This design comes from an exercise in tuning for small area, a short achievable clock period and few clock cycles on the open sky130 flow, not from production work.
The RTL was checked by simulation tests, not by an equivalence proof against the original design.
The series may have gaps, and a smaller design here may also do less where the tests do not look.
No activity file was given, so power comes from the tool's default toggle rates.

[flow/config.mk]
export PLATFORM = sky130hd
export DESIGN_NAME = rv32i_core
export DESIGN_NICKNAME = rv32i_core
export VERILOG_FILES = /design/flow/design.v
export SDC_FILE = /design/flow/constraint.sdc
export NUM_CORES = 4
export LEC_CHECK = 0
export CAP_MARGIN = 20
export CORE_MARGIN = 2
export CORE_UTILIZATION = 30
export PLACE_DENSITY = 0.5
export SLEW_MARGIN = 20
[flow/constraint.sdc]
create_clock -name core_clock -period 11.0 [get_ports {clk}]
set_input_delay 2.2000 -clock core_clock [delete_from_list [all_inputs] [get_ports {clk}]]
set_output_delay 2.2000 -clock core_clock [all_outputs]
set_load 0.01 [all_outputs]
[flow/design.v]
module RegisterFile (
    input  logic        clk,
    input  logic        rst_n,
    input  logic        we,
    input  logic [4:0]  waddr,
    input  logic [31:0] wdata,
    input  logic [4:0]  raddr1,
    input  logic [4:0]  raddr2,
    output logic [31:0] rdata1,
    output logic [31:0] rdata2
);
    logic [31:0] rf [1:31];
    logic [31:1] valid;
    always_ff @(posedge clk or negedge rst_n) begin
        if (!rst_n)
            valid <= '0;
        else if (we)
            valid[waddr] <= 1'b1;
    end
    always_ff @(posedge clk) begin
        if (we)
            rf[waddr] <= wdata;
    end
    always_comb begin
        rdata1 = '0;
        rdata2 = '0;
        if (raddr1 != 5'd0 && valid[raddr1]) rdata1 = rf[raddr1];
        if (raddr2 != 5'd0 && valid[raddr2]) rdata2 = rf[raddr2];
    end
endmodule
`timescale 1ns / 1ps
module rv32i_core (
    input  logic        clk,
    input  logic        rst_n,
    output logic [31:0] imem_addr,
    input  logic [31:0] imem_rdata,
    output logic [31:0] dmem_addr,
    output logic [3:0]  dmem_we,
    output logic [31:0] dmem_wdata,
    input  logic [31:0] dmem_rdata,
    output logic        halt
);
    localparam logic [4:0] LUI    = 5'b01101;
    localparam logic [4:0] AUIPC  = 5'b00101;
    localparam logic [4:0] JAL    = 5'b11011;
    localparam logic [4:0] JALR   = 5'b11001;
    localparam logic [4:0] BRANCH = 5'b11000;
    localparam logic [4:0] LOAD   = 5'b00000;
    localparam logic [4:0] STORE  = 5'b01000;
    localparam logic [4:0] OP_IMM = 5'b00100;
    localparam logic [4:0] OP     = 5'b01100;
    localparam logic [4:0] SYSTEM = 5'b11100;
    logic [31:2] pc_f;       
    logic [31:2] pc_e;       
    logic        e_valid;
    logic [31:0] ir;         
    logic [31:0] a_reg, b_reg;
    logic        halt_r;
    logic [4:0] op;
    logic [2:0] f3;
    logic [4:0] rd;
    assign op = ir[6:2];
    assign f3 = ir[14:12];
    assign rd = ir[11:7];
    logic exec;
    assign exec = e_valid & ~halt_r;
    logic is_lui, is_auipc, is_jal, is_jalr, is_br, is_load, is_store, is_opimm, is_op;
    assign is_lui   = (op == LUI);
    assign is_auipc = (op == AUIPC);
    assign is_jal   = (op == JAL);
    assign is_jalr  = (op == JALR);
    assign is_br    = (op == BRANCH);
    assign is_load  = (op == LOAD);
    assign is_store = (op == STORE);
    assign is_opimm = (op == OP_IMM);
    assign is_op    = (op == OP);
    logic [31:0] imm_i, imm_s, imm_b, imm_u, imm_j;
    assign imm_i = {{21{ir[31]}}, ir[30:20]};
    assign imm_s = {{21{ir[31]}}, ir[30:25], ir[11:7]};
    assign imm_b = {{20{ir[31]}}, ir[7], ir[30:25], ir[11:8], 1'b0};
    assign imm_u = {ir[31:12], 12'b0};
    assign imm_j = {{12{ir[31]}}, ir[19:12], ir[20], ir[30:21], 1'b0};
    logic [31:0] op2;
    assign op2 = (is_op | is_br) ? b_reg : (is_store ? imm_s : imm_i);
    logic sub;
    assign sub = is_br | (is_op & ir[30] & (f3 == 3'b000)) | ((is_op | is_opimm) & (f3[2:1] == 2'b01));
    logic [32:0] sum33;
    assign sum33 = {1'b0, a_reg} + {1'b0, op2 ^ {32{sub}}} + {32'd0, sub};
    logic [31:0] sum;
    assign sum = sum33[31:0];
    logic ltu, lt;
    assign ltu = ~sum33[32];
    assign lt  = (a_reg[31] ^ op2[31]) ? a_reg[31] : ltu;
    logic eq;
    assign eq = (a_reg == b_reg);
    logic cond;
    always_comb begin
        case (f3)
            3'b000:  cond = eq;
            3'b001:  cond = ~eq;
            3'b100:  cond = lt;
            3'b101:  cond = ~lt;
            3'b110:  cond = ltu;
            3'b111:  cond = ~ltu;
            default: cond = 1'b0;
        endcase
    end
    logic [31:0] timm;
    assign timm = is_jal ? imm_j : (is_br ? imm_b : imm_u);
    logic [31:0] tsum;
    assign tsum = {pc_e, 2'b00} + timm;
    logic redirect;
    assign redirect = exec & (is_jal | is_jalr | (is_br & cond));
    logic [31:2] fetch_pc;
    assign fetch_pc = !redirect ? pc_f : (is_jalr ? sum[31:2] : tsum[31:2]);
    assign imem_addr = {fetch_pc, 2'b00};
    logic [4:0] shamt;
    assign shamt = is_op ? b_reg[4:0] : ir[24:20];
    logic [31:0] sh_in, sh_rev, sh_out, sh_res;
    logic        sh_left, sh_fill;
    assign sh_left = (f3 == 3'b001);
    assign sh_fill = ir[30] & a_reg[31] & ~sh_left;
    always_comb begin
        for (int i = 0; i < 32; i++) sh_rev[i] = a_reg[31 - i];
    end
    assign sh_in  = sh_left ? sh_rev : a_reg;
    assign sh_out = $signed({sh_fill, sh_in}) >>> shamt;
    always_comb begin
        for (int i = 0; i < 32; i++) sh_res[i] = sh_left ? sh_out[31 - i] : sh_out[i];
    end
    logic [31:0] alu_res;
    always_comb begin
        case (f3)
            3'b000:  alu_res = sum;
            3'b001:  alu_res = sh_res;
            3'b010:  alu_res = {31'd0, lt};
            3'b011:  alu_res = {31'd0, ltu};
            3'b100:  alu_res = a_reg ^ op2;
            3'b101:  alu_res = sh_res;
            3'b110:  alu_res = a_reg | op2;
            default: alu_res = a_reg & op2;
        endcase
    end
    logic [31:0] ld_data;
    logic [15:0] ld_h;
    logic [7:0]  ld_b;
    assign ld_h = sum[1] ? dmem_rdata[31:16] : dmem_rdata[15:0];
    assign ld_b = sum[0] ? ld_h[15:8] : ld_h[7:0];
    always_comb begin
        case (f3[1:0])
            2'b00:   ld_data = {{24{ld_b[7] & ~f3[2]}}, ld_b};
            2'b01:   ld_data = {{16{ld_h[15] & ~f3[2]}}, ld_h};
            default: ld_data = dmem_rdata;
        endcase
    end
    logic [31:0] wb_data;
    always_comb begin
        if (is_load)                 wb_data = ld_data;
        else if (is_jal | is_jalr)   wb_data = {pc_f, 2'b00};
        else if (is_lui)             wb_data = imm_u;
        else if (is_auipc)           wb_data = tsum;
        else                         wb_data = alu_res;
    end
    logic wb_en;
    assign wb_en = exec & (rd != 5'd0) &
                   (is_lui | is_auipc | is_jal | is_jalr | is_load | is_opimm | is_op);
    assign dmem_addr = sum;
    always_comb begin
        case (f3[1:0])
            2'b00: begin
                dmem_wdata = {4{b_reg[7:0]}};
                dmem_we    = 4'b0001 << sum[1:0];
            end
            2'b01: begin
                dmem_wdata = {2{b_reg[15:0]}};
                dmem_we    = sum[1] ? 4'b1100 : 4'b0011;
            end
            default: begin
                dmem_wdata = b_reg;
                dmem_we    = 4'b1111;
            end
        endcase
        if (!(exec & is_store))
            dmem_we = 4'b0000;
    end
    logic [4:0] rs1_f, rs2_f;
    assign rs1_f = imem_rdata[19:15];
    assign rs2_f = imem_rdata[24:20];
    logic [31:0] rf_rs1, rf_rs2;
    RegisterFile register_file (
        .clk(clk),
        .rst_n(rst_n),
        .we(wb_en),
        .waddr(rd),
        .wdata(wb_data),
        .raddr1(rs1_f),
        .raddr2(rs2_f),
        .rdata1(rf_rs1),
        .rdata2(rf_rs2)
    );
    logic byp1, byp2;
    assign byp1 = wb_en & (rd == rs1_f);
    assign byp2 = wb_en & (rd == rs2_f);
    always_ff @(posedge clk or negedge rst_n) begin
        if (!rst_n) begin
            pc_f    <= 30'h0040_0000;
            e_valid <= 1'b0;
            halt_r  <= 1'b0;
        end else if (!halt_r) begin
            pc_f    <= fetch_pc + 30'd1;
            e_valid <= 1'b1;
            halt_r  <= (imem_rdata[6:2] == SYSTEM);
        end
    end
    always_ff @(posedge clk) begin
        if (!halt_r) begin
            pc_e  <= fetch_pc;
            ir    <= imem_rdata;
            a_reg <= byp1 ? wb_data : rf_rs1;
            b_reg <= byp2 ? wb_data : rf_rs2;
        end
    end
    assign halt = halt_r;
endmodule
[flow/run.sh]
#!/bin/bash
# synth_recipe.tcl (not shown) runs the flow's synth.tcl, then flattens the netlist and writes it again
# the make line also repeats each setting of config.mk as NAME=value (left out here)
make -C /OpenROAD-flow-scripts/flow DESIGN_CONFIG=/design/flow/config.mk WORK_HOME=/design/flow/orfs CLKGATE_MAP_FILE= SYNTH_SCRIPT=/design/flow/synth_recipe.tcl finish
==> run_1/final_routing.png <==
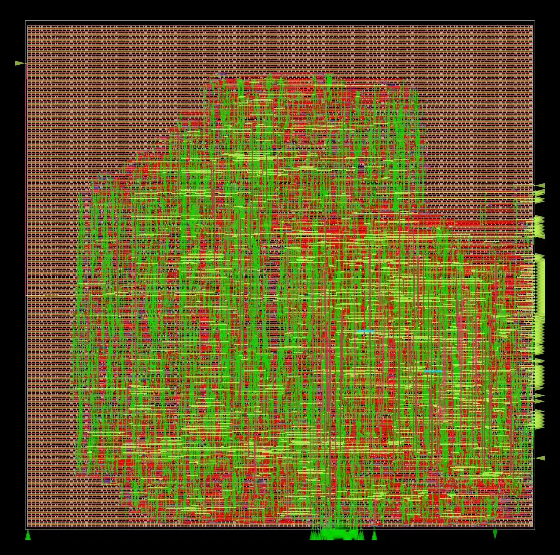
top sig layer: met5
overall routing resource usage: 22.6%
wire length on met1: 109000 um
final WL: 259000 um

==> run_1/final_clocks.png <==
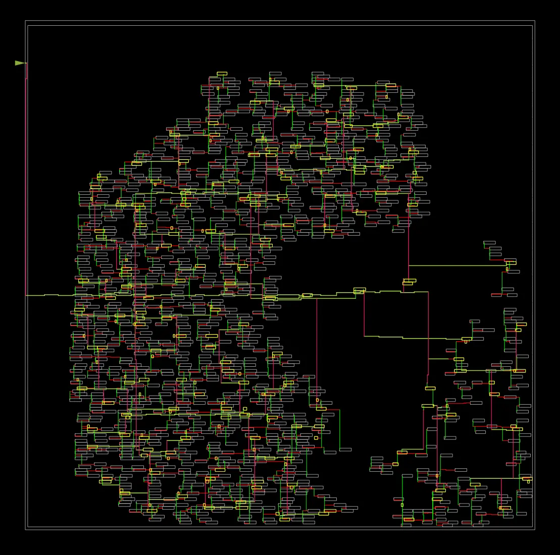
clock buffers: 166
Fin Clk Skew: 0.0775 ns
Power Clock: 0.00452 W

==> run_1/clock_map.png <==
(1 px per um)
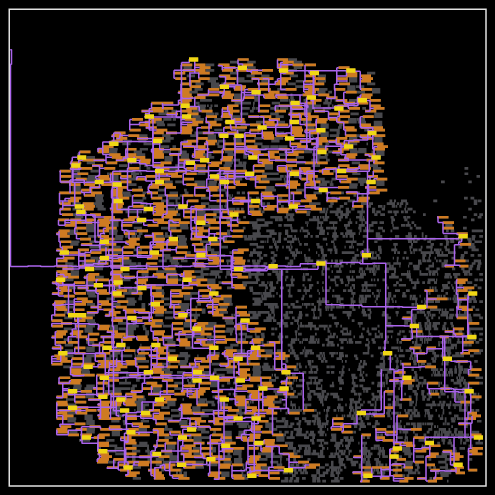
[flip-flops] orange | count: 1179
[cells driving clock nets] yellow | count: 138
[clock wires] purple | length: 16400 um
routed clock nets: 139
clock latency on the worst-skew pair: 0.84 ns
clock power share: 31.8%

==> flow_metrics.env, run 1 <==
export IMPL_synth_simple_gate_area_share_pct=5.52
export IMPL_cts_resized=0
export IMPL_seq_area_share_pct=45.6
export IMPL_io_pins=167
export IMPL_fmax_mhz=99.7
export IMPL_hp_class="reg -> reg"
export IMPL_layout_cells_non_filler=7772
export IMPL_area_delta_synth_final_pct=15.5
export IMPL_syn_avg_cell_area_sq_um=14.6
export IMPL_clk_pin_slew_ns=0.06
export IMPL_dieArea_sq_mm=0.226
export IMPL_dieWidth_um=475
export IMPL_internal_power_w=0.00938
export IMPL_p_seq_w=0.00568
export IMPL_cts_max_level=4
export IMPL_whs_path_depth=1
export IMPL_multiInputGateArea_sq_mm=0.0301
export IMPL_synth_seq_cells=1179
export IMPL_combPwrFrac_pct=28.3
export IMPL_grt_busiest_layer="met2"
export IMPL_grt_pass1_wl_um=359000
export IMPL_synth_common_cells="1116 x edfxtp_1, 627 x mux4_2, 281 x nor2_1, 264 x a21oi_1, 243 x nand2_1"
export IMPL_yosysWarnings=2
export IMPL_drtAntennaViolNets=0
export IMPL_crit_fanout=11
export IMPL_end_kind="output port"
export IMPL_top_power_group="sequential cells"
export IMPL_peakVddDrop_mv=0.169
export IMPL_synth_compound_area_share_pct=8.81
export IMPL_vias=45500
export IMPL_fin_nets=4910
export IMPL_clkCellAreaFrac_pct=5.78
export IMPL_crit_cells=15
export IMPL_fin_tns_setup_ns=0
export IMPL_drive_above_1_share_pct=24.0
export IMPL_grtUsageMet1_pct=30.8
export IMPL_power_density_mw_per_mm2=185
export IMPL_cts_buffers_inserted=138
export IMPL_synth_seq_area_share_pct=52.7
export IMPL_yosys_area_top_type_share_pct=50.3
export IMPL_post_place_ws_ns=1.97
export IMPL_ys_async_sr_fraction_pct=5.34
export IMPL_antenna_found_initial=12
export IMPL_die_h_um=475
export IMPL_buf_share_pct=3.99
export IMPL_sequentialPowerShare_pct=39.9
export IMPL_reg2reg_slack_ns=2.43
export IMPL_synthAdderAreaFrac_pct=2.67
export IMPL_initial_core_util_pct=30.3
export IMPL_setup_slack_ns=0.974
export IMPL_comb_power_w=0.00403
export IMPL_slew_headroom_pct=16.0
export IMPL_required_ns=8.80
export IMPL_multi_input_comb_cells=2904
export IMPL_diodes=5
export IMPL_worstSetupStartpointType="register"
export IMPL_portBuffers=162
export IMPL_largest_register_ffs=992
export IMPL_rr_worst_depth=23
export IMPL_post_synth_top_count_cell="edfxtp_1"
export IMPL_routed_via_density=5.86
export IMPL_seq_cells=1179
export IMPL_cp_num_buf_inv=3
export IMPL_largest_class="registers"
export IMPL_use_met3_pct=3.81
export IMPL_synth_edf_count=1116
export IMPL_fin_crit_sh_pct=91.1
export IMPL_postCtsHoldBufs=0
export IMPL_total_power_w=0.0142
export IMPL_finalHoldViolCount=0
export IMPL_post_cts_buffers=0
export IMPL_grt_overflow=0
export IMPL_swShare_pct=34.0
export IMPL_wl_met3_um=19700
export IMPL_syn_area_sq_mm=0.0666
export IMPL_drc=0
export IMPL_maxCapViolCount=0
export IMPL_final_area_sq_mm=0.0769
export IMPL_nWellTaps=2958
export IMPL_syn_inst=4561
export IMPL_synth_mux_area_share_pct=25.5
export IMPL_clock_sinks=1179
export IMPL_synth_xor_area_share_pct=2.02
export IMPL_route_met2_wl_um=120000
export IMPL_wl_per_cell_um=33.4
export IMPL_inverters=136
export IMPL_ys_top_cells_by_area="edfxtp_1 50%, mux4_2 21%, mux2i_1 3.6%, ha_1 2.6%, dfrtp_1 2.3%"
export IMPL_cp_cell_sequence="inv_1 > a31oi_1 > o31a_1 > xnor2_1 > ha_1 > a21o_1 > a31oi_1 > nor3_1 > or4_1 > o22ai_1 > xor2_1 > inv_1 > a21oi_1 > o21ai_0 > clkdlybuf4s50_1"
export IMPL_use_met2_pct=35.9
export IMPL_synth_top_family_by_area="multiplexers"
export IMPL_place_area_sq_mm=0.0724
export IMPL_critPathMaxStageDelay_ns=0.84
export IMPL_synth_largest_area_cell="edfxtp_1"
export IMPL_coreArea_sq_mm=0.220
export IMPL_leakage_nw=26.1
export IMPL_synthFlopType="edfxtp_1"
export IMPL_p_sw_w=0.00484
export IMPL_status="finished clean"
export IMPL_grt_pass1_vias=45000
export IMPL_setup_violations=0
export IMPL_crit_type="reg -> out"
export IMPL_rsz0062_at_grt="no"
export IMPL_tightest_slew_ns=1.23
export IMPL_grt_max_degree=96
export IMPL_fin_crit_ns=10.03
export IMPL_cts_buffer_depth=3
export IMPL_nFillCells=20900
export IMPL_cts_root_buf="clkbuf_16"
export IMPL_drt_iter0_drc=5752
export IMPL_dp_hpwl_um=168000
export IMPL_dpl_cell_count=7520
export IMPL_cts_tree="built"
export IMPL_register_area_sq_mm=0.0351
export IMPL_slew_viol_final=0
export IMPL_crit_family="compound AO/OA/AOI/OAI gates"
export IMPL_core_rowCount=172
export IMPL_multi_input_area_share_pct=39.1
export IMPL_gp_congestion=0.996
Testbench counts for the RTL of run 1, summed over its fixed seeds: cycles 37,878.
## run 1: final timing paths
kind,startpoint,endpoint
hold / removal,register_file.valid[2],register_file.valid[2]
setup reg to reg,ir[4],pc_f[18]
max in group asynchronous,rst_n,halt_r
min in group asynchronous,rst_n,pc_f[11]
setup / recovery,ir[12],imem_addr[21]
hold reg to reg,register_file.valid[2],register_file.valid[2]
## run 1: cells in the final DEF, fill, tap and decap left out, drive strengths merged, types with 20 or more instances in the layout
cell type / Yosys / layout
a21oi: 264 / 264
nand4: 33 / 33
ha: 139 / 139
a211oi: 42 / 42
nand2: 245 / 245
mux4: 627 / 627
a31oi: 28 / 28
mux2: 39 / 39
edfxtp: 1116 / 1116
o211ai: 27 / 27
and3: 20 / 20
buf: 111 / 191
xor2: 47 / 47
nor3: 43 / 43
a221oi: 31 / 31
mux2i: 239 / 239
a21o: 75 / 75
nor2b: 20 / 20
dfrtp: 62 / 62
clkdlybuf4s50: 0 / 151
clkinv: 3 / 64
xnor2: 104 / 104
inv: 133 / 141
nor2: 281 / 281
clkbuf: 232 / 168
o22ai: 42 / 42
nand3: 56 / 56
o2bb2ai: 20 / 20
o21ai: 204 / 204
==> run_1/pdn.png <==
Pins as bars on the die edge. Tap cells in grey.
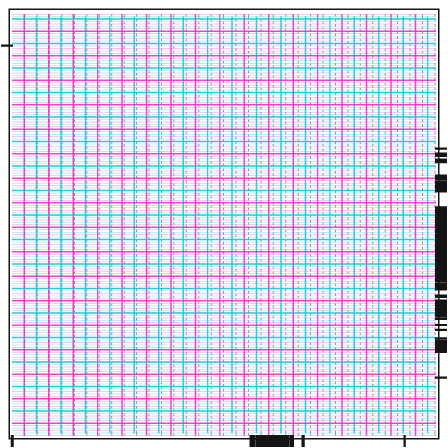

--- run 2 (changed files replaced; the others as in run 1) ---
==> flow/design.v <==
module RegisterFile (
    input  logic        clk,
    input  logic        rst_n,
    input  logic        we,
    input  logic [4:0]  waddr,
    input  logic [31:0] wdata,
    input  logic [4:0]  raddr1,
    input  logic [4:0]  raddr2,
    output logic [31:0] rdata1,
    output logic [31:0] rdata2
);
    logic [31:0] rf [1:31];
    logic [31:1] valid;
    always_ff @(posedge clk or negedge rst_n) begin
        if (!rst_n)
            valid <= '0;
        else if (we)
            valid[waddr] <= 1'b1;
    end
    always_ff @(posedge clk) begin
        for (int i = 1; i < 32; i++)
            if (we && waddr == 5'(i))
                rf[i] <= wdata;
    end
    always_comb begin
        rdata1 = '0;
        rdata2 = '0;
        for (int i = 1; i < 32; i++) begin
            rdata1 = rdata1 | (rf[i] & {32{valid[i] && raddr1 == 5'(i)}});
            rdata2 = rdata2 | (rf[i] & {32{valid[i] && raddr2 == 5'(i)}});
        end
    end
endmodule
`timescale 1ns / 1ps
module rv32i_core (
    input  logic        clk,
    input  logic        rst_n,
    output logic [31:0] imem_addr,
    input  logic [31:0] imem_rdata,
    output logic [31:0] dmem_addr,
    output logic [3:0]  dmem_we,
    output logic [31:0] dmem_wdata,
    input  logic [31:0] dmem_rdata,
    output logic        halt
);
    localparam logic [4:0] LUI    = 5'b01101;
    localparam logic [4:0] AUIPC  = 5'b00101;
    localparam logic [4:0] JAL    = 5'b11011;
    localparam logic [4:0] JALR   = 5'b11001;
    localparam logic [4:0] BRANCH = 5'b11000;
    localparam logic [4:0] LOAD   = 5'b00000;
    localparam logic [4:0] STORE  = 5'b01000;
    localparam logic [4:0] OP_IMM = 5'b00100;
    localparam logic [4:0] OP     = 5'b01100;
    localparam logic [4:0] SYSTEM = 5'b11100;
    logic [31:0] fi;
    assign fi = imem_rdata;
    logic [4:0] f_op;
    logic [2:0] f_f3;
    assign f_op = fi[6:2];
    assign f_f3 = fi[14:12];
    logic f_lui, f_auipc, f_jal, f_jalr, f_br, f_load, f_store, f_opimm, f_op_r, f_sys;
    assign f_lui   = (f_op == LUI);
    assign f_auipc = (f_op == AUIPC);
    assign f_jal   = (f_op == JAL);
    assign f_jalr  = (f_op == JALR);
    assign f_br    = (f_op == BRANCH);
    assign f_load  = (f_op == LOAD);
    assign f_store = (f_op == STORE);
    assign f_opimm = (f_op == OP_IMM);
    assign f_op_r  = (f_op == OP);
    assign f_sys   = (f_op == SYSTEM);
    logic [31:0] f_imm;
    always_comb begin
        if (f_lui | f_auipc)  f_imm = {fi[31:12], 12'b0};
        else if (f_jal)       f_imm = {{12{fi[31]}}, fi[19:12], fi[20], fi[30:21], 1'b0};
        else if (f_br)        f_imm = {{20{fi[31]}}, fi[7], fi[30:25], fi[11:8], 1'b0};
        else if (f_store)     f_imm = {{21{fi[31]}}, fi[30:25], fi[11:7]};
        else                  f_imm = {{21{fi[31]}}, fi[30:20]};
    end
    logic [31:2] pc_f;       
    logic [31:2] pc_e;       
    logic        halt_r;
    logic [31:0] a_reg, b_reg, imm_reg, op2x;
    logic [2:0]  f3;
    logic [4:0]  rd;
    logic        e_lui, e_auipc, e_jal, e_jalr, e_br, e_load, e_store, e_alu, e_sub, e_sra, e_wb;
    logic [32:0] sum33;
    assign sum33 = {1'b0, a_reg} + {1'b0, op2x} + {32'd0, e_sub};
    logic [31:0] sum;
    assign sum = sum33[31:0];
    logic ltu, lt;
    assign ltu = ~sum33[32];
    assign lt  = (a_reg[31] ^ ~op2x[31]) ? a_reg[31] : ltu;
    logic eq;
    assign eq = &(a_reg ^ op2x);
    logic [31:0] op2;
    assign op2 = op2x;    
    logic cond;
    always_comb begin
        case (f3)
            3'b000:  cond = eq;
            3'b001:  cond = ~eq;
            3'b100:  cond = lt;
            3'b101:  cond = ~lt;
            3'b110:  cond = ltu;
            3'b111:  cond = ~ltu;
            default: cond = 1'b0;
        endcase
    end
    assign pc_f = pc_e + 30'd1;
    logic [31:0] tsum;
    assign tsum = {pc_e, 2'b00} + imm_reg;
    logic redirect;
    assign redirect = e_jal | e_jalr | (e_br & cond);
    logic [31:2] fetch_pc;
    assign fetch_pc = !redirect ? pc_f : (e_jalr ? sum[31:2] : tsum[31:2]);
    assign imem_addr = {fetch_pc, 2'b00};
    logic [4:0] shamt;
    assign shamt = op2[4:0];
    logic [31:0] sh_rev, sh_in, sh_out, sh_res;
    logic        sh_left, sh_fill;
    assign sh_left = ~f3[2];
    assign sh_fill = e_sra & a_reg[31];
    always_comb begin
        for (int i = 0; i < 32; i++) sh_rev[i] = a_reg[31 - i];
    end
    assign sh_in  = sh_left ? sh_rev : a_reg;
    assign sh_out = $signed({sh_fill, sh_in}) >>> shamt;
    always_comb begin
        for (int i = 0; i < 32; i++) sh_res[i] = sh_left ? sh_out[31 - i] : sh_out[i];
    end
    logic [31:0] alu_res;
    always_comb begin
        case (f3)
            3'b000:  alu_res = sum;
            3'b001:  alu_res = sh_res;
            3'b010:  alu_res = {31'd0, lt};
            3'b011:  alu_res = {31'd0, ltu};
            3'b100:  alu_res = a_reg ^ op2;
            3'b101:  alu_res = sh_res;
            3'b110:  alu_res = a_reg | op2;
            default: alu_res = a_reg & op2;
        endcase
    end
    logic [31:0] ld_data;
    logic [15:0] ld_h;
    logic [7:0]  ld_b;
    assign ld_h = sum[1] ? dmem_rdata[31:16] : dmem_rdata[15:0];
    assign ld_b = sum[0] ? ld_h[15:8] : ld_h[7:0];
    always_comb begin
        case (f3[1:0])
            2'b00:   ld_data = {{24{ld_b[7] & ~f3[2]}}, ld_b};
            2'b01:   ld_data = {{16{ld_h[15] & ~f3[2]}}, ld_h};
            default: ld_data = dmem_rdata;
        endcase
    end
    logic [31:0] wb_data;
    always_comb begin
        if (e_load)                  wb_data = ld_data;
        else if (e_jal | e_jalr)     wb_data = {pc_f, 2'b00};
        else if (e_lui)              wb_data = imm_reg;
        else if (e_auipc)            wb_data = tsum;
        else                         wb_data = alu_res;
    end
    assign dmem_addr = sum;
    always_comb begin
        case (f3[1:0])
            2'b00: begin
                dmem_wdata = {4{b_reg[7:0]}};
                dmem_we    = 4'b0001 << sum[1:0];
            end
            2'b01: begin
                dmem_wdata = {2{b_reg[15:0]}};
                dmem_we    = sum[1] ? 4'b1100 : 4'b0011;
            end
            default: begin
                dmem_wdata = b_reg;
                dmem_we    = 4'b1111;
            end
        endcase
        if (!e_store)
            dmem_we = 4'b0000;
    end
    logic [4:0] rs1_f, rs2_f;
    assign rs1_f = fi[19:15];
    assign rs2_f = fi[24:20];
    logic [31:0] rf_rs1, rf_rs2;
    RegisterFile register_file (
        .clk(clk),
        .rst_n(rst_n),
        .we(e_wb),
        .waddr(rd),
        .wdata(wb_data),
        .raddr1(rs1_f),
        .raddr2(rs2_f),
        .rdata1(rf_rs1),
        .rdata2(rf_rs2)
    );
    logic byp1, byp2;
    assign byp1 = e_wb & (rd == rs1_f);
    assign byp2 = e_wb & (rd == rs2_f);
    logic [31:0] f_rs2;
    assign f_rs2 = byp2 ? wb_data : rf_rs2;
    logic f_sub;
    assign f_sub = f_br | (f_op_r & fi[30] & (f_f3 == 3'b000)) |
                   ((f_op_r | f_opimm) & (f_f3[2:1] == 2'b01));
    logic go;
    assign go = ~halt_r;
    always_ff @(posedge clk or negedge rst_n) begin
        if (!rst_n) begin
            pc_e    <= 30'h003F_FFFF;    
            halt_r  <= 1'b0;
            e_jal   <= 1'b0;
            e_jalr  <= 1'b0;
            e_br    <= 1'b0;
            e_store <= 1'b0;
            e_wb    <= 1'b0;
        end else begin
            pc_e    <= fetch_pc;
            halt_r  <= halt_r | f_sys;
            e_jal   <= go & f_jal;
            e_jalr  <= go & f_jalr;
            e_br    <= go & f_br;
            e_store <= go & f_store;
            e_wb    <= go & (fi[11:7] != 5'd0) &
                       (f_lui | f_auipc | f_jal | f_jalr | f_load | f_opimm | f_op_r);
        end
    end
    always_ff @(posedge clk) begin
         f3      <= f_f3;
        rd      <= fi[11:7];
        imm_reg <= f_imm;
        e_lui   <= f_lui;
        e_auipc <= f_auipc;
        e_load  <= f_load;
        e_sub   <= f_sub;
        e_sra   <= fi[30];
        a_reg   <= byp1 ? wb_data : rf_rs1;
        b_reg   <= f_rs2;
        op2x    <= ((f_op_r | f_br) ? f_rs2 : f_imm) ^ {32{f_sub}};
    end
    assign halt = halt_r;
endmodule
==> flow/config.mk <==
export PLATFORM = sky130hd
export DESIGN_NAME = rv32i_core
export DESIGN_NICKNAME = rv32i_core
export VERILOG_FILES = /design/flow/design.v
export SDC_FILE = /design/flow/constraint.sdc
export NUM_CORES = 4
export LEC_CHECK = 0
export CAP_MARGIN = 20
export CORE_MARGIN = 2
export CORE_UTILIZATION = 55
export PLACE_DENSITY = 0.65
export SETUP_SLACK_MARGIN = 5
export SLEW_MARGIN = 20
==> run_2/pdn.png <==
(1 px per um) Pins as bars on the die edge. Tap cells in grey.
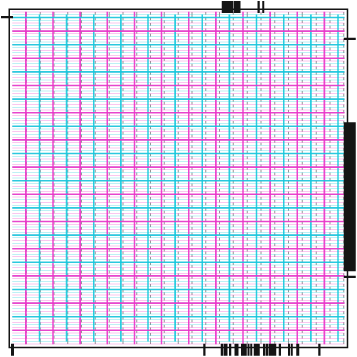
| net | colour |
|---|---|
| VSS | magenta |
| VDD | cyan |
tap cells: 1488
met1 rails: 123
rows: 122
met5 straps: 24
signal pins: 167
Die Y: 337 um
DIE WIDTH: 337 um
Core Area: 0.110 sq mm
VDD IR max: 0.156 mV

==> run_2/zoom.png <==
Window x 240 to 265, y 72 to 97 um. Cells in grey, sequential cells in the stronger grey; small squares are vias.
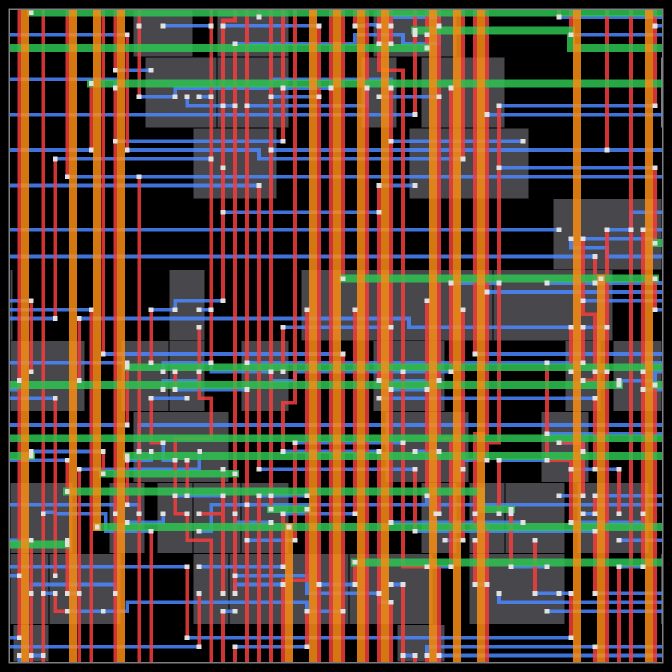
| layer | colour |
|---|---|
| met1 | blue |
| met4 | orange |
| met3 | green |
| met2 | red |
most frequent: nor2_1 (5), a21oi_1 (5)
sequential cells in the window: 0
cells with their middle in the window: 39

==> run_2/registers.png <==
(1.5 px per um) Other sequential cells in the stronger grey, the rest of the logic in the fainter grey.
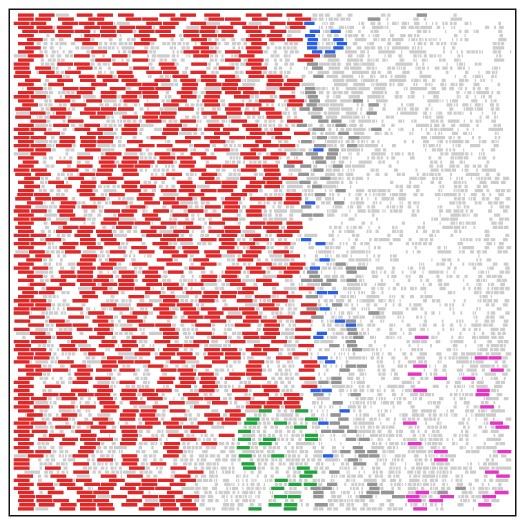
| netlist name | colour | placed flops |
|---|---|---|
| b_reg | blue | 32 |
| register_file.valid | green | 31 |
| pc_e | magenta | 30 |
| register_file.rf | red | 992 |
not coloured: 115
Core Util, Final: 64.2%
Flop+latch power: 0.00548 W
Seq area share: 48.6%
Sequential Area: 0.0344 sq mm

==> run_2/final_clocks.png <==
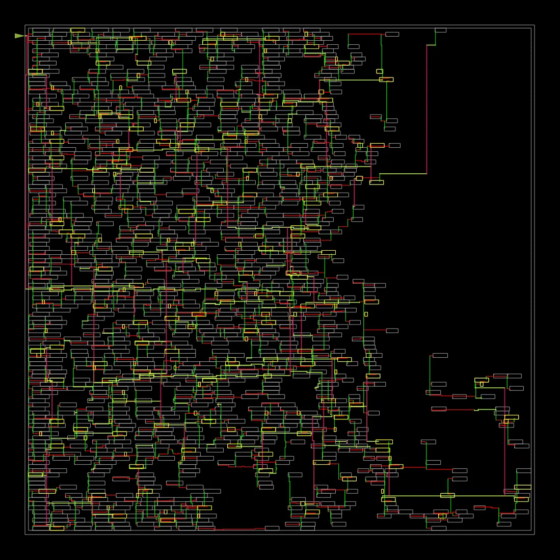
clock buffers: 155
cts bufs inserted: 118
Fin Clk Skew: 0.118 ns
Power Clock: 0.00410 W

==> flow_metrics.env, run 2 <==
export IMPL_status="finished clean"
export IMPL_internal_power_w=0.00861
export IMPL_synthAdderAreaFrac_pct=2.28
export IMPL_nWellTaps=1488
export IMPL_rsz0062_at_grt="yes"
export IMPL_synthFlopType="edfxtp_1"
export IMPL_postCtsHoldBufs=0
export IMPL_slowest_stage="dfxtp_1"
export IMPL_gp_congestion=1.06
export IMPL_post_synth_top_count_cell="edfxtp_1"
export IMPL_synth_largest_area_cell="edfxtp_1"
export IMPL_cts_buffer_depth=3
export IMPL_synth_seq_cells=1200
export IMPL_antenna_found_initial=26
export IMPL_grt_max_degree=68
export IMPL_place_area_sq_mm=0.0643
export IMPL_synth_common_cells="992 x edfxtp_1, 414 x a22oi_1, 365 x clkbuf_1, 285 x nand2_1, 264 x a221oi_1"
export IMPL_end_kind="output port"
export IMPL_slew_headroom_pct=3.95
export IMPL_tightest_slew_ns=1.44
export IMPL_largest_register_ffs=992
export IMPL_io_pins=167
export IMPL_fin_crit_ns=6.47
export IMPL_fin_nets=5449
export IMPL_top_power_group="sequential cells"
export IMPL_drc=0
export IMPL_diodes=18
export IMPL_final_area_sq_mm=0.0707
export IMPL_vias=57600
export IMPL_cts_tree="built"
export IMPL_clock_sinks=1200
export IMPL_cp_num_buf_inv=5
export IMPL_gr_usage_all_layers_pct=55.5
export IMPL_use_met3_pct=26.4
export IMPL_fin_crit_sh_pct=58.8
export IMPL_r2r_start="f3[2]"
export IMPL_dpl_cell_count=6543
export IMPL_power_density_mw_per_mm2=180
export IMPL_use_met2_pct=77.0
export IMPL_largest_class="registers"
export IMPL_ys_top_cells_by_area="edfxtp_1 49%, a22oi_1 5.1%, dfxtp_1 4.6%, a221oi_1 3.8%, a22o_1 3.6%"
export IMPL_reg2reg_slack_ns=5.02
export IMPL_buf_share_pct=5.72
export IMPL_wl_per_cell_um=46.8
export IMPL_sequentialPowerShare_pct=42.9
export IMPL_syn_inst=5170
export IMPL_crit_start="a_reg[2]"
export IMPL_crit_type="reg -> out"
export IMPL_largest_register="register_file.rf"
export IMPL_syn_avg_cell_area_sq_um=11.8
export IMPL_worstSkewPairLatency_ns=0.78
export IMPL_m1WireLength_um=98000
export IMPL_synth_seq_area_share_pct=56.4
export IMPL_leakage_nw=24.5
export IMPL_ys_async_sr_fraction_pct=5.58
export IMPL_clk_pin_slew_ns=0.06
export IMPL_synth_simple_gate_area_share_pct=10.2
export IMPL_setup_violations=0
export IMPL_inverters=106
export IMPL_maxCapViolCount=0
export IMPL_required_ns=8.80
export IMPL_cts_max_level=3
export IMPL_layout_cells_non_filler=6879
export IMPL_core_rowCount=122
export IMPL_drt_iter0_drc=13700
export IMPL_post_cts_buffers=72
export IMPL_seq_cells=1200
export IMPL_multi_input_area_share_pct=36.9
export IMPL_grt_overflow=0
export IMPL_grtUsageMet1_pct=63.0
export IMPL_synth_xor_area_share_pct=1.81
export IMPL_yosysWarnings=3
export IMPL_cts_resized=422
export IMPL_syn_area_sq_mm=0.0609
export IMPL_fmax_mhz=155
export IMPL_rr_worst_depth=12
export IMPL_nFillCells=8533
export IMPL_synth_edf_count=992
export IMPL_dp_hpwl_um=193000
export IMPL_drt_total_wl_um=322000
export IMPL_area_delta_synth_final_pct=16.2
export IMPL_clkCellAreaFrac_pct=5.50
export IMPL_synth_top_family_by_area="compound AO/OA/AOI/OAI gates"
export IMPL_drive_above_1_share_pct=17.2
export IMPL_p_clk_share_pct=32.1
export IMPL_hp_class="reg -> reg"
export IMPL_dieArea_sq_mm=0.113
export IMPL_route_met2_wl_um=127000
export IMPL_wl_met3_um=56200
export IMPL_combPwrFrac_pct=24.9
export IMPL_slew_viol_final=0
export IMPL_worstSetupStartpointType="register"
export IMPL_p_sw_w=0.00415
export IMPL_crit_fanout=8
export IMPL_crit_arrival_ns=4.27
export IMPL_crit_family="compound AO/OA/AOI/OAI gates"
export IMPL_cp_cell_sequence="inv_1 > ha_4 > nor2b_4 > o21a_1 > o21ai_2 > a311oi_2 > o21ai_1 > a31oi_2 > xnor2_2 > buf_6 > a31oi_4 > buf_4 > buf_4 > a21oi_2 > buf_2"
export IMPL_grt_busiest_layer="met2"
export IMPL_comb_power_w=0.00318
export IMPL_non_clock_buffer_count=433
export IMPL_top_layer="met5"
export IMPL_cp_endpoint="imem_addr[16]"
export IMPL_r2r_end="op2x[5]"
export IMPL_finalHoldViolCount=0
export IMPL_synth_mux_area_share_pct=3.50
export IMPL_drtAntennaViolNets=0
export IMPL_grt_pass1_vias=52900
export IMPL_critPathMaxStageDelay_ns=0.60
export IMPL_portBuffers=162
export IMPL_hp_start="register_file.valid[28]"
export IMPL_synth_compound_area_share_pct=22.2
export IMPL_fin_tns_setup_ns=0
export IMPL_crit_cells=15
export IMPL_grt_pass1_wl_um=430000
export IMPL_final_common_cell="edfxtp_1"
export IMPL_drt_pass1_iter_count=16
export IMPL_multi_input_comb_cells=3415
export IMPL_synth_cell_types=104
export IMPL_routed_via_density=8.37
export IMPL_initial_core_util_pct=55.2
export IMPL_yosys_area_top_type_share_pct=48.9
export IMPL_mostFrequentLayoutCells="992 x edfxtp_1, 414 x a22oi_1, 280 x nand2_1"
export IMPL_swShare_pct=32.5
export IMPL_path_common_cell="buf_4"
export IMPL_cts_root_buf="clkbuf_16"
export IMPL_multiInputGateArea_sq_mm=0.0261
Testbench counts for the RTL of run 2, summed over its fixed seeds: cycles 37,878.
run 2: cell types whose count changed after synthesis, sizes merged, moves of 64 or more:
cell / before / now
nand4: 33 / 145
mux2i: 239 / 65
dfxtp: 0 / 141
clkbuf: 232 / 365
edfxtp: 1116 / 992
nand3: 56 / 158
and3: 20 / 84
mux4: 627 / 44
nor3: 43 / 114
a22o: 10 / 248
a22oi: 9 / 414
a221oi: 31 / 265
run 2: worst min path at each step:
stage | slack (ns) | cells past startpoint | endpoint
finish | 0.50 | 1 | register_file.valid[28]
global route | 0.51 | 1 | register_file.valid[6]
detailed placement | 0.47 | 1 | register_file.valid[6]
global placement | 0.46 | 1 | register_file.valid[6]
CTS | 0.49 | 1 | register_file.valid[5]
floorplan | 0.43 | 1 | register_file.valid[1]
run 2: stage by stage:
step	hold WS [ns]	utilization, %	setup WS [ns]	total power [W]
after detailed placement	0.471	58.4	3.07	0.00818
after floorplan	0.433	-	5.15	0.00696
final	0.498	64.2	4.53	0.0128
after global routing	0.505	64.1	4.48	0.0130
after global placement	0.464	58.4	3.09	0.00818
after CTS	0.489	63.7	4.62	0.0125
==> run_2/final_routing.png <==
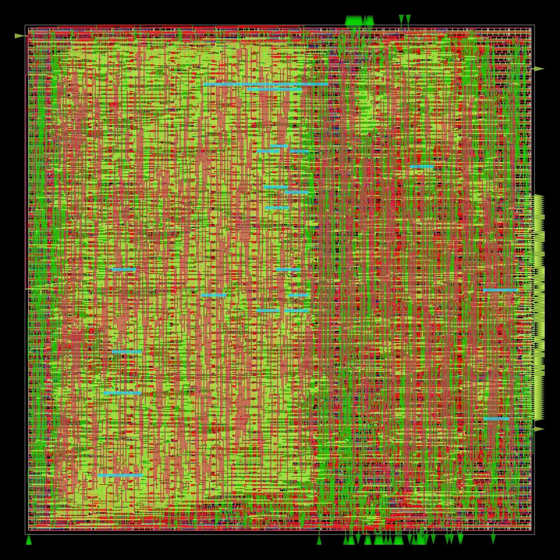

## Run 3: files that changed since run 2, shown whole
removed: flow/run.sh
==> flow/design.v <==
module rf_aoi3 (
    input  logic [2:0] s,
    input  logic [2:0] d,
    output logic       y
);
    assign y = ~|(s & d);
endmodule
`timescale 1ns / 1ps
module rv32i_core (
    input  logic        clk,
    input  logic        rst_n,
    output logic [31:0] imem_addr,
    input  logic [31:0] imem_rdata,
    output logic [31:0] dmem_addr,
    output logic [3:0]  dmem_we,
    output logic [31:0] dmem_wdata,
    input  logic [31:0] dmem_rdata,
    output logic        halt
);
    localparam logic [4:0] LUI    = 5'b01101;
    localparam logic [4:0] AUIPC  = 5'b00101;
    localparam logic [4:0] JAL    = 5'b11011;
    localparam logic [4:0] JALR   = 5'b11001;
    localparam logic [4:0] BRANCH = 5'b11000;
    localparam logic [4:0] LOAD   = 5'b00000;
    localparam logic [4:0] STORE  = 5'b01000;
    localparam logic [4:0] OP_IMM = 5'b00100;
    localparam logic [4:0] OP     = 5'b01100;
    localparam logic [4:0] SYSTEM = 5'b11100;
    logic [31:0] fi;
    assign fi = imem_rdata;
    logic [4:0] f_op;
    logic [2:0] f_f3;
    logic [4:0] f_rd;
    assign f_op = fi[6:2];
    assign f_f3 = fi[14:12];
    assign f_rd = fi[11:7];
    logic f_lui, f_auipc, f_jal, f_jalr, f_br, f_load, f_store, f_opimm, f_op_r, f_sys, f_alu;
    assign f_lui   = (f_op == LUI);
    assign f_auipc = (f_op == AUIPC);
    assign f_jal   = (f_op == JAL);
    assign f_jalr  = (f_op == JALR);
    assign f_br    = (f_op == BRANCH);
    assign f_load  = (f_op == LOAD);
    assign f_store = (f_op == STORE);
    assign f_opimm = (f_op == OP_IMM);
    assign f_op_r  = (f_op == OP);
    assign f_sys   = (f_op == SYSTEM);
    assign f_alu   = f_opimm | f_op_r;
    logic [31:0] f_imm;
    always_comb begin
        if (f_lui | f_auipc)  f_imm = {fi[31:12], 12'b0};
        else if (f_jal)       f_imm = {{12{fi[31]}}, fi[19:12], fi[20], fi[30:21], 1'b0};
        else if (f_br)        f_imm = {{20{fi[31]}}, fi[7], fi[30:25], fi[11:8], 1'b0};
        else if (f_store)     f_imm = {{21{fi[31]}}, fi[30:25], fi[11:7]};
        else                  f_imm = {{21{fi[31]}}, fi[30:20]};
    end
    logic f_sub;
    assign f_sub = f_br | (f_op_r & fi[30] & (f_f3 == 3'b000)) | (f_alu & (f_f3[2:1] == 2'b01));
    logic [31:2] pc_e;       
    logic        halt_r;
    logic [31:0] a_reg, c_reg, op2x;    
    logic [4:0]  rd;
    logic        e_jal, e_jalr, e_store, e_wb, e_sub;
    logic        e_beq, e_blt, e_bltu, e_binv;
    logic        e_r_add, e_r_sl, e_r_sr, e_r_slt, e_r_sltu, e_r_xor, e_r_or, e_r_and;
    logic        e_r_imm, e_r_tsum, e_r_link, e_r_lb, e_r_lh, e_r_lw;
    logic        e_ld_s;     
    logic        e_sra;
    logic        e_sb, e_sh;
    logic [32:0] sum33;
    assign sum33 = {1'b0, a_reg} + {1'b0, op2x} + {32'd0, e_sub};
    logic [31:0] sum;
    assign sum = sum33[31:0];
    logic ltu, lt;
    assign ltu = ~sum33[32];
    assign lt  = (a_reg[31] ^ ~op2x[31]) ? a_reg[31] : ltu;
    logic eq;
    assign eq = &(a_reg ^ op2x);
    logic taken;
    assign taken = (e_beq & (eq ^ e_binv)) | (e_blt & (lt ^ e_binv)) | (e_bltu & (ltu ^ e_binv));
    logic [31:2] pc_f;       
    assign pc_f = pc_e + 30'd1;
    logic [31:0] tsum;
    assign tsum = {pc_e, 2'b00} + c_reg;
    logic [31:2] fetch_pc;
    always_comb begin
        if (e_jalr)              fetch_pc = sum[31:2];
        else if (e_jal | taken)  fetch_pc = tsum[31:2];
        else                     fetch_pc = pc_f;
    end
    assign imem_addr = {fetch_pc, 2'b00};
    logic [4:0] shamt;
    assign shamt = op2x[4:0];
    logic [31:0] sh_rev, sh_in, sh_out, sh_l;
    logic        sh_fill;
    assign sh_fill = e_sra & a_reg[31];
    always_comb begin
        for (int i = 0; i < 32; i++) sh_rev[i] = a_reg[31 - i];
    end
    assign sh_in  = e_r_sl ? sh_rev : a_reg;
    assign sh_out = $signed({sh_fill, sh_in}) >>> shamt;
    always_comb begin
        for (int i = 0; i < 32; i++) sh_l[i] = sh_out[31 - i];
    end
    logic [15:0] ld_h;
    logic [7:0]  ld_b;
    assign ld_h = sum[1] ? dmem_rdata[31:16] : dmem_rdata[15:0];
    assign ld_b = sum[0] ? ld_h[15:8] : ld_h[7:0];
    logic [31:0] wb_data;
    always_comb begin
        wb_data = ({32{e_r_add}}  & sum)
                | ({32{e_r_sl}}   & sh_l)
                | ({32{e_r_sr}}   & sh_out)
                | ({32{e_r_xor}}  & (a_reg ^ op2x))
                | ({32{e_r_or}}   & (a_reg | op2x))
                | ({32{e_r_and}}  & (a_reg & op2x))
                | ({32{e_r_imm}}  & c_reg)
                | ({32{e_r_tsum}} & tsum)
                | ({32{e_r_link}} & {pc_f, 2'b00})
                | ({32{e_r_lw}}   & dmem_rdata);
        wb_data[0]     = wb_data[0] | (e_r_slt & lt) | (e_r_sltu & ltu) | (e_r_lb & ld_b[0]) | (e_r_lh & ld_h[0]);
        wb_data[7:1]   = wb_data[7:1] | ({7{e_r_lb}} & ld_b[7:1]) | ({7{e_r_lh}} & ld_h[7:1]);
        wb_data[15:8]  = wb_data[15:8] | ({8{e_r_lb & e_ld_s & ld_b[7]}}) | ({8{e_r_lh}} & ld_h[15:8]);
        wb_data[31:16] = wb_data[31:16] | ({16{e_r_lb & e_ld_s & ld_b[7]}}) | ({16{e_r_lh & e_ld_s & ld_h[15]}});
    end
    assign dmem_addr = sum;
    always_comb begin
        if (e_sb) begin
            dmem_wdata = {4{c_reg[7:0]}};
            dmem_we    = {sum[1] & sum[0], sum[1] & ~sum[0], ~sum[1] & sum[0], ~sum[1] & ~sum[0]};
        end else if (e_sh) begin
            dmem_wdata = {2{c_reg[15:0]}};
            dmem_we    = {sum[1], sum[1], ~sum[1], ~sum[1]};
        end else begin
            dmem_wdata = c_reg;
            dmem_we    = 4'b1111;
        end
        if (!e_store)
            dmem_we = 4'b0000;
    end
    logic [4:0] rs1_f, rs2_f;
    assign rs1_f = fi[19:15];
    assign rs2_f = fi[24:20];
    logic [31:0] rf_rs1, rf_rs2;
    logic [31:0] rf [1:31];
    logic [31:1] rf_valid;
    always_ff @(posedge clk or negedge rst_n) begin
        if (!rst_n)
            rf_valid <= '0;
        else if (e_wb)
            rf_valid[rd] <= 1'b1;
    end
    always_ff @(posedge clk) begin
        for (int i = 1; i < 32; i++)
            if (e_wb && rd == 5'(i))
                rf[i] <= wb_data;
    end
    logic [31:1] sel1, sel2;
    always_comb begin
        for (int i = 1; i < 32; i++) begin
            sel1[i] = rf_valid[i] && rs1_f == 5'(i);
            sel2[i] = rf_valid[i] && rs2_f == 5'(i);
        end
    end
    logic [10:0] t1 [0:31];
    logic [10:0] t2 [0:31];
    genvar gb, gg;
    generate
        for (gb = 0; gb < 32; gb++) begin : rd_bit
            for (gg = 0; gg < 10; gg++) begin : rd_grp
                rf_aoi3 u1 (
                    .s(sel1[3*gg+3:3*gg+1]),
                    .d({rf[3*gg+3][gb], rf[3*gg+2][gb], rf[3*gg+1][gb]}),
                    .y(t1[gb][gg])
                );
                rf_aoi3 u2 (
                    .s(sel2[3*gg+3:3*gg+1]),
                    .d({rf[3*gg+3][gb], rf[3*gg+2][gb], rf[3*gg+1][gb]}),
                    .y(t2[gb][gg])
                );
            end
            assign t1[gb][10] = ~(sel1[31] & rf[31][gb]);
            assign t2[gb][10] = ~(sel2[31] & rf[31][gb]);
            assign rf_rs1[gb] = ~&t1[gb];
            assign rf_rs2[gb] = ~&t2[gb];
        end
    endgenerate
    logic byp1, byp2;
    assign byp1 = e_wb & (rd == rs1_f);
    assign byp2 = e_wb & (rd == rs2_f);
    logic [31:0] f_rs1, f_rs2;
    assign f_rs1 = byp1 ? wb_data : rf_rs1;
    assign f_rs2 = byp2 ? wb_data : rf_rs2;
    logic go;
    assign go = ~halt_r;
    always_ff @(posedge clk or negedge rst_n) begin
        if (!rst_n) begin
            pc_e    <= 30'h003F_FFFF;    
            halt_r  <= 1'b0;
            e_jal   <= 1'b0;
            e_jalr  <= 1'b0;
            e_beq   <= 1'b0;
            e_blt   <= 1'b0;
            e_bltu  <= 1'b0;
            e_store <= 1'b0;
            e_wb    <= 1'b0;
        end else begin
            pc_e    <= fetch_pc;
            halt_r  <= halt_r | f_sys;
            e_jal   <= go & f_jal;
            e_jalr  <= go & f_jalr;
            e_beq   <= go & f_br & (f_f3[2:1] == 2'b00);
            e_blt   <= go & f_br & (f_f3[2:1] == 2'b10);
            e_bltu  <= go & f_br & (f_f3[2:1] == 2'b11);
            e_store <= go & f_store;
            e_wb    <= go & (f_rd != 5'd0) &
                       (f_lui | f_auipc | f_jal | f_jalr | f_load | f_alu);
        end
    end
    always_ff @(posedge clk) begin
        rd       <= f_rd;
        e_sub    <= f_sub;
        e_binv   <= f_f3[0];
        e_sra    <= fi[30];
        e_r_add  <= f_alu & (f_f3 == 3'b000);
        e_r_sl   <= f_alu & (f_f3 == 3'b001);
        e_r_slt  <= f_alu & (f_f3 == 3'b010);
        e_r_sltu <= f_alu & (f_f3 == 3'b011);
        e_r_xor  <= f_alu & (f_f3 == 3'b100);
        e_r_sr   <= f_alu & (f_f3 == 3'b101);
        e_r_or   <= f_alu & (f_f3 == 3'b110);
        e_r_and  <= f_alu & (f_f3 == 3'b111);
        e_r_imm  <= f_lui;
        e_r_tsum <= f_auipc;
        e_r_link <= f_jal | f_jalr;
        e_r_lb   <= f_load & (f_f3[1:0] == 2'b00);
        e_r_lh   <= f_load & (f_f3[1:0] == 2'b01);
        e_r_lw   <= f_load & f_f3[1];
        e_ld_s   <= ~f_f3[2];
        e_sb     <= f_f3[1:0] == 2'b00;
        e_sh     <= f_f3[1:0] == 2'b01;
        a_reg    <= f_rs1;
        c_reg    <= f_store ? f_rs2 : f_imm;
        op2x     <= ((f_op_r | f_br) ? f_rs2 : f_imm) ^ {32{f_sub}};
    end
    assign halt = halt_r;
endmodule
==> flow/flow/run.sh <==
#!/bin/bash
# Layout flow: the standard ORFS flow (standard.sh, unchanged synthesis and
# steps), except that the port buffers are sky130_fd_sc_hd__buf_4 cells rather
# than the delay cells buffer_ports picks by default. The make output goes to
# orfs_flow.log here; ORFS keeps each tool's log under orfs/logs/.
set -uo pipefail
if ! bash standard.sh "BUFFER_PORTS_ARGS=-buffer_cell sky130_fd_sc_hd__buf_4" finish > orfs_flow.log 2>&1; then
    tail -40 orfs_flow.log
    exit 1
fi
==> flow/standard.sh <==
#!/bin/bash
# synth_recipe.tcl (not shown) runs the flow's synth.tcl, then flattens the netlist and writes it again
# the make line also repeats each setting of config.mk as NAME=value (left out here)
make -C /OpenROAD-flow-scripts/flow DESIGN_CONFIG=/design/flow/config.mk WORK_HOME=/design/flow/orfs CLKGATE_MAP_FILE= SYNTH_SCRIPT=/design/flow/synth_recipe.tcl "${@:-finish}"
==> flow/config.mk <==
export PLATFORM = sky130hd
export DESIGN_NAME = rv32i_core
export DESIGN_NICKNAME = rv32i_core
export VERILOG_FILES = /design/flow/design.v
export SDC_FILE = /design/flow/constraint.sdc
export NUM_CORES = 4
export LEC_CHECK = 0
export CAP_MARGIN = 20
export CORE_MARGIN = 2
export CORE_UTILIZATION = 30
export PLACE_DENSITY = 0.5
export SETUP_SLACK_MARGIN = 5
export SLEW_MARGIN = 20
export SYNTH_HIERARCHICAL = 1
==> run_3/final_routing.png <==
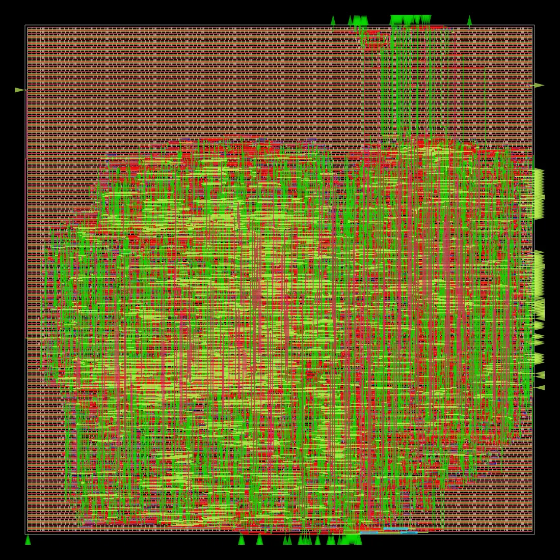
vias: 47600
final WL: 277000 um
wire length on met1: 102000 um
routed wl met3: 30600 um
overall routing resource usage: 27.6%

==> run_3/final_clocks.png <==
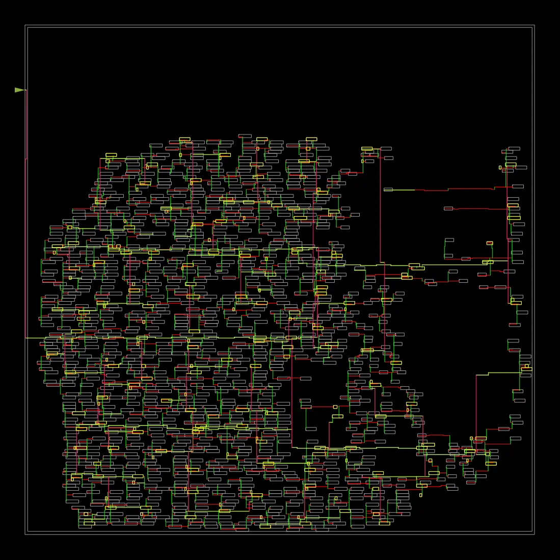
CTS sink count: 1182
Fin Clk Skew: 0.0595 ns
clock latency on the worst-skew pair: 0.80 ns
clock buffers: 137

==> run_3/zoom.png <==
Window x 318 to 343, y 98 to 123 um. Cells in grey, sequential cells in the stronger grey; small squares are vias.
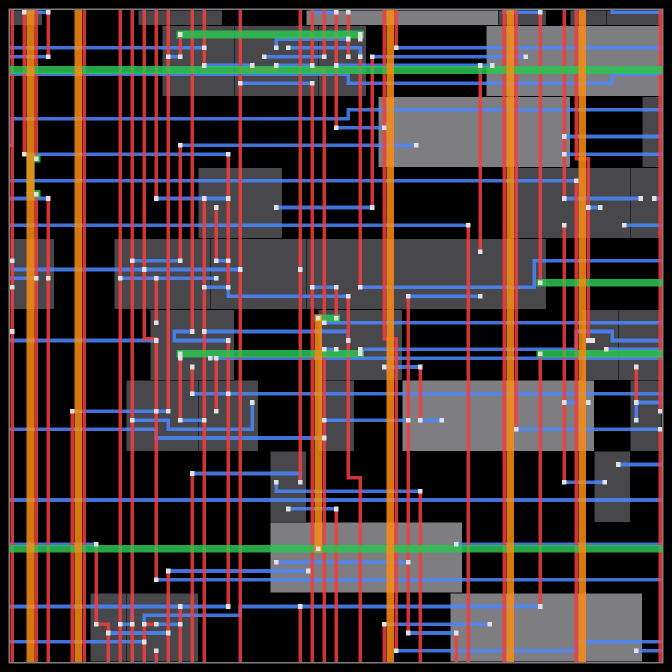
| layer | colour |
|---|---|
| met4 | orange |
| met2 | red |
| met3 | green |
| met1 | blue |
cells with their middle in the window: 25
most frequent: dfxtp_1 (5), inv_1 (3)
netlist names of flops here include: c_reg (3), op2x (2)
sequential cells in the window: 5

==> run_3/clock_map.png <==
(1 px per um)
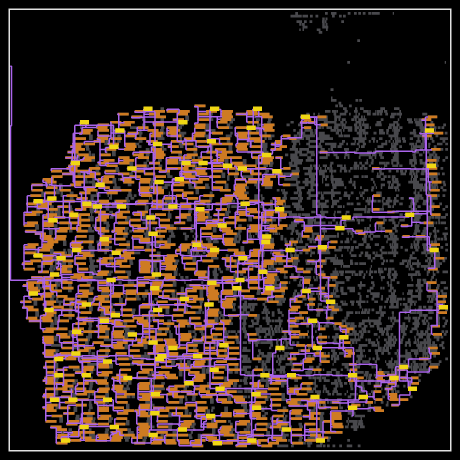
[cells driving clock nets] yellow | count: 121
[flip-flops] orange | count: 1182
[clock wires] purple | length: 15200 um
routed clock nets: 122
Power Clock: 0.00418 W
clock power share: 34.7%

==> flow_metrics.env, run 3 <==
export IMPL_status="finished clean"
export IMPL_leakage_nw=24.1
export IMPL_fin_tns_setup_ns=0
export IMPL_fin_crit_ns=6.68
export IMPL_gp_congestion=1.00
export IMPL_syn_avg_cell_area_sq_um=13.2
export IMPL_antenna_found_initial=14
export IMPL_synth_common_cells="992 x edfxtp_1, 660 x a222oi_1, 281 x nand2_1, 190 x nor2_1, 181 x a21oi_1"
export IMPL_yosysWarnings=13
export IMPL_crit_start="op2x[0]"
export IMPL_synthAdderAreaFrac_pct=2.43
export IMPL_synth_largest_area_cell="edfxtp_1"
export IMPL_required_ns=8.80
export IMPL_r2r_end="rf[21][10]"
export IMPL_use_met2_pct=42.4
export IMPL_internal_power_w=0.00834
export IMPL_core_rowCount=160
export IMPL_grt_pass1_vias=45100
export IMPL_worstSetupStartpointType="register"
export IMPL_post_place_ws_ns=3.55
export IMPL_tightest_slew_ns=1.30
export IMPL_grt_pass1_wl_um=373000
export IMPL_slowest_stage="fa_2"
export IMPL_hp_class="reg -> reg"
export IMPL_post_synth_top_count_cell="edfxtp_1"
export IMPL_synth_mux_area_share_pct=4.41
export IMPL_whs_path_depth=1
export IMPL_cts_buffer_depth=3
export IMPL_final_common_cell="edfxtp_1"
export IMPL_largest_register="rf"
export IMPL_dieWidth_um=440
export IMPL_area_delta_synth_final_pct=19.3
export IMPL_ys_async_sr_fraction_pct=5.84
export IMPL_synth_compound_area_share_pct=20.7
export IMPL_fin_nets=4858
export IMPL_syn_inst=4305
export IMPL_finalHoldViolCount=0
export IMPL_setup_slack_ns=4.32
export IMPL_synthFlopType="edfxtp_1"
export IMPL_sequentialPowerShare_pct=43.9
export IMPL_setup_violations=0
export IMPL_top_layer="met5"
export IMPL_portBuffers=162
export IMPL_combPwrFrac_pct=21.5
export IMPL_drt_pass1_iter_count=15
export IMPL_synth_seq_area_share_pct=59.6
export IMPL_crit_fanout=5
export IMPL_synth_edf_count=992
export IMPL_power_density_mw_per_mm2=177
export IMPL_largest_register_ffs=992
export IMPL_multiInputGateArea_sq_mm=0.0228
export IMPL_drc=0
export IMPL_synth_xor_area_share_pct=1.95
export IMPL_cts_root_buf="clkbuf_16"
export IMPL_fin_crit_sh_pct=60.7
export IMPL_end_kind="output port"
export IMPL_p_seq_w=0.00528
export IMPL_synth_seq_cells=1182
export IMPL_grt_max_degree=55
export IMPL_maxCapViolCount=0
export IMPL_crit_arrival_ns=4.48
export IMPL_rsz0062_at_grt="yes"
export IMPL_slew_headroom_pct=12.2
export IMPL_mostFrequentLayoutCells="992 x edfxtp_1, 660 x a222oi_1, 403 x buf_4"
export IMPL_grt_overflow=0
export IMPL_hold_worst_slack_ns=0.468
export IMPL_critPathMaxStageDelay_ns=0.38
export IMPL_postCtsHoldBufs=0
export IMPL_drive_above_1_share_pct=20.5
export IMPL_cp_cell_sequence="buf_12 > fa_2 > inv_2 > fa_2 > nor2b_2 > o31a_1 > o221ai_4 > nand2_4 > a211oi_4 > mux2i_2 > nor3_4 > buf_12 > buf_12 > mux2_4 > mux2_4 > buf_6"
export IMPL_clk_pin_slew_ns=0.06
export IMPL_nFillCells=18300
export IMPL_fmax_mhz=150
export IMPL_use_met3_pct=6.97
export IMPL_cts_buffers_inserted=121
export IMPL_swShare_pct=30.8
export IMPL_drt_iter0_drc=9346
export IMPL_crit_cells=16
export IMPL_dieArea_sq_mm=0.194
export IMPL_rr_worst_depth=9
export IMPL_dp_hpwl_um=180000
export IMPL_drtAntennaViolNets=0
export IMPL_io_pins=167
export IMPL_comb_power_w=0.00259
export IMPL_grtUsageMet1_pct=34.3
export IMPL_cp_num_buf_inv=5
export IMPL_cts_max_level=3
export IMPL_p_sw_w=0.00371
export IMPL_crit_type="reg -> out"
export IMPL_yosys_area_top_type_share_pct=52.2
export IMPL_synth_simple_gate_area_share_pct=8.73
export IMPL_top_power_group="sequential cells"
export IMPL_synth_cell_types=99
export IMPL_hold_end="rf_valid[10]"
export IMPL_cp_endpoint="imem_addr[14]"
export IMPL_crit_family="compound AO/OA/AOI/OAI gates"
export IMPL_r2r_start="e_r_sl"
export IMPL_syn_area_sq_mm=0.0570
export IMPL_coreArea_sq_mm=0.190
export IMPL_synth_top_family_by_area="compound AO/OA/AOI/OAI gates"
export IMPL_grt_busiest_layer="met2"
export IMPL_route_met2_wl_um=123000
export IMPL_die_h_um=440
export IMPL_total_power_w=0.0120
export IMPL_hp_start="rf_valid[10]"
export IMPL_routed_via_density=6.52
export IMPL_ys_top_cells_by_area="edfxtp_1 52%, a222oi_1 12%, dfxtp_1 4.2%, ha_1 2.3%, dfrtp_1 2.1%"
export IMPL_reg2reg_slack_ns=5.11
export IMPL_register_area_sq_mm=0.0340
export IMPL_cts_tree="built"
export IMPL_path_common_cell="buf_12"
export IMPL_slew_viol_final=0
export IMPL_initial_core_util_pct=30.1
export IMPL_wl_per_cell_um=38.0
export IMPL_peakVddDrop_mv=0.165
Testbench counts for the RTL of run 3, summed over its fixed seeds: cycles 37,878.
run 3: changes by cell type after synthesis, sizes merged, moves of 58 or more:
cell,previous run,this run
nor2,248,190
nand3,158,78
a222oi,65,660
a221oi,265,15
a22o,248,2
clkbuf,365,128
a2111oi,6,69
nor3,114,42
a22oi,414,24
run 3: through the flow:
stage                     cells  util [%]  area, sq um
after floorplan            4306         -        57000
after global placement     6978      32.9        62400
after detailed placement   6978      32.9        62400
after CTS                  7262      35.6        67400
after global routing       7302      35.9        68000
final                      7304      35.9        68000
run 3: layout make-up:
type,instances,share of cell area [%]
tap,2511,4.62
timing repair buffer,432,5.24
sequential,1182,50.0
antenna,7,0.0257
timing repair inverter,1,0.00736
inverter,126,0.723
clock buffer,137,4.64
clock inverter,89,1.21
multi-input combinational,2819,33.5
run 3: repair_timing:
| action | in CTS | in global routing |
|---|---|---|
| hold endpoints to repair | 0 | 0 |
| resized for setup | 159 | 56 |
| setup buffers | 53 | 30 |
| endpoints found under the setup margin | 177 | 47 |
| pin swaps | 26 | 27 |
| gates cloned | 5 | 4 |
==> run_3/pdn.png <==
Pins as bars on the die edge. Tap cells in grey.
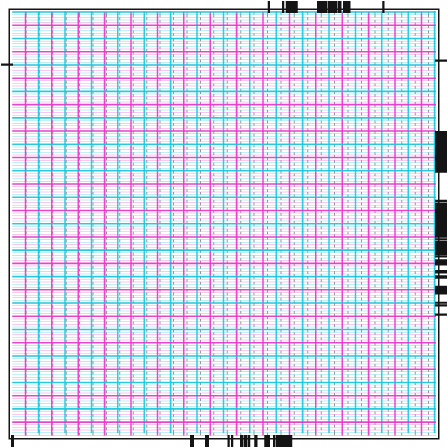

--- run 4 (changed files replaced; the others as in run 3) ---
==> flow/design.v <==
module rf_aoi3 (
    input  logic [2:0] s,
    input  logic [2:0] d,
    output logic       y
);
    assign y = ~|(s & d);
endmodule
`timescale 1ns / 1ps
module rv32i_core (
    input  logic        clk,
    input  logic        rst_n,
    output logic [31:0] imem_addr,
    input  logic [31:0] imem_rdata,
    output logic [31:0] dmem_addr,
    output logic [3:0]  dmem_we,
    output logic [31:0] dmem_wdata,
    input  logic [31:0] dmem_rdata,
    output logic        halt
);
    localparam logic [4:0] LUI    = 5'b01101;
    localparam logic [4:0] AUIPC  = 5'b00101;
    localparam logic [4:0] JAL    = 5'b11011;
    localparam logic [4:0] JALR   = 5'b11001;
    localparam logic [4:0] BRANCH = 5'b11000;
    localparam logic [4:0] LOAD   = 5'b00000;
    localparam logic [4:0] STORE  = 5'b01000;
    localparam logic [4:0] OP_IMM = 5'b00100;
    localparam logic [4:0] OP     = 5'b01100;
    localparam logic [4:0] SYSTEM = 5'b11100;
    logic [31:2] pc_f;       
    logic        halt_r;
    logic [31:0] a_reg, op2x;
    logic [31:0] x_reg;      
    logic [4:0]  e_rd;
    logic        e_jalr, e_store, e_load, e_wb, e_sys, e_sub, e_pred;
    logic        e_beq, e_blt, e_bltu, e_binv;
    logic        e_r_add, e_r_sl, e_r_sr, e_r_slt, e_r_sltu, e_r_xor, e_r_or, e_r_and, e_r_x;
    logic        e_sra, e_sb, e_sh;
    logic        e_lb, e_lh, e_lw, e_ld_s;
    logic        e_fa, e_fo, e_fx;    
    logic [31:0] m_res;      
    logic [31:0] m_wdata;
    logic [3:0]  m_we;
    logic [4:0]  m_rd;
    logic        m_wb, m_lb, m_lh, m_lw, m_ld_s;
    logic [31:0] fi;
    assign fi = imem_rdata;
    logic [4:0] f_op;
    logic [2:0] f_f3;
    logic [4:0] f_rd, rs1_f, rs2_f;
    assign f_op  = fi[6:2];
    assign f_f3  = fi[14:12];
    assign f_rd  = fi[11:7];
    assign rs1_f = fi[19:15];
    assign rs2_f = fi[24:20];
    logic f_lui, f_auipc, f_jal, f_jalr, f_br, f_load, f_store, f_opimm, f_op_r, f_sys, f_alu;
    assign f_lui   = (f_op == LUI);
    assign f_auipc = (f_op == AUIPC);
    assign f_jal   = (f_op == JAL);
    assign f_jalr  = (f_op == JALR);
    assign f_br    = (f_op == BRANCH);
    assign f_load  = (f_op == LOAD);
    assign f_store = (f_op == STORE);
    assign f_opimm = (f_op == OP_IMM);
    assign f_op_r  = (f_op == OP);
    assign f_sys   = (f_op == SYSTEM);
    assign f_alu   = f_opimm | f_op_r;
    logic f_use1, f_use2;    
    assign f_use1 = ~(f_lui | f_auipc | f_jal);
    assign f_use2 = f_op_r | f_br | f_store;
    logic [31:0] f_imm;      
    assign f_imm = f_store ? {{21{fi[31]}}, fi[30:25], fi[11:7]} : {{21{fi[31]}}, fi[30:20]};
    logic f_sub;
    assign f_sub = f_br | (f_op_r & fi[30] & (f_f3 == 3'b000)) | (f_alu & (f_f3[2:1] == 2'b01));
    logic [31:0] ea, eo, ex;
    assign ea = e_fa ? m_res : a_reg;
    assign eo = e_fo ? (m_res ^ {32{e_sub}}) : op2x;
    assign ex = e_fx ? m_res : x_reg;
    logic [32:0] sum33;
    assign sum33 = {1'b0, ea} + {1'b0, eo} + {32'd0, e_sub};
    logic [31:0] sum;
    assign sum = sum33[31:0];
    logic ltu, lt;
    assign ltu = ~sum33[32];
    assign lt  = (ea[31] ^ ~eo[31]) ? ea[31] : ltu;
    logic eq;
    assign eq = &(ea ^ eo);
    logic taken;
    assign taken = (e_beq & (eq ^ e_binv)) | (e_blt & (lt ^ e_binv)) | (e_bltu & (ltu ^ e_binv));
    logic e_redir;
    assign e_redir = e_jalr | ((e_beq | e_blt | e_bltu) & (taken ^ e_pred));
    logic [31:2] e_target;
    assign e_target = e_jalr ? sum[31:2] : x_reg[31:2];
    logic [4:0] shamt;
    assign shamt = eo[4:0];
    logic [31:0] sh_rev, sh_in, sh_out, sh_l;
    logic        sh_fill;
    assign sh_fill = e_sra & ea[31];
    always_comb begin
        for (int i = 0; i < 32; i++) sh_rev[i] = ea[31 - i];
    end
    assign sh_in  = e_r_sl ? sh_rev : ea;
    assign sh_out = $signed({sh_fill, sh_in}) >>> shamt;
    always_comb begin
        for (int i = 0; i < 32; i++) sh_l[i] = sh_out[31 - i];
    end
    logic [31:0] e_res;
    always_comb begin
        e_res = ({32{e_r_add}}  & sum)
              | ({32{e_r_sl}}   & sh_l)
              | ({32{e_r_sr}}   & sh_out)
              | ({32{e_r_xor}}  & (ea ^ eo))
              | ({32{e_r_or}}   & (ea | eo))
              | ({32{e_r_and}}  & (ea & eo))
              | ({32{e_r_x}}    & x_reg);
        e_res[0] = e_res[0] | (e_r_slt & lt) | (e_r_sltu & ltu);
    end
    logic [3:0]  e_we;
    logic [31:0] e_wdata;
    always_comb begin
        if (e_sb) begin
            e_wdata = {4{ex[7:0]}};
            e_we    = {sum[1] & sum[0], sum[1] & ~sum[0], ~sum[1] & sum[0], ~sum[1] & ~sum[0]};
        end else if (e_sh) begin
            e_wdata = {2{ex[15:0]}};
            e_we    = {sum[1], sum[1], ~sum[1], ~sum[1]};
        end else begin
            e_wdata = ex;
            e_we    = 4'b1111;
        end
        if (!e_store)
            e_we = 4'b0000;
    end
    assign dmem_addr  = m_res;
    assign dmem_we    = m_we;
    assign dmem_wdata = m_wdata;
    logic [15:0] ld_h;
    logic [7:0]  ld_b;
    assign ld_h = m_res[1] ? dmem_rdata[31:16] : dmem_rdata[15:0];
    assign ld_b = m_res[0] ? ld_h[15:8] : ld_h[7:0];
    logic [31:0] wb_data;
    always_comb begin
        if (m_lw)       wb_data = dmem_rdata;
        else if (m_lh)  wb_data = {{16{m_ld_s & ld_h[15]}}, ld_h};
        else if (m_lb)  wb_data = {{24{m_ld_s & ld_b[7]}}, ld_b};
        else            wb_data = m_res;
    end
    logic [31:0] rf_rs1, rf_rs2;
    logic [31:0] rf [1:31];
    logic [31:1] rf_valid;
    always_ff @(posedge clk or negedge rst_n) begin
        if (!rst_n)
            rf_valid <= '0;
        else if (m_wb)
            rf_valid[m_rd] <= 1'b1;
    end
    always_ff @(posedge clk) begin
        for (int i = 1; i < 32; i++)
            if (m_wb && m_rd == 5'(i))
                rf[i] <= wb_data;
    end
    logic [31:1] sel1, sel2;
    always_comb begin
        for (int i = 1; i < 32; i++) begin
            sel1[i] = rf_valid[i] && rs1_f == 5'(i);
            sel2[i] = rf_valid[i] && rs2_f == 5'(i);
        end
    end
    logic [10:0] t1 [0:31];
    logic [10:0] t2 [0:31];
    genvar gb, gg;
    generate
        for (gb = 0; gb < 32; gb++) begin : rd_bit
            for (gg = 0; gg < 10; gg++) begin : rd_grp
                rf_aoi3 u1 (
                    .s(sel1[3*gg+3:3*gg+1]),
                    .d({rf[3*gg+3][gb], rf[3*gg+2][gb], rf[3*gg+1][gb]}),
                    .y(t1[gb][gg])
                );
                rf_aoi3 u2 (
                    .s(sel2[3*gg+3:3*gg+1]),
                    .d({rf[3*gg+3][gb], rf[3*gg+2][gb], rf[3*gg+1][gb]}),
                    .y(t2[gb][gg])
                );
            end
            assign t1[gb][10] = ~(sel1[31] & rf[31][gb]);
            assign t2[gb][10] = ~(sel2[31] & rf[31][gb]);
            assign rf_rs1[gb] = ~&t1[gb];
            assign rf_rs2[gb] = ~&t2[gb];
        end
    endgenerate
    logic [31:0] f_rs1, f_rs2;
    assign f_rs1 = (m_wb & (m_rd == rs1_f)) ? wb_data : rf_rs1;
    assign f_rs2 = (m_wb & (m_rd == rs2_f)) ? wb_data : rf_rs2;
    assign imem_addr = {pc_f, 2'b00};
    logic [31:2] f_pc4;
    assign f_pc4 = pc_f + 30'd1;
    logic [31:0] f_imm_b, f_imm_j;
    assign f_imm_b = {{20{fi[31]}}, fi[7], fi[30:25], fi[11:8], 1'b0};
    assign f_imm_j = {{12{fi[31]}}, fi[19:12], fi[20], fi[30:21], 1'b0};
    logic [31:0] f_tgt_b, f_tgt_j, f_tgt_u;
    assign f_tgt_b = {pc_f, 2'b00} + f_imm_b;
    assign f_tgt_j = {pc_f, 2'b00} + f_imm_j;
    assign f_tgt_u = {pc_f[31:12] + fi[31:12], pc_f[11:2], 2'b00};
    logic f_pred;
    assign f_pred = f_jal | (f_br & fi[31]);
    logic stall;
    assign stall = e_load & e_wb & ((f_use1 & (rs1_f == e_rd)) | (f_use2 & (rs2_f == e_rd)));
    logic [31:2] pc_next;
    always_comb begin
        if (e_redir)      pc_next = e_target;
        else if (stall)   pc_next = pc_f;
        else if (f_jal)   pc_next = f_tgt_j[31:2];
        else if (f_pred)  pc_next = f_tgt_b[31:2];
        else              pc_next = f_pc4;
    end
    logic [31:0] f_x;
    always_comb begin
        if (f_store)              f_x = f_rs2;
        else if (f_lui)           f_x = {fi[31:12], 12'b0};
        else if (f_auipc)         f_x = f_tgt_u;
        else if (f_br & ~fi[31])  f_x = f_tgt_b;            
        else                      f_x = {f_pc4, 2'b00};     
    end
    logic f_fa, f_fb;
    assign f_fa = e_wb & (e_rd == rs1_f);
    assign f_fb = e_wb & (e_rd == rs2_f);
    logic go, halting;
    assign halting = halt_r | e_sys;
    assign go = ~halting & ~e_redir & ~stall;
    always_ff @(posedge clk or negedge rst_n) begin
        if (!rst_n) begin
            pc_f    <= 30'h0040_0000;    
            halt_r  <= 1'b0;
            e_jalr  <= 1'b0;
            e_beq   <= 1'b0;
            e_blt   <= 1'b0;
            e_bltu  <= 1'b0;
            e_store <= 1'b0;
            e_load  <= 1'b0;
            e_wb    <= 1'b0;
            e_sys   <= 1'b0;
            m_we    <= 4'b0000;
            m_wb    <= 1'b0;
        end else begin
            if (!halting)
                pc_f <= pc_next;
            halt_r  <= halting;
            e_jalr  <= go & f_jalr;
            e_beq   <= go & f_br & (f_f3[2:1] == 2'b00);
            e_blt   <= go & f_br & (f_f3[2:1] == 2'b10);
            e_bltu  <= go & f_br & (f_f3[2:1] == 2'b11);
            e_store <= go & f_store;
            e_load  <= go & f_load;
            e_wb    <= go & (f_rd != 5'd0) &
                       (f_lui | f_auipc | f_jal | f_jalr | f_load | f_alu);
            e_sys   <= go & f_sys;
            m_we    <= e_we;
            m_wb    <= e_wb;
        end
    end
    always_ff @(posedge clk) begin
        e_rd     <= f_rd;
        e_sub    <= f_sub;
        e_pred   <= fi[31];
        e_binv   <= f_f3[0];
        e_sra    <= fi[30];
        e_r_add  <= (f_alu & (f_f3 == 3'b000)) | f_load | f_store;
        e_r_sl   <= f_alu & (f_f3 == 3'b001);
        e_r_slt  <= f_alu & (f_f3 == 3'b010);
        e_r_sltu <= f_alu & (f_f3 == 3'b011);
        e_r_xor  <= f_alu & (f_f3 == 3'b100);
        e_r_sr   <= f_alu & (f_f3 == 3'b101);
        e_r_or   <= f_alu & (f_f3 == 3'b110);
        e_r_and  <= f_alu & (f_f3 == 3'b111);
        e_r_x    <= f_lui | f_auipc | f_jal | f_jalr;
        e_lb     <= f_load & (f_f3[1:0] == 2'b00);
        e_lh     <= f_load & (f_f3[1:0] == 2'b01);
        e_lw     <= f_load & f_f3[1];
        e_ld_s   <= ~f_f3[2];
        e_sb     <= f_f3[1:0] == 2'b00;
        e_sh     <= f_f3[1:0] == 2'b01;
        e_fa     <= f_fa;
        e_fo     <= f_fb & (f_op_r | f_br);
        e_fx     <= f_fb;
        a_reg    <= f_rs1;
        x_reg    <= f_x;
        op2x     <= ((f_op_r | f_br) ? f_rs2 : f_imm) ^ {32{f_sub}};
        m_res    <= e_res;
        m_wdata  <= e_wdata;
        m_rd     <= e_rd;
        m_lb     <= e_lb;
        m_lh     <= e_lh;
        m_lw     <= e_lw;
        m_ld_s   <= e_ld_s;
    end
    assign halt = halt_r;
endmodule
==> flow/flow/run.sh <==
#!/bin/bash
# Layout flow: the standard ORFS flow (standard.sh, unchanged synthesis and
# steps) with these changes:
#  - the port buffers are sky130_fd_sc_hd__buf_4 cells rather than the delay
#    cells buffer_ports picks by default;
set -uo pipefail
if ! bash standard.sh "BUFFER_PORTS_ARGS=-buffer_cell sky130_fd_sc_hd__buf_4" \
        "SETUP_SLACK_MARGIN=6.5" finish > orfs_flow.log 2>&1; then
    tail -40 orfs_flow.log
    exit 1
fi
==> flow/config.mk <==
export PLATFORM = sky130hd
export DESIGN_NAME = rv32i_core
export DESIGN_NICKNAME = rv32i_core
export VERILOG_FILES = /design/flow/design.v
export SDC_FILE = /design/flow/constraint.sdc
export NUM_CORES = 4
export LEC_CHECK = 0
export CAP_MARGIN = 20
export CORE_MARGIN = 2
export CORE_UTILIZATION = 30
export PLACE_DENSITY = 0.5
export SLEW_MARGIN = 20
export SYNTH_HIERARCHICAL = 1
==> run_4/pdn.png <==
Pins as bars on the die edge. Tap cells in grey.
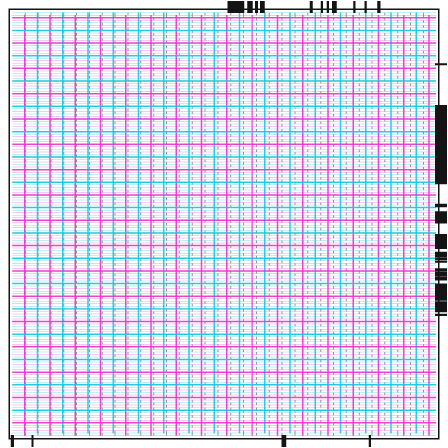
| net | colour |
|---|---|
| VSS | magenta |
| VDD | cyan |
met4 straps: 33
signal pins: 167
met1 rails: 168
tap cells: 2704
DIE WIDTH: 460 um
Die Y: 460 um
Core Area: 0.207 sq mm
VDD IR max: 0.115 mV

==> run_4/clock_map.png <==
(1 px per um)
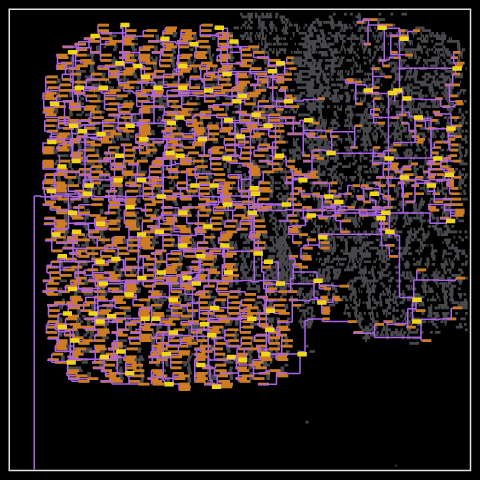
[flip-flops] orange | count: 1263
[clock wires] purple | length: 17100 um
[cells driving clock nets] yellow | count: 140
routed clock nets: 141
Power Clock: 0.00475 W
clock power share: 32.9%
Fin Clk Skew: 0.0451 ns
clock latency on the worst-skew pair: 0.83 ns

==> flow_metrics.env, run 4 <==
export IMPL_status="finished clean"
export IMPL_leakage_nw=26.7
export IMPL_crit_fanout=11
export IMPL_synthFlopType="edfxtp_1"
export IMPL_postCtsHoldBufs=0
export IMPL_cts_resized=311
export IMPL_crit_start="imem_rdata[23]"
export IMPL_critPathMaxStageDelay_ns=0.54
export IMPL_synth_seq_cells=1263
export IMPL_fmax_mhz=215
export IMPL_syn_area_sq_mm=0.0623
export IMPL_cp_endpoint="op2x[16]"
export IMPL_largest_class="registers"
export IMPL_dieArea_sq_mm=0.211
export IMPL_drc=0
export IMPL_slowest_stage="a2111oi_4"
export IMPL_finalHoldViolCount=0
export IMPL_hold_end="m_lw"
export IMPL_hold_worst_slack_ns=0.332
export IMPL_rsz0062_at_grt="yes"
export IMPL_crit_type="in -> reg"
export IMPL_syn_avg_cell_area_sq_um=12.4
export IMPL_combPwrFrac_pct=25.8
export IMPL_hp_class="reg -> reg"
export IMPL_io_pins=167
export IMPL_post_synth_top_count_cell="edfxtp_1"
export IMPL_ys_async_sr_fraction_pct=5.94
export IMPL_use_met3_pct=5.82
export IMPL_nWellTaps=2704
export IMPL_fin_crit_ns=4.65
export IMPL_portBuffers=162
export IMPL_cp_num_buf_inv=3
export IMPL_swShare_pct=33.7
export IMPL_yosysWarnings=13
export IMPL_setup_violations=0
export IMPL_buf_share_pct=5.74
export IMPL_inverters=158
export IMPL_syn_inst=5031
export IMPL_fin_nets=5609
export IMPL_synth_xor_area_share_pct=2.88
export IMPL_worstSetupStartpointType="input pin"
export IMPL_vias=53100
export IMPL_drt_pass1_iter_count=13
export IMPL_r2r_start="e_sub"
export IMPL_required_ns=11.70
export IMPL_multi_input_comb_cells=3386
export IMPL_drtAntennaViolNets=0
export IMPL_grt_max_degree=57
export IMPL_ys_top_cells_by_area="edfxtp_1 48%, a222oi_1 10%, dfxtp_1 6.3%, dfrtp_1 3.0%, ha_1 2.6%"
export IMPL_wl_met3_um=33700
export IMPL_synth_cell_types=104
export IMPL_drt_iter0_drc=10700
export IMPL_end_kind="register"
export IMPL_synth_edf_count=992
export IMPL_use_met2_pct=39.8
export IMPL_synth_simple_gate_area_share_pct=8.96
export IMPL_cts_buffers_inserted=140
export IMPL_fin_tns_setup_ns=0
export IMPL_multiInputGateArea_sq_mm=0.0276
export IMPL_internal_power_w=0.00957
export IMPL_mostFrequentLayoutCells="992 x edfxtp_1, 642 x a222oi_1, 376 x buf_4"
export IMPL_r2r_end="pc_f[17]"
export IMPL_path_common_cell="buf_4"
export IMPL_slew_viol_final=0
export IMPL_dpl_cell_count=7815
export IMPL_layout_cells_non_filler=8236
export IMPL_reg2reg_slack_ns=6.57
export IMPL_clkCellAreaFrac_pct=6.00
export IMPL_cts_max_level=4
export IMPL_power_density_mw_per_mm2=189
export IMPL_core_rowCount=167
export IMPL_synthAdderAreaFrac_pct=2.75
export IMPL_nFillCells=20000
export IMPL_multi_input_area_share_pct=36.2
export IMPL_cp_cell_sequence="buf_6 > nor2b_4 > buf_4 > and3_4 > buf_4 > a222oi_1 > nand4_1 > a2111oi_4 > mux2i_4 > mux2_4 > xnor2_2"
export IMPL_slew_headroom_pct=16.5
export IMPL_cts_tree="built"
export IMPL_grt_pass1_vias=49700
export IMPL_sequentialPowerShare_pct=41.3
export IMPL_synth_top_family_by_area="compound AO/OA/AOI/OAI gates"
export IMPL_synth_seq_area_share_pct=57.1
Testbench counts for the RTL of run 4, summed over its fixed seeds: cycles 39,800.
==> run_4/registers.png <==
(1 px per um) Other sequential cells in the stronger grey, the rest of the logic in the fainter grey.
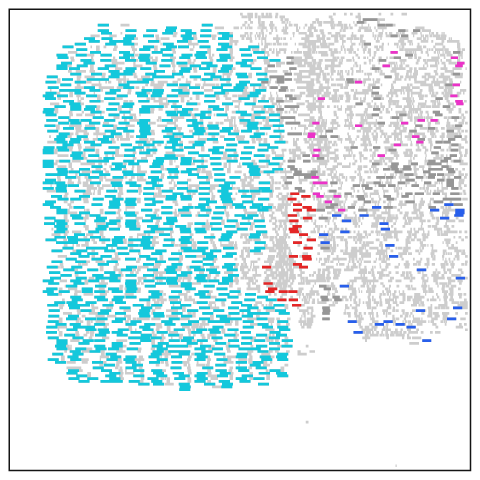
| netlist name | colour | placed flops |
|---|---|---|
| rf_valid | red | 31 |
| rf | cyan | 992 |
| pc_f | blue | 30 |
| op2x | magenta | 32 |
not coloured: 178
Flop+latch power: 0.00596 W
Sequential Area: 0.0356 sq mm
Core Util, Final: 36.8%
Seq area share: 46.7%

==> run_4/final_routing.png <==
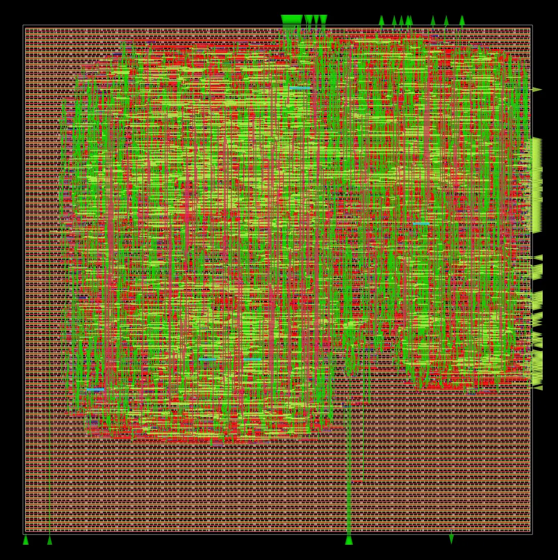
wire length on met1: 112000 um
final WL: 293000 um
met2 WL: 127000 um
routed length per instance: 35.6 um

-- run 4: cell types whose count changed after synthesis, sizes merged, moves of 32 or more --
cell / delta
xnor2: +74
dfxtp: +75
mux2i: +54
nand4: -32
o21ai: +60
a21oi: +124
o211ai: +35
nor2: +124
-- run 4: worst register-to-register path: stages, from the launching register on --
cell	delay (ns)
dfxtp_2	0.40
bufbuf_16	0.37
xnor2_1	0.19
a21oi_2	0.11
buf_6	0.18
ha_1	0.44
nand3_2	0.17
a21oi_4	0.21
o21ai_2	0.12
a211oi_2	0.30
nand4bb_1	0.18
and4b_1	0.23
mux2_4	0.38
a21o_4	0.29
buf_6	0.20
a211o_4	0.42
o221a_2	0.14
-- run 4: metrics by stage --
stage / cell area, sq um / total power [W] / util (%)
finish: 76200 / 0.0144 / 36.8
global route: 76200 / 0.0149 / 36.8
CTS: 74500 / 0.0142 / 36.0
detailed placement: 67600 / 0.00929 / 32.7
global placement: 67600 / 0.00927 / 32.7
floorplan: 62500 / 0.00785 / -
==> run_4/met3.png <==
(1.5 px per um)
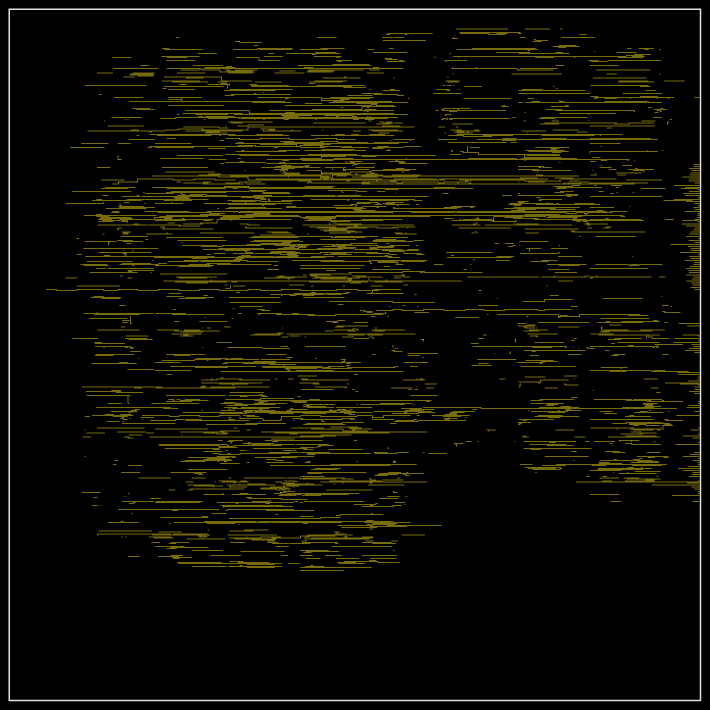

==> run 4 -> run 5 <==
==> flow/flow/run.sh (replaced) <==
#!/bin/bash
# Layout flow: the standard ORFS flow (standard.sh, unchanged synthesis and
# steps) with these changes:
#  - the port buffers are sky130_fd_sc_hd__buf_4 cells rather than the delay
#    cells buffer_ports picks by default;
#  - clock tree synthesis uses sky130_fd_sc_hd__clkbuf_16 only, clusters of up
#    to 20 sinks within 100 um, and adds no dummy loads (fewer clock buffers;
#    flip-flop clock slew stays near 100 ps);
set -uo pipefail
CTS="-sink_clustering_enable -repair_clock_nets -dont_use_dummy_load"
CTS="$CTS -buf_list sky130_fd_sc_hd__clkbuf_16 -sink_clustering_size 20 -sink_clustering_max_diameter 100"
if ! bash standard.sh "BUFFER_PORTS_ARGS=-buffer_cell sky130_fd_sc_hd__buf_4" "CTS_ARGS=$CTS" \
        "SETUP_SLACK_MARGIN=6.5" finish > orfs_flow.log 2>&1; then
    tail -40 orfs_flow.log
    exit 1
fi
==> run_5/met3.png <==
(1.5 px per um)
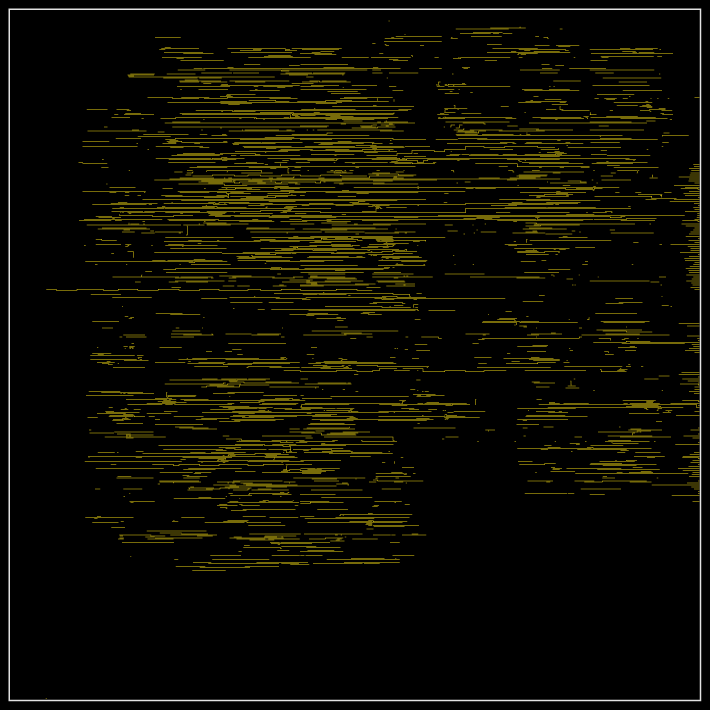
longest straight run: 251 um
share of all routed wire: 11%
nets with wire on the layer: 902
final WL: 292000 um
vias: 52300
GR Util met3: 5.84%

==> run_5/final_clocks.png <==
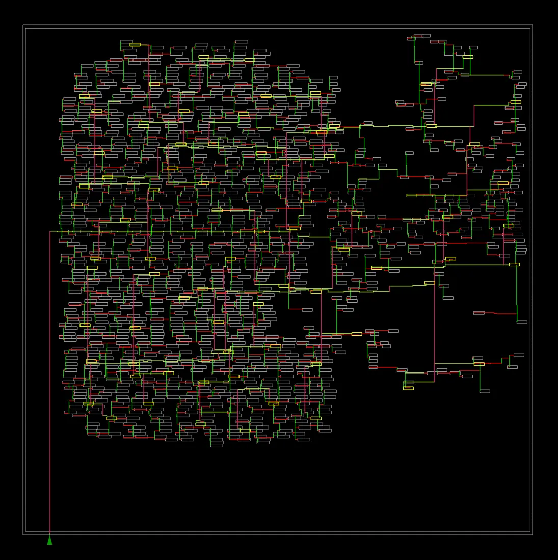
clock buffers: 77
cts bufs inserted: 77

==> run_5/clock_map.png <==
(1 px per um)
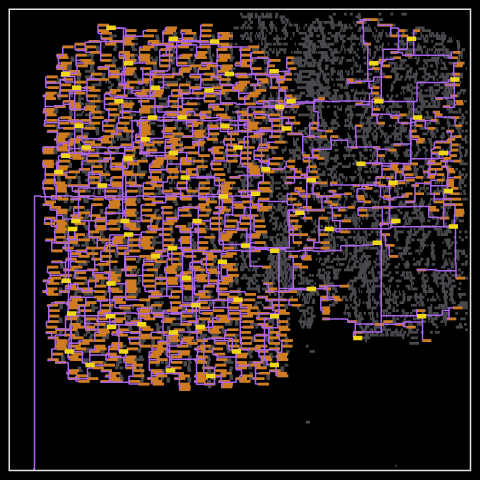
[clock wires] purple | length: 15900 um
[flip-flops] orange | count: 1263
[cells driving clock nets] yellow | count: 77
routed clock nets: 78
Power Clock: 0.00287 W
clock latency on the worst-skew pair: 0.77 ns
Fin Clk Skew: 0.0888 ns

==> run_5/registers.png <==
(1 px per um) Other sequential cells in the stronger grey, the rest of the logic in the fainter grey.
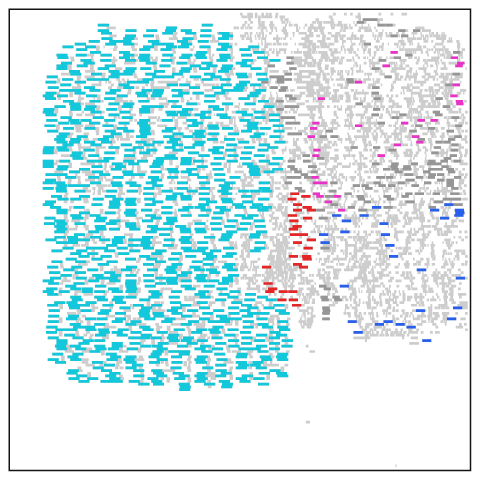
| netlist name | colour | placed flops |
|---|---|---|
| rf | cyan | 992 |
| op2x | magenta | 32 |
| rf_valid | red | 31 |
| pc_f | blue | 30 |
not coloured: 178
Sequential Area: 0.0356 sq mm
Seq area share: 48.4%

==> flow_metrics.env, run 5 <==
export IMPL_drtAntennaViolNets=0
export IMPL_hold_end="m_lh"
export IMPL_grt_overflow=0
export IMPL_critPathMaxStageDelay_ns=0.56
export IMPL_p_seq_w=0.00595
export IMPL_place_area_sq_mm=0.0676
export IMPL_largest_class="registers"
export IMPL_syn_inst=5031
export IMPL_rsz0062_at_grt="yes"
export IMPL_portBuffers=162
export IMPL_status="finished clean"
export IMPL_top_power_group="sequential cells"
export IMPL_crit_type="in -> reg"
export IMPL_comb_power_w=0.00377
export IMPL_mostFrequentLayoutCells="992 x edfxtp_1, 642 x a222oi_1, 352 x buf_4"
export IMPL_drive_above_1_share_pct=19.5
export IMPL_clock_sinks=1263
export IMPL_post_synth_top_count_cell="edfxtp_1"
export IMPL_diodes=3
export IMPL_gr_usage_all_layers_pct=26.3
export IMPL_fin_crit_ns=4.81
export IMPL_leakage_nw=25.3
export IMPL_swShare_pct=35.0
export IMPL_postLayoutCoreUtil_pct=35.6
export IMPL_crit_arrival_ns=5.35
export IMPL_total_power_w=0.0126
export IMPL_seq_cells=1263
export IMPL_multiInputGateArea_sq_mm=0.0277
export IMPL_initial_core_util_pct=30.1
export IMPL_synth_seq_cells=1263
export IMPL_synth_largest_area_cell="edfxtp_1"
export IMPL_clkCellAreaFrac_pct=2.62
export IMPL_reg2reg_slack_ns=6.57
export IMPL_slowest_stage="a2111o_1"
export IMPL_antenna_found_initial=15
export IMPL_route_met2_wl_um=128000
export IMPL_p_clk_share_pct=22.8
export IMPL_ys_top_cells_by_area="edfxtp_1 48%, a222oi_1 10%, dfxtp_1 6.3%, dfrtp_1 3.0%, ha_1 2.6%"
export IMPL_peakVddDrop_mv=0.0991
export IMPL_maxCapViolCount=0
export IMPL_cts_tree="built"
export IMPL_non_clock_buffer_count=441
export IMPL_drt_pass1_iter_count=12
export IMPL_cts_resized=392
export IMPL_post_place_ws_ns=4.73
export IMPL_grt_pass1_wl_um=393000
export IMPL_cp_num_buf_inv=5
export IMPL_io_pins=167
export IMPL_crit_fanout=5
export IMPL_coreArea_sq_mm=0.207
export IMPL_slew_headroom_pct=9.88
export IMPL_r2r_end="pc_f[20]"
export IMPL_cts_buffer_depth=3
export IMPL_grt_pass1_vias=48900
export IMPL_slew_viol_final=0
export IMPL_fmax_mhz=208
export IMPL_multi_input_comb_cells=3385
export IMPL_final_common_cell="edfxtp_1"
export IMPL_crit_family="compound AO/OA/AOI/OAI gates"
export IMPL_power_density_mw_per_mm2=171
export IMPL_largest_register="rf"
export IMPL_hp_start="e_lh"
export IMPL_synth_cell_types=104
export IMPL_synthFlopType="edfxtp_1"
export IMPL_syn_area_sq_mm=0.0623
export IMPL_whs_path_depth=0
export IMPL_syn_avg_cell_area_sq_um=12.4
export IMPL_internal_power_w=0.00818
export IMPL_drc=0
## run 5: worst max-delay path by stage
stage / from / end / slack [ns] / cells after the start
after floorplan: imem_rdata[9] / pc_f[22] / 6.25 / 13
after global placement: imem_rdata[21] / op2x[24] / 4.74 / 11
after detailed placement: imem_rdata[20] / op2x[5] / 4.73 / 11
after CTS: imem_rdata[24] / x_reg[30] / 6.39 / 13
after global routing: imem_rdata[24] / x_reg[30] / 6.29 / 13
final: imem_rdata[20] / op2x[25] / 6.19 / 14
## run 5: layer usage
metal / vias up / track usage [%]
met3: 652 / 5.84
met1: 26500 / 34.2
met5: - / 0
met4: 8 / 15.7
met2: 3472 / 39.9
li1: 21600 / -
## run 5: cell families (layout without fill, tap and decap cells)
group,Yosys count,after routing,synth area share (%)
flip-flops,1263,1263,57.1
buffers and inverters,394,678,2.60
XOR/XNOR,205,205,2.88
AO/OA/AOI/OAI,1663,1664,21.1
multiplexers,243,243,4.63
other,1,5,0.00602
adder cells (fa/ha/maj),134,134,2.75
AND/OR/NAND/NOR,1128,1137,8.96
==> run_5/final_routing.png <==
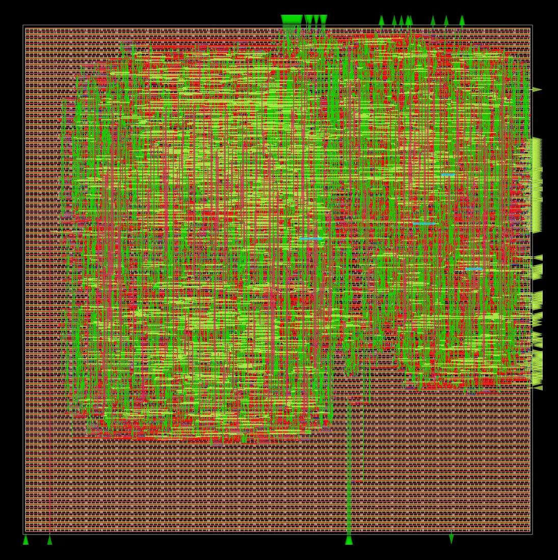

==> run 5 -> run 6 <==
--- a/flow/config.mk
+++ b/flow/config.mk
@@ -11,3 +11,4 @@
 export PLACE_DENSITY = 0.5
 export SLEW_MARGIN = 20
 export SYNTH_HIERARCHICAL = 1
+export TNS_END_PERCENT = 10
==> run_6/final_routing.png <==
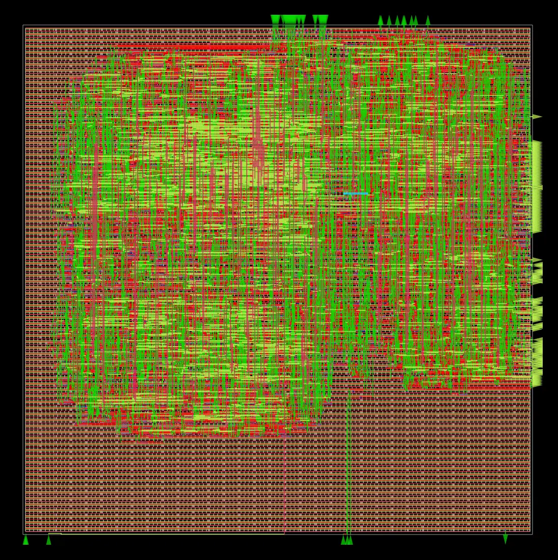
final WL: 290000 um
wire length on met1: 111000 um
met2 WL: 127000 um

==> run_6/registers.png <==
(1 px per um) Other sequential cells in the stronger grey, the rest of the logic in the fainter grey.
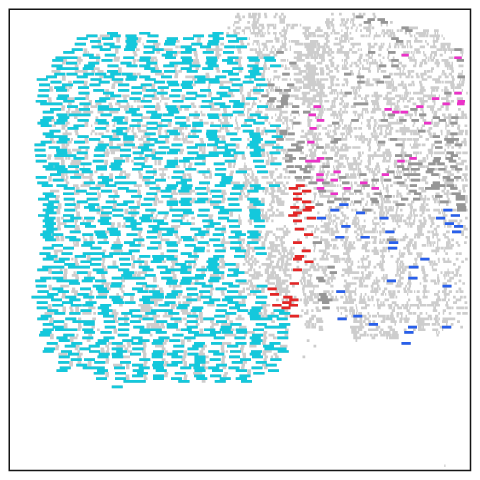
| netlist name | colour | placed flops |
|---|---|---|
| pc_f | blue | 30 |
| op2x | magenta | 32 |
| rf | cyan | 992 |
| rf_valid | red | 31 |
Core Util, Final: 34.8%
Sequential Area: 0.0356 sq mm
Flop+latch power: 0.00595 W
Seq area share: 49.5%

==> run_6/final_clocks.png <==
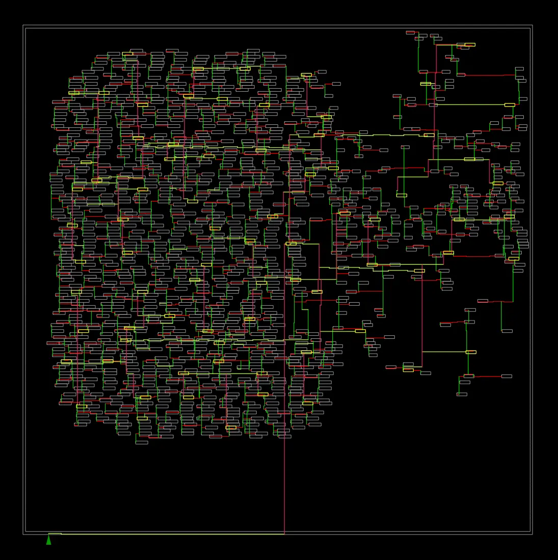
Fin Clk Skew: 0.0704 ns
clock latency on the worst-skew pair: 0.75 ns
Seq cells: 1263

==> run_6/met3.png <==
(1.5 px per um)
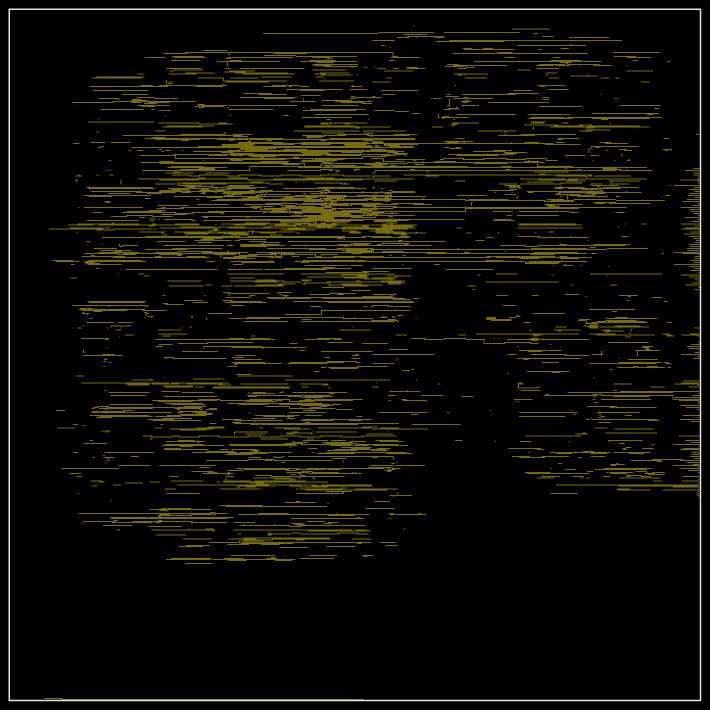
longest straight run: 232 um
nets with wire on the layer: 871
share of all routed wire: 11%
GR Util met3: 6.13%
vias: 52000

==> flow_metrics.env, run 6 <==
export IMPL_status="finished clean"
export IMPL_cp_num_buf_inv=3
export IMPL_cts_buffers_inserted=77
export IMPL_comb_power_w=0.00353
export IMPL_rr_worst_depth=11
export IMPL_mostFrequentLayoutCells="992 x edfxtp_1, 642 x a222oi_1, 316 x buf_4"
export IMPL_gr_usage_all_layers_pct=26.3
export IMPL_r2r_start="m_res[13]"
export IMPL_setup_violations=0
export IMPL_wl_per_cell_um=36.4
export IMPL_syn_inst=5031
export IMPL_synth_seq_area_share_pct=57.1
export IMPL_synth_top_family_by_area="compound AO/OA/AOI/OAI gates"
export IMPL_dpl_cell_count=7822
export IMPL_end_kind="register"
export IMPL_post_synth_top_count_cell="edfxtp_1"
export IMPL_dieArea_sq_mm=0.211
export IMPL_area_delta_synth_final_pct=15.4
export IMPL_rsz0062_at_grt="yes"
export IMPL_ys_async_sr_fraction_pct=5.94
export IMPL_hp_class="reg -> reg"
export IMPL_fin_tns_setup_ns=0
export IMPL_p_clk_share_pct=23.2
export IMPL_crit_arrival_ns=5.17
export IMPL_slew_headroom_pct=18.7
export IMPL_power_density_mw_per_mm2=172
export IMPL_gp_congestion=0.955
export IMPL_synth_seq_cells=1263
export IMPL_total_power_w=0.0124
export IMPL_hold_worst_slack_ns=0.364
export IMPL_final_common_cell="edfxtp_1"
export IMPL_leakage_nw=24.8
export IMPL_top_power_group="sequential cells"
export IMPL_synth_largest_area_cell="edfxtp_1"
export IMPL_hold_end="m_ld_s"
export IMPL_final_area_sq_mm=0.0719
export IMPL_whs_path_depth=0
export IMPL_synth_compound_area_share_pct=21.1
export IMPL_pg_clk_w=0.00287
export IMPL_crit_fanout=31
export IMPL_core_rowCount=167
export IMPL_syn_area_sq_mm=0.0623
export IMPL_routed_via_density=6.53
export IMPL_grt_overflow=0
export IMPL_cp_cell_sequence="buf_4 > mux4_2 > a21boi_1 > buf_4 > o21bai_1 > a22oi_1 > inv_1"
export IMPL_synth_simple_gate_area_share_pct=8.96
export IMPL_reg2reg_slack_ns=6.37
export IMPL_peakVddDrop_mv=0.103
export IMPL_synth_mux_area_share_pct=4.63
export IMPL_grt_pass1_vias=49100
export IMPL_cp_endpoint="rf[15][24]"
export IMPL_hp_start="e_ld_s"
export IMPL_drive_above_1_share_pct=16.3
export IMPL_swShare_pct=35.1
export IMPL_setup_slack_ns=6.08
export IMPL_cts_max_level=3
export IMPL_coreArea_sq_mm=0.207
export IMPL_maxCapViolCount=0
export IMPL_sequentialPowerShare_pct=48.2
export IMPL_post_place_ws_ns=4.52
export IMPL_cts_buffer_depth=3
export IMPL_synth_common_cells="992 x edfxtp_1, 642 x a222oi_1, 314 x nor2_1, 302 x a21oi_1, 285 x nand2_1"
export IMPL_drt_pass1_iter_count=13
export IMPL_grt_max_degree=59
export IMPL_dieWidth_um=460
export IMPL_fin_nets=5463
export IMPL_portBuffers=162
export IMPL_initial_core_util_pct=30.1
export IMPL_combPwrFrac_pct=28.6
export IMPL_syn_avg_cell_area_sq_um=12.4
export IMPL_drtAntennaViolNets=0
export IMPL_tightest_slew_ns=1.22
export IMPL_io_pins=167
export IMPL_largest_register="rf"
export IMPL_internal_power_w=0.00802
export IMPL_drc=0
export IMPL_die_h_um=460
export IMPL_r2r_end="pc_f[22]"
export IMPL_synthFlopType="edfxtp_1"
export IMPL_synth_cell_types=104
export IMPL_slew_viol_final=0
export IMPL_drt_iter0_drc=10900
export IMPL_synth_edf_count=992
export IMPL_yosysWarnings=13
export IMPL_synthAdderAreaFrac_pct=2.75
export IMPL_largest_register_ffs=992
export IMPL_clk_pin_slew_ns=0.09
export IMPL_path_common_cell="buf_4"
export IMPL_cts_root_buf="clkbuf_16"
export IMPL_place_area_sq_mm=0.0676
export IMPL_fmax_mhz=203
export IMPL_crit_type="in -> reg"
export IMPL_p_sw_w=0.00433
export IMPL_synth_xor_area_share_pct=2.88
export IMPL_cts_tree="built"
export IMPL_ys_top_cells_by_area="edfxtp_1 48%, a222oi_1 10%, dfxtp_1 6.3%, dfrtp_1 3.0%, ha_1 2.6%"
export IMPL_crit_cells=7
export IMPL_layout_cells_non_filler=7970
export IMPL_required_ns=11.25
export IMPL_fin_crit_ns=4.92
export IMPL_critPathMaxStageDelay_ns=0.82
export IMPL_fin_crit_sh_pct=44.8
export IMPL_worstSetupStartpointType="input pin"
export IMPL_slowest_stage="a22oi_1"
export IMPL_clock_sinks=1263
export IMPL_dp_hpwl_um=180000
export IMPL_crit_start="dmem_rdata[31]"
export IMPL_grt_pass1_wl_um=395000
export IMPL_crit_family="buffers and inverters"
export IMPL_finalHoldViolCount=0
[run 6: cell count changes in the layout (fill, tap and decap cells not counted), sizes merged]
cell / delta
clkinvlp: -9
bufbuf: +3
and3: +1
inv: +5
clkbuf: -5
o21a: -1
buf: -59
diode: +2
[run 6: per-module statistics from Yosys, one instance, submodules excluded]
module / cells inside / flops+latches / area [sq um]
rf_aoi3: 1 / 0 / 10.0
rv32i_core: 4391 / 1263 / 55900
[run 6: repair_timing]
item / CTS / global route
hold buffers: 0 / 0
cloned: 23 / 3
pin swaps: 79 / 20
setup buffers: 33 / 7
resized for setup: 279 / 69
setup endpoints to repair: 301 / 337
[run 6: cell type report]
| class | instances | area (sq um) |
|---|---|---|
| Fill cell | 20300 | 135000 |
| Sequential cell | 1263 | 35600 |
| Multi-Input combinational cell | 3385 | 26800 |
| Timing Repair Buffer | 380 | 3610 |
| Tap cell | 2704 | 3380 |
| Clock buffer | 77 | 1930 |
| Inverter | 153 | 586 |
| Timing Repair inverter | 3 | 22.5 |
| Antenna cell | 5 | 12.5 |
[run 6: per-layer routing]
metal	part of all wire, %	GRT usage, %
met5	0.0069	0
met4	6.5	14.7
met3	11	6.13
met2	44	40.0
met1	38	34.4
==> run_6/pdn.png <==
Pins as bars on the die edge. Tap cells in grey.
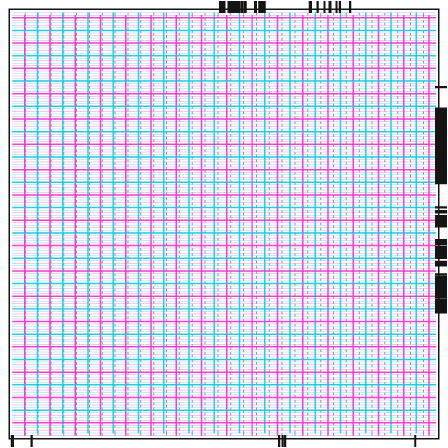

==> run 6 -> run 7 <==
--- a/flow/config.mk
+++ b/flow/config.mk
@@ -7,8 +7,7 @@
 export LEC_CHECK = 0
 export CAP_MARGIN = 20
 export CORE_MARGIN = 2
-export CORE_UTILIZATION = 30
-export PLACE_DENSITY = 0.5
+export CORE_UTILIZATION = 35
+export PLACE_DENSITY = 0.55
 export SLEW_MARGIN = 20
 export SYNTH_HIERARCHICAL = 1
-export TNS_END_PERCENT = 10
==> run_7/pdn.png <==
(1 px per um) Pins as bars on the die edge. Tap cells in grey.
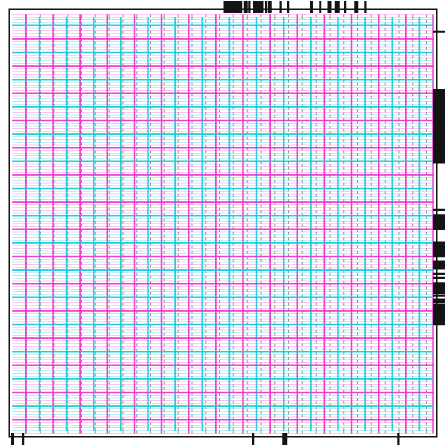
| net | colour |
|---|---|
| VSS | magenta |
| VDD | cyan |
met1 rails: 155
tap cells: 2340
rows: 154
signal pins: 167
met4 straps: 31
Die Y: 426 um
VDD IR max: 0.117 mV
DIE WIDTH: 426 um
Core Area: 0.176 sq mm

==> run_7/registers.png <==
(1.5 px per um) Other sequential cells in the stronger grey, the rest of the logic in the fainter grey.
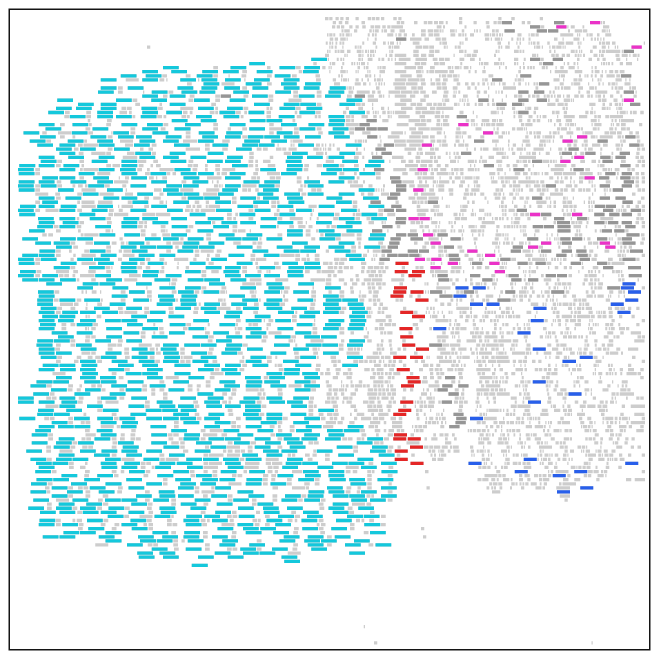
| netlist name | colour | placed flops |
|---|---|---|
| rf_valid | red | 31 |
| rf | cyan | 992 |
| pc_f | blue | 30 |
| op2x | magenta | 32 |
not coloured: 178
Core Util, Final: 41.5%
Sequential Area: 0.0356 sq mm
Seq area share: 48.7%

==> flow_metrics.env, run 7 <==
export IMPL_top_power_group="sequential cells"
export IMPL_slew_viol_final=0
export IMPL_fmax_mhz=212
export IMPL_non_clock_buffer_count=441
export IMPL_finalHoldViolCount=0
export IMPL_critPathMaxStageDelay_ns=0.59
export IMPL_finClkSkew_ns=0.0824
export IMPL_sequentialPowerShare_pct=47.4
export IMPL_cp_endpoint="op2x[25]"
export IMPL_combPwrFrac_pct=29.9
export IMPL_drive_above_1_share_pct=19.3
export IMPL_initial_core_util_pct=35.3
export IMPL_routed_via_density=6.89
export IMPL_swShare_pct=34.8
export IMPL_p_seq_w=0.00595
export IMPL_tightest_slew_ns=1.26
export IMPL_internal_power_w=0.00818
export IMPL_cts_tree="built"
export IMPL_syn_inst=5031
export IMPL_slew_headroom_pct=15.0
export IMPL_yosysWarnings=13
export IMPL_cp_cell_sequence="buf_16 > nor2b_4 > and2_4 > and3_4 > buf_4 > buf_16 > a222oi_1 > nand4_1 > a2111o_1 > o21ai_4 > o21ai_2 > xnor2_2"
export IMPL_grt_pass1_vias=48700
export IMPL_dp_hpwl_um=173000
export IMPL_fin_crit_sh_pct=42.9
export IMPL_fin_tns_setup_ns=0
export IMPL_final_common_cell="edfxtp_1"
export IMPL_synth_compound_area_share_pct=21.1
export IMPL_multiInputGateArea_sq_mm=0.0277
export IMPL_mostFrequentLayoutCells="992 x edfxtp_1, 642 x a222oi_1, 360 x buf_4"
export IMPL_buf_share_pct=5.88
export IMPL_leakage_nw=25.4
export IMPL_clock_buffers=77
export IMPL_required_ns=11.55
export IMPL_p_clk_share_pct=22.7
export IMPL_drc=0
export IMPL_synth_largest_area_cell="edfxtp_1"
export IMPL_crit_start="imem_rdata[24]"
export IMPL_multi_input_area_share_pct=37.9
export IMPL_gp_congestion=0.971
export IMPL_diodes=9
export IMPL_drt_total_wl_um=285000
export IMPL_dieArea_sq_mm=0.181
export IMPL_synth_edf_count=992
export IMPL_nWellTaps=2340
export IMPL_crit_cells=12
export IMPL_antenna_found_initial=11
export IMPL_drt_pass1_iter_count=15
export IMPL_ys_top_cells_by_area="edfxtp_1 48%, a222oi_1 10%, dfxtp_1 6.3%, dfrtp_1 3.0%, ha_1 2.6%"
export IMPL_use_met2_pct=44.8
export IMPL_cts_buffers_inserted=77
export IMPL_portBuffers=162
export IMPL_power_density_mw_per_mm2=171
export IMPL_comb_power_w=0.00375
export IMPL_clock_sinks=1263
export IMPL_worstSetupStartpointType="input pin"
export IMPL_grt_busiest_layer="met2"
export IMPL_top_layer="met5"
export IMPL_clk_pin_slew_ns=0.08
export IMPL_yosys_area_top_type_share_pct=47.8
export IMPL_final_area_sq_mm=0.0732
export IMPL_crit_fanout=8
export IMPL_clkCellAreaFrac_pct=2.63
export IMPL_grt_max_degree=71
export IMPL_synth_cell_types=104
export IMPL_synth_seq_area_share_pct=57.1
export IMPL_cts_root_buf="clkbuf_16"
export IMPL_wl_met3_um=35800
export IMPL_status="finished clean"
export IMPL_pg_clk_w=0.00285
export IMPL_hp_start="e_lb"
export IMPL_largest_class="registers"
export IMPL_drtAntennaViolNets=0
export IMPL_inverters=158
export IMPL_whs_path_depth=0
export IMPL_r2r_end="pc_f[17]"
export IMPL_seq_cells=1263
export IMPL_slowest_stage="a2111o_1"
export IMPL_fin_nets=5532
export IMPL_syn_area_sq_mm=0.0623
export IMPL_largest_register="rf"
export IMPL_worstSkewPairLatency_ns=0.74
export IMPL_grt_overflow=0
export IMPL_maxCapViolCount=0
export IMPL_fin_crit_ns=4.72
export IMPL_r2r_start="e_fa"
export IMPL_p_sw_w=0.00437
export IMPL_multi_input_comb_cells=3391
export IMPL_largest_register_ffs=992
export IMPL_cts_max_level=3
export IMPL_postCtsHoldBufs=0
==> run_7/zoom.png <==
Window x 307 to 332, y 94 to 119 um. Cells in grey, sequential cells in the stronger grey; small squares are vias.
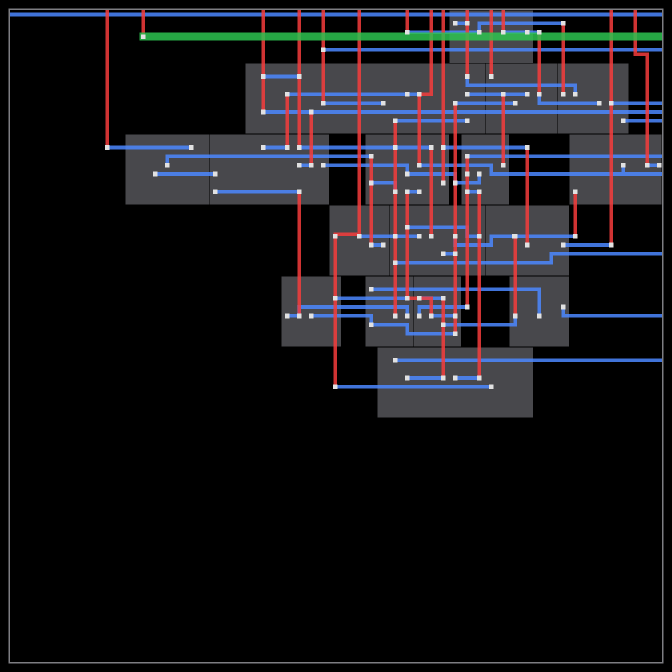
| layer | colour |
|---|---|
| met1 | blue |
| met3 | green |
| met2 | red |
sequential cells in the window: 0
cells with their middle in the window: 17
most frequent: a21oi_1 (2), nor2b_1 (2), ha_1 (2)

==> run_7/final_routing.png <==
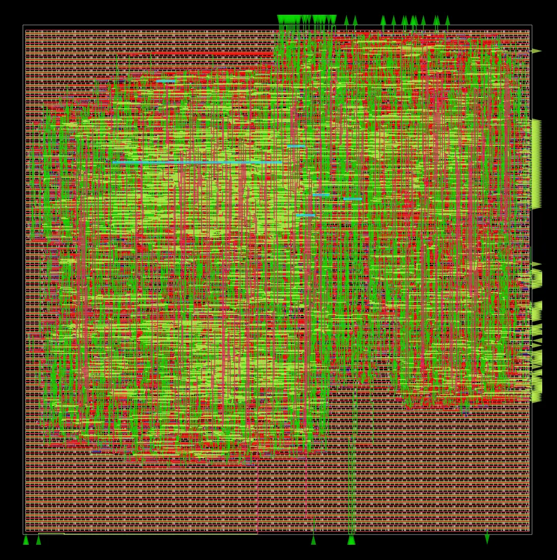
routed length per instance: 37.1 um
vias: 52900
met2 WL: 123000 um

==> run 7: changes by cell type in the layout (fill, tap and decap cells not counted), sizes merged <==
cell / change
bufbuf: -4
buf: +58
clkbuf: +7
and3: +6
inv: -2
clkinvlp: +4
diode: +4
==> run 7: stage by stage <==
step / hold slack (ns) / worst slack, ns / total power [W] / std cells / utilization (%)
floorplan: 0.310 / 6.25 / 0.00785 / 5032 / -
global placement: 0.318 / 4.66 / 0.00923 / 7447 / 38.0
detailed placement: 0.312 / 4.66 / 0.00925 / 7447 / 38.0
CTS: 0.349 / 6.31 / 0.0123 / 7598 / 40.5
global route: 0.354 / 6.36 / 0.0129 / 7672 / 41.4
finish: 0.352 / 6.28 / 0.0125 / 7679 / 41.5
==> run 7: per-module statistics from Yosys (local to each module, per instance) <==
| module | flip-flops and latches | cells |
|---|---|---|
| rv32i_core | 1263 | 4391 |
| rf_aoi3 | 0 | 1 |
==> run 7: timing repair <==
action                     in CTS  in global routing
buffers inserted               48                 55
pin swaps                     110                126
setup endpoints to repair     300                334
gates resized for setup       364                208
cloned                         26                 13
==> run_7/clock_map.png <==
(1 px per um)
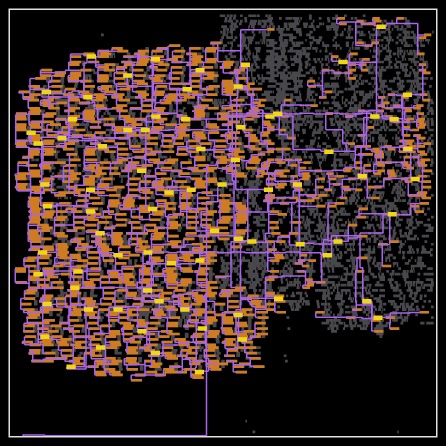

==> run 7 -> run 8 <==
--- a/flow/design.v
+++ b/flow/design.v
@@ -32,7 +32,7 @@
     logic [31:0] a_reg, op2x;
     logic [31:0] x_reg;      
     logic [4:0]  e_rd;
-    logic        e_jalr, e_store, e_load, e_wb, e_sys, e_sub, e_pred;
+    logic        e_jalr, e_store, e_load, e_wb, e_sys, e_sub;
     logic        e_beq, e_blt, e_bltu, e_binv;
     logic        e_r_add, e_r_sl, e_r_sr, e_r_slt, e_r_sltu, e_r_xor, e_r_or, e_r_and, e_r_x;
     logic        e_sra, e_sb, e_sh;
@@ -88,7 +88,7 @@
     logic taken;
     assign taken = (e_beq & (eq ^ e_binv)) | (e_blt & (lt ^ e_binv)) | (e_bltu & (ltu ^ e_binv));
     logic e_redir;
-    assign e_redir = e_jalr | ((e_beq | e_blt | e_bltu) & (taken ^ e_pred));
+    assign e_redir = e_jalr | ((e_beq | e_blt | e_bltu) & ~taken);
     logic [31:2] e_target;
     assign e_target = e_jalr ? sum[31:2] : x_reg[31:2];
     logic [4:0] shamt;
@@ -203,7 +203,7 @@
     assign f_tgt_j = {pc_f, 2'b00} + f_imm_j;
     assign f_tgt_u = {pc_f[31:12] + fi[31:12], pc_f[11:2], 2'b00};
     logic f_pred;
-    assign f_pred = f_jal | (f_br & fi[31]);
+    assign f_pred = f_jal | f_br;
     logic stall;
     assign stall = e_load & e_wb & ((f_use1 & (rs1_f == e_rd)) | (f_use2 & (rs2_f == e_rd)));
     logic [31:2] pc_next;
@@ -219,7 +219,6 @@
         if (f_store)              f_x = f_rs2;
         else if (f_lui)           f_x = {fi[31:12], 12'b0};
         else if (f_auipc)         f_x = f_tgt_u;
-        else if (f_br & ~fi[31])  f_x = f_tgt_b;            
         else                      f_x = {f_pc4, 2'b00};     
     end
     logic f_fa, f_fb;
@@ -262,7 +261,6 @@
     always_ff @(posedge clk) begin
         e_rd     <= f_rd;
         e_sub    <= f_sub;
-        e_pred   <= fi[31];
         e_binv   <= f_f3[0];
         e_sra    <= fi[30];
         e_r_add  <= (f_alu & (f_f3 == 3'b000)) | f_load | f_store;
==> flow/flow/run.sh (replaced) <==
#!/bin/bash
# Layout flow: the standard ORFS flow (standard.sh, unchanged synthesis and
# steps) with these changes:
#  - the port buffers are sky130_fd_sc_hd__buf_2 cells rather than the delay
#    cells buffer_ports picks by default;
#  - clock tree synthesis uses sky130_fd_sc_hd__clkbuf_16 only, clusters of up
#    to 20 sinks within 100 um, and adds no dummy loads (fewer clock buffers;
#    flip-flop clock slew stays near 100 ps);
set -uo pipefail
CTS="-sink_clustering_enable -repair_clock_nets -dont_use_dummy_load"
CTS="$CTS -buf_list sky130_fd_sc_hd__clkbuf_16 -sink_clustering_size 20 -sink_clustering_max_diameter 100"
if ! bash standard.sh "BUFFER_PORTS_ARGS=-buffer_cell sky130_fd_sc_hd__buf_2" "CTS_ARGS=$CTS" \
        "SETUP_SLACK_MARGIN=6.5" finish > orfs_flow.log 2>&1; then
    tail -40 orfs_flow.log
    exit 1
fi
--- a/flow/config.mk
+++ b/flow/config.mk
@@ -7,7 +7,7 @@
 export LEC_CHECK = 0
 export CAP_MARGIN = 20
 export CORE_MARGIN = 2
-export CORE_UTILIZATION = 35
-export PLACE_DENSITY = 0.55
+export CORE_UTILIZATION = 30
+export PLACE_DENSITY = 0.5
 export SLEW_MARGIN = 20
 export SYNTH_HIERARCHICAL = 1
==> run_8/clock_map.png <==
(1 px per um)
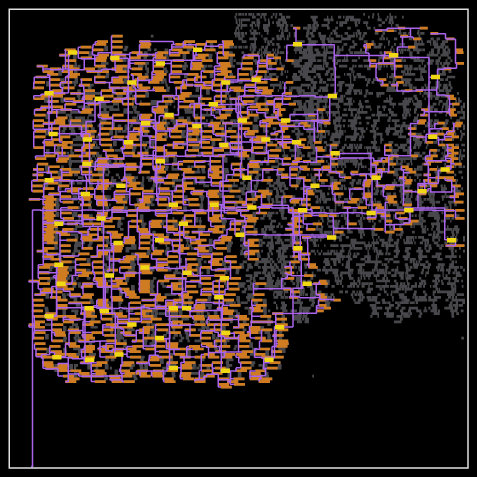
[flip-flops] orange | count: 1262
[cells driving clock nets] yellow | count: 75
[clock wires] purple | length: 15400 um
routed clock nets: 76
Fin Clk Skew: 0.107 ns
Power Clock: 0.00281 W
clock power share: 23.3%

==> run_8/final_routing.png <==
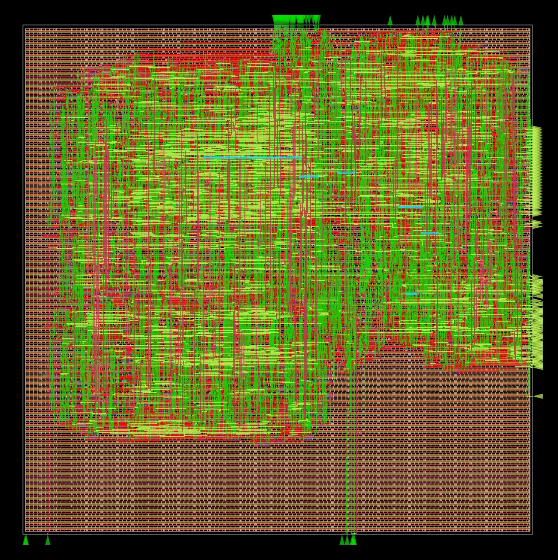
routed wl met3: 34200 um
wire length on met1: 109000 um

==> run_8/pdn.png <==
Pins as bars on the die edge. Tap cells in grey.
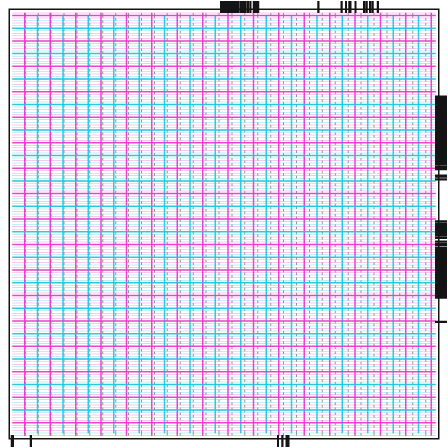
| net | colour |
|---|---|
| VDD | cyan |
| VSS | magenta |
met1 rails: 167
met5 straps: 33
rows: 166
Die Y: 457 um
Core Area: 0.204 sq mm
DIE WIDTH: 457 um

==> run_8/final_clocks.png <==
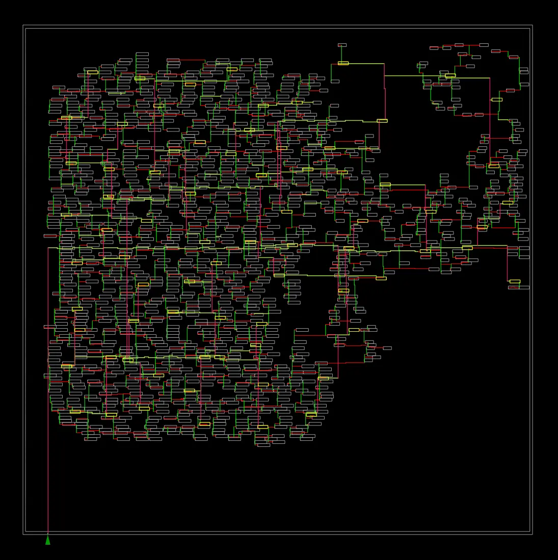
cts bufs inserted: 75
clock buffers: 75

==> flow_metrics.env, run 8 <==
export IMPL_dpl_cell_count=7737
export IMPL_path_common_cell="buf_6"
export IMPL_slew_headroom_pct=23.3
export IMPL_io_pins=167
export IMPL_fin_tns_setup_ns=0
export IMPL_grt_max_degree=65
export IMPL_hold_worst_slack_ns=0.317
export IMPL_end_kind="register"
export IMPL_drtAntennaViolNets=0
export IMPL_hp_start="e_lb"
export IMPL_cp_endpoint="x_reg[23]"
export IMPL_yosysWarnings=13
export IMPL_finalHoldViolCount=0
export IMPL_grt_pass1_vias=48600
export IMPL_crit_family="compound AO/OA/AOI/OAI gates"
export IMPL_synth_edf_count=992
export IMPL_cts_buffer_depth=3
export IMPL_drive_above_1_share_pct=19.7
export IMPL_cp_num_buf_inv=3
export IMPL_yosys_area_top_type_share_pct=48.3
export IMPL_gr_usage_all_layers_pct=26.4
export IMPL_ys_async_sr_fraction_pct=5.94
export IMPL_setup_violations=0
export IMPL_maxCapViolCount=0
export IMPL_cts_tree="built"
export IMPL_syn_avg_cell_area_sq_um=12.4
export IMPL_tightest_slew_ns=1.15
export IMPL_leakage_nw=24.8
export IMPL_postLayoutCoreUtil_pct=35.5
export IMPL_synth_largest_area_cell="edfxtp_1"
export IMPL_synth_common_cells="992 x edfxtp_1, 642 x a222oi_1, 305 x nand2_1, 296 x nor2_1, 260 x a21oi_1"
export IMPL_final_common_cell="edfxtp_1"
export IMPL_post_synth_top_count_cell="edfxtp_1"
export IMPL_register_area_sq_mm=0.0356
export IMPL_final_area_sq_mm=0.0725
export IMPL_largest_register="rf"
export IMPL_crit_start="imem_rdata[21]"
export IMPL_drt_pass1_iter_count=13
export IMPL_crit_fanout=10
export IMPL_multiInputGateArea_sq_mm=0.0272
export IMPL_fmax_mhz=216
export IMPL_required_ns=11.54
export IMPL_synth_seq_cells=1262
export IMPL_hp_class="reg -> reg"
export IMPL_rr_worst_depth=16
export IMPL_drt_iter0_drc=11300
export IMPL_cts_root_buf="clkbuf_16"
export IMPL_reg2reg_slack_ns=6.52
export IMPL_syn_inst=4952
export IMPL_routed_via_density=6.55
export IMPL_core_rowCount=166
export IMPL_slew_viol_final=0
export IMPL_portBuffers=162
export IMPL_vias=52100
export IMPL_mostFrequentLayoutCells="992 x edfxtp_1, 642 x a222oi_1, 302 x nand2_1"
export IMPL_drt_total_wl_um=291000
export IMPL_fin_crit_sh_pct=42.1
export IMPL_clk_pin_slew_ns=0.09
export IMPL_whs_path_depth=0
export IMPL_synthFlopType="edfxtp_1"
export IMPL_rsz0062_at_grt="yes"
export IMPL_antenna_found_initial=22
export IMPL_peakVddDrop_mv=0.119
export IMPL_area_delta_synth_final_pct=17.6
export IMPL_synth_cell_types=102
export IMPL_synth_seq_area_share_pct=57.7
export IMPL_crit_cells=11
export IMPL_r2r_start="e_fa"
export IMPL_post_place_ws_ns=4.40
export IMPL_wl_per_cell_um=36.6
export IMPL_critPathMaxStageDelay_ns=0.56
export IMPL_grt_pass1_wl_um=392000
export IMPL_fin_nets=5460
export IMPL_cp_cell_sequence="buf_6 > and2_4 > nor2b_4 > and3_4 > buf_6 > a222oi_1 > nand4_1 > a2111o_1 > o21ai_4 > buf_4 > o21ai_0"
export IMPL_place_area_sq_mm=0.0667
export IMPL_largest_register_ffs=992
export IMPL_status="finished clean"
export IMPL_crit_arrival_ns=5.17
export IMPL_ys_top_cells_by_area="edfxtp_1 48%, a222oi_1 10%, dfxtp_1 6.3%, dfrtp_1 3.0%, ha_1 2.6%"
export IMPL_drc=0
export IMPL_cts_max_level=3
Testbench counts for the RTL of run 8, summed over its fixed seeds: cycles 39,729.
-- run 8: timing repair --
item | CTS | global route
buffers inserted | 64 | 37
gates resized for setup | 386 | 188
pin swaps | 78 | 107
setup endpoints to repair | 301 | 200
cloned | 23 | 6
-- run 8: per-layer routing --
metal	wire, um	track usage [%]
met5	157	0
met4	16500	13.1
met3	34200	5.64
met1	109000	34.5
met2	131000	41.4
-- run 8: layout make-up --
class	instances	area share, %
Inverter	155	0.834
Tap cell	2688	4.64
Multi-Input combinational cell	3320	37.5
Timing Repair Buffer	441	5.27
Clock buffer	75	2.59
Antenna cell	9	0.0311
Sequential cell	1262	49.1
Timing Repair inverter	5	0.0483
-- run 8: power by group --
part           switching, W  internal [W]  total, W
Clock               0.00159       0.00121   0.00281
Combinational       0.00208       0.00121   0.00329
Sequential         0.000459       0.00547   0.00593
Total               0.00413       0.00789    0.0120
-- run 8: logic make-up after synthesis --
logic type      Yosys count  synth area share (%)
flops                  1262                  57.7
xor+xnor                191                  2.71
simple gates           1145                  9.27
other cells               1               0.00608
compound gates         1648                  21.3
buf+inv                 381                  2.47
fa+ha+maj               134                  2.78
mux                     190                  3.81

-- what the ideal ports hide --
The results above use ideal ports. As a check the final layouts listed here were re-extracted and re-timed, cells and wires unchanged.
Step 1 assumes that a clkbuf_16 drives the clock port and a buf_2 every other input.
Step 2 moves the port delays by t, midway between the first and last clock arrival at a register: inputs arrive t later, outputs are due t later. That takes back most of the time a late clock gives input paths.
Three values: no drivers, after step 1, after step 2; two values: the first two.
run	shift t [ns]	slack for setup (ns)	worst setup path after step 2	slew at the worst register clock pin (ns)	pins driven straight from the clock port
run 1	0.893	0.974 / 0.885 / 1.778	register to output	0.07 / 0.07	1
run 2	0.804	4.528 / 4.448 / 4.039	input to register	0.09 / 0.09	1
run 3	0.858	4.325 / 4.239 / 4.500	input to register	0.07 / 0.07	1
run 4	0.895	6.349 / 6.376 / 5.481	input to register	0.07 / 0.07	1
run 5	0.819	6.191 / 6.222 / 5.404	input to register	0.11 / 0.11	1
run 6	0.802	6.077 / 6.122 / 5.320	input to register	0.10 / 0.10	1
run 7	0.784	6.282 / 6.219 / 5.435	input to register	0.10 / 0.10	1
run 8	0.782	6.374 / 6.302 / 5.519	input to register	0.09 / 0.09	1
After both steps setup and hold are still met in every run listed. For run 4, which loses most, drivers alone change the setup slack by +0.027 ns; drivers and shift together by -0.868 ns.
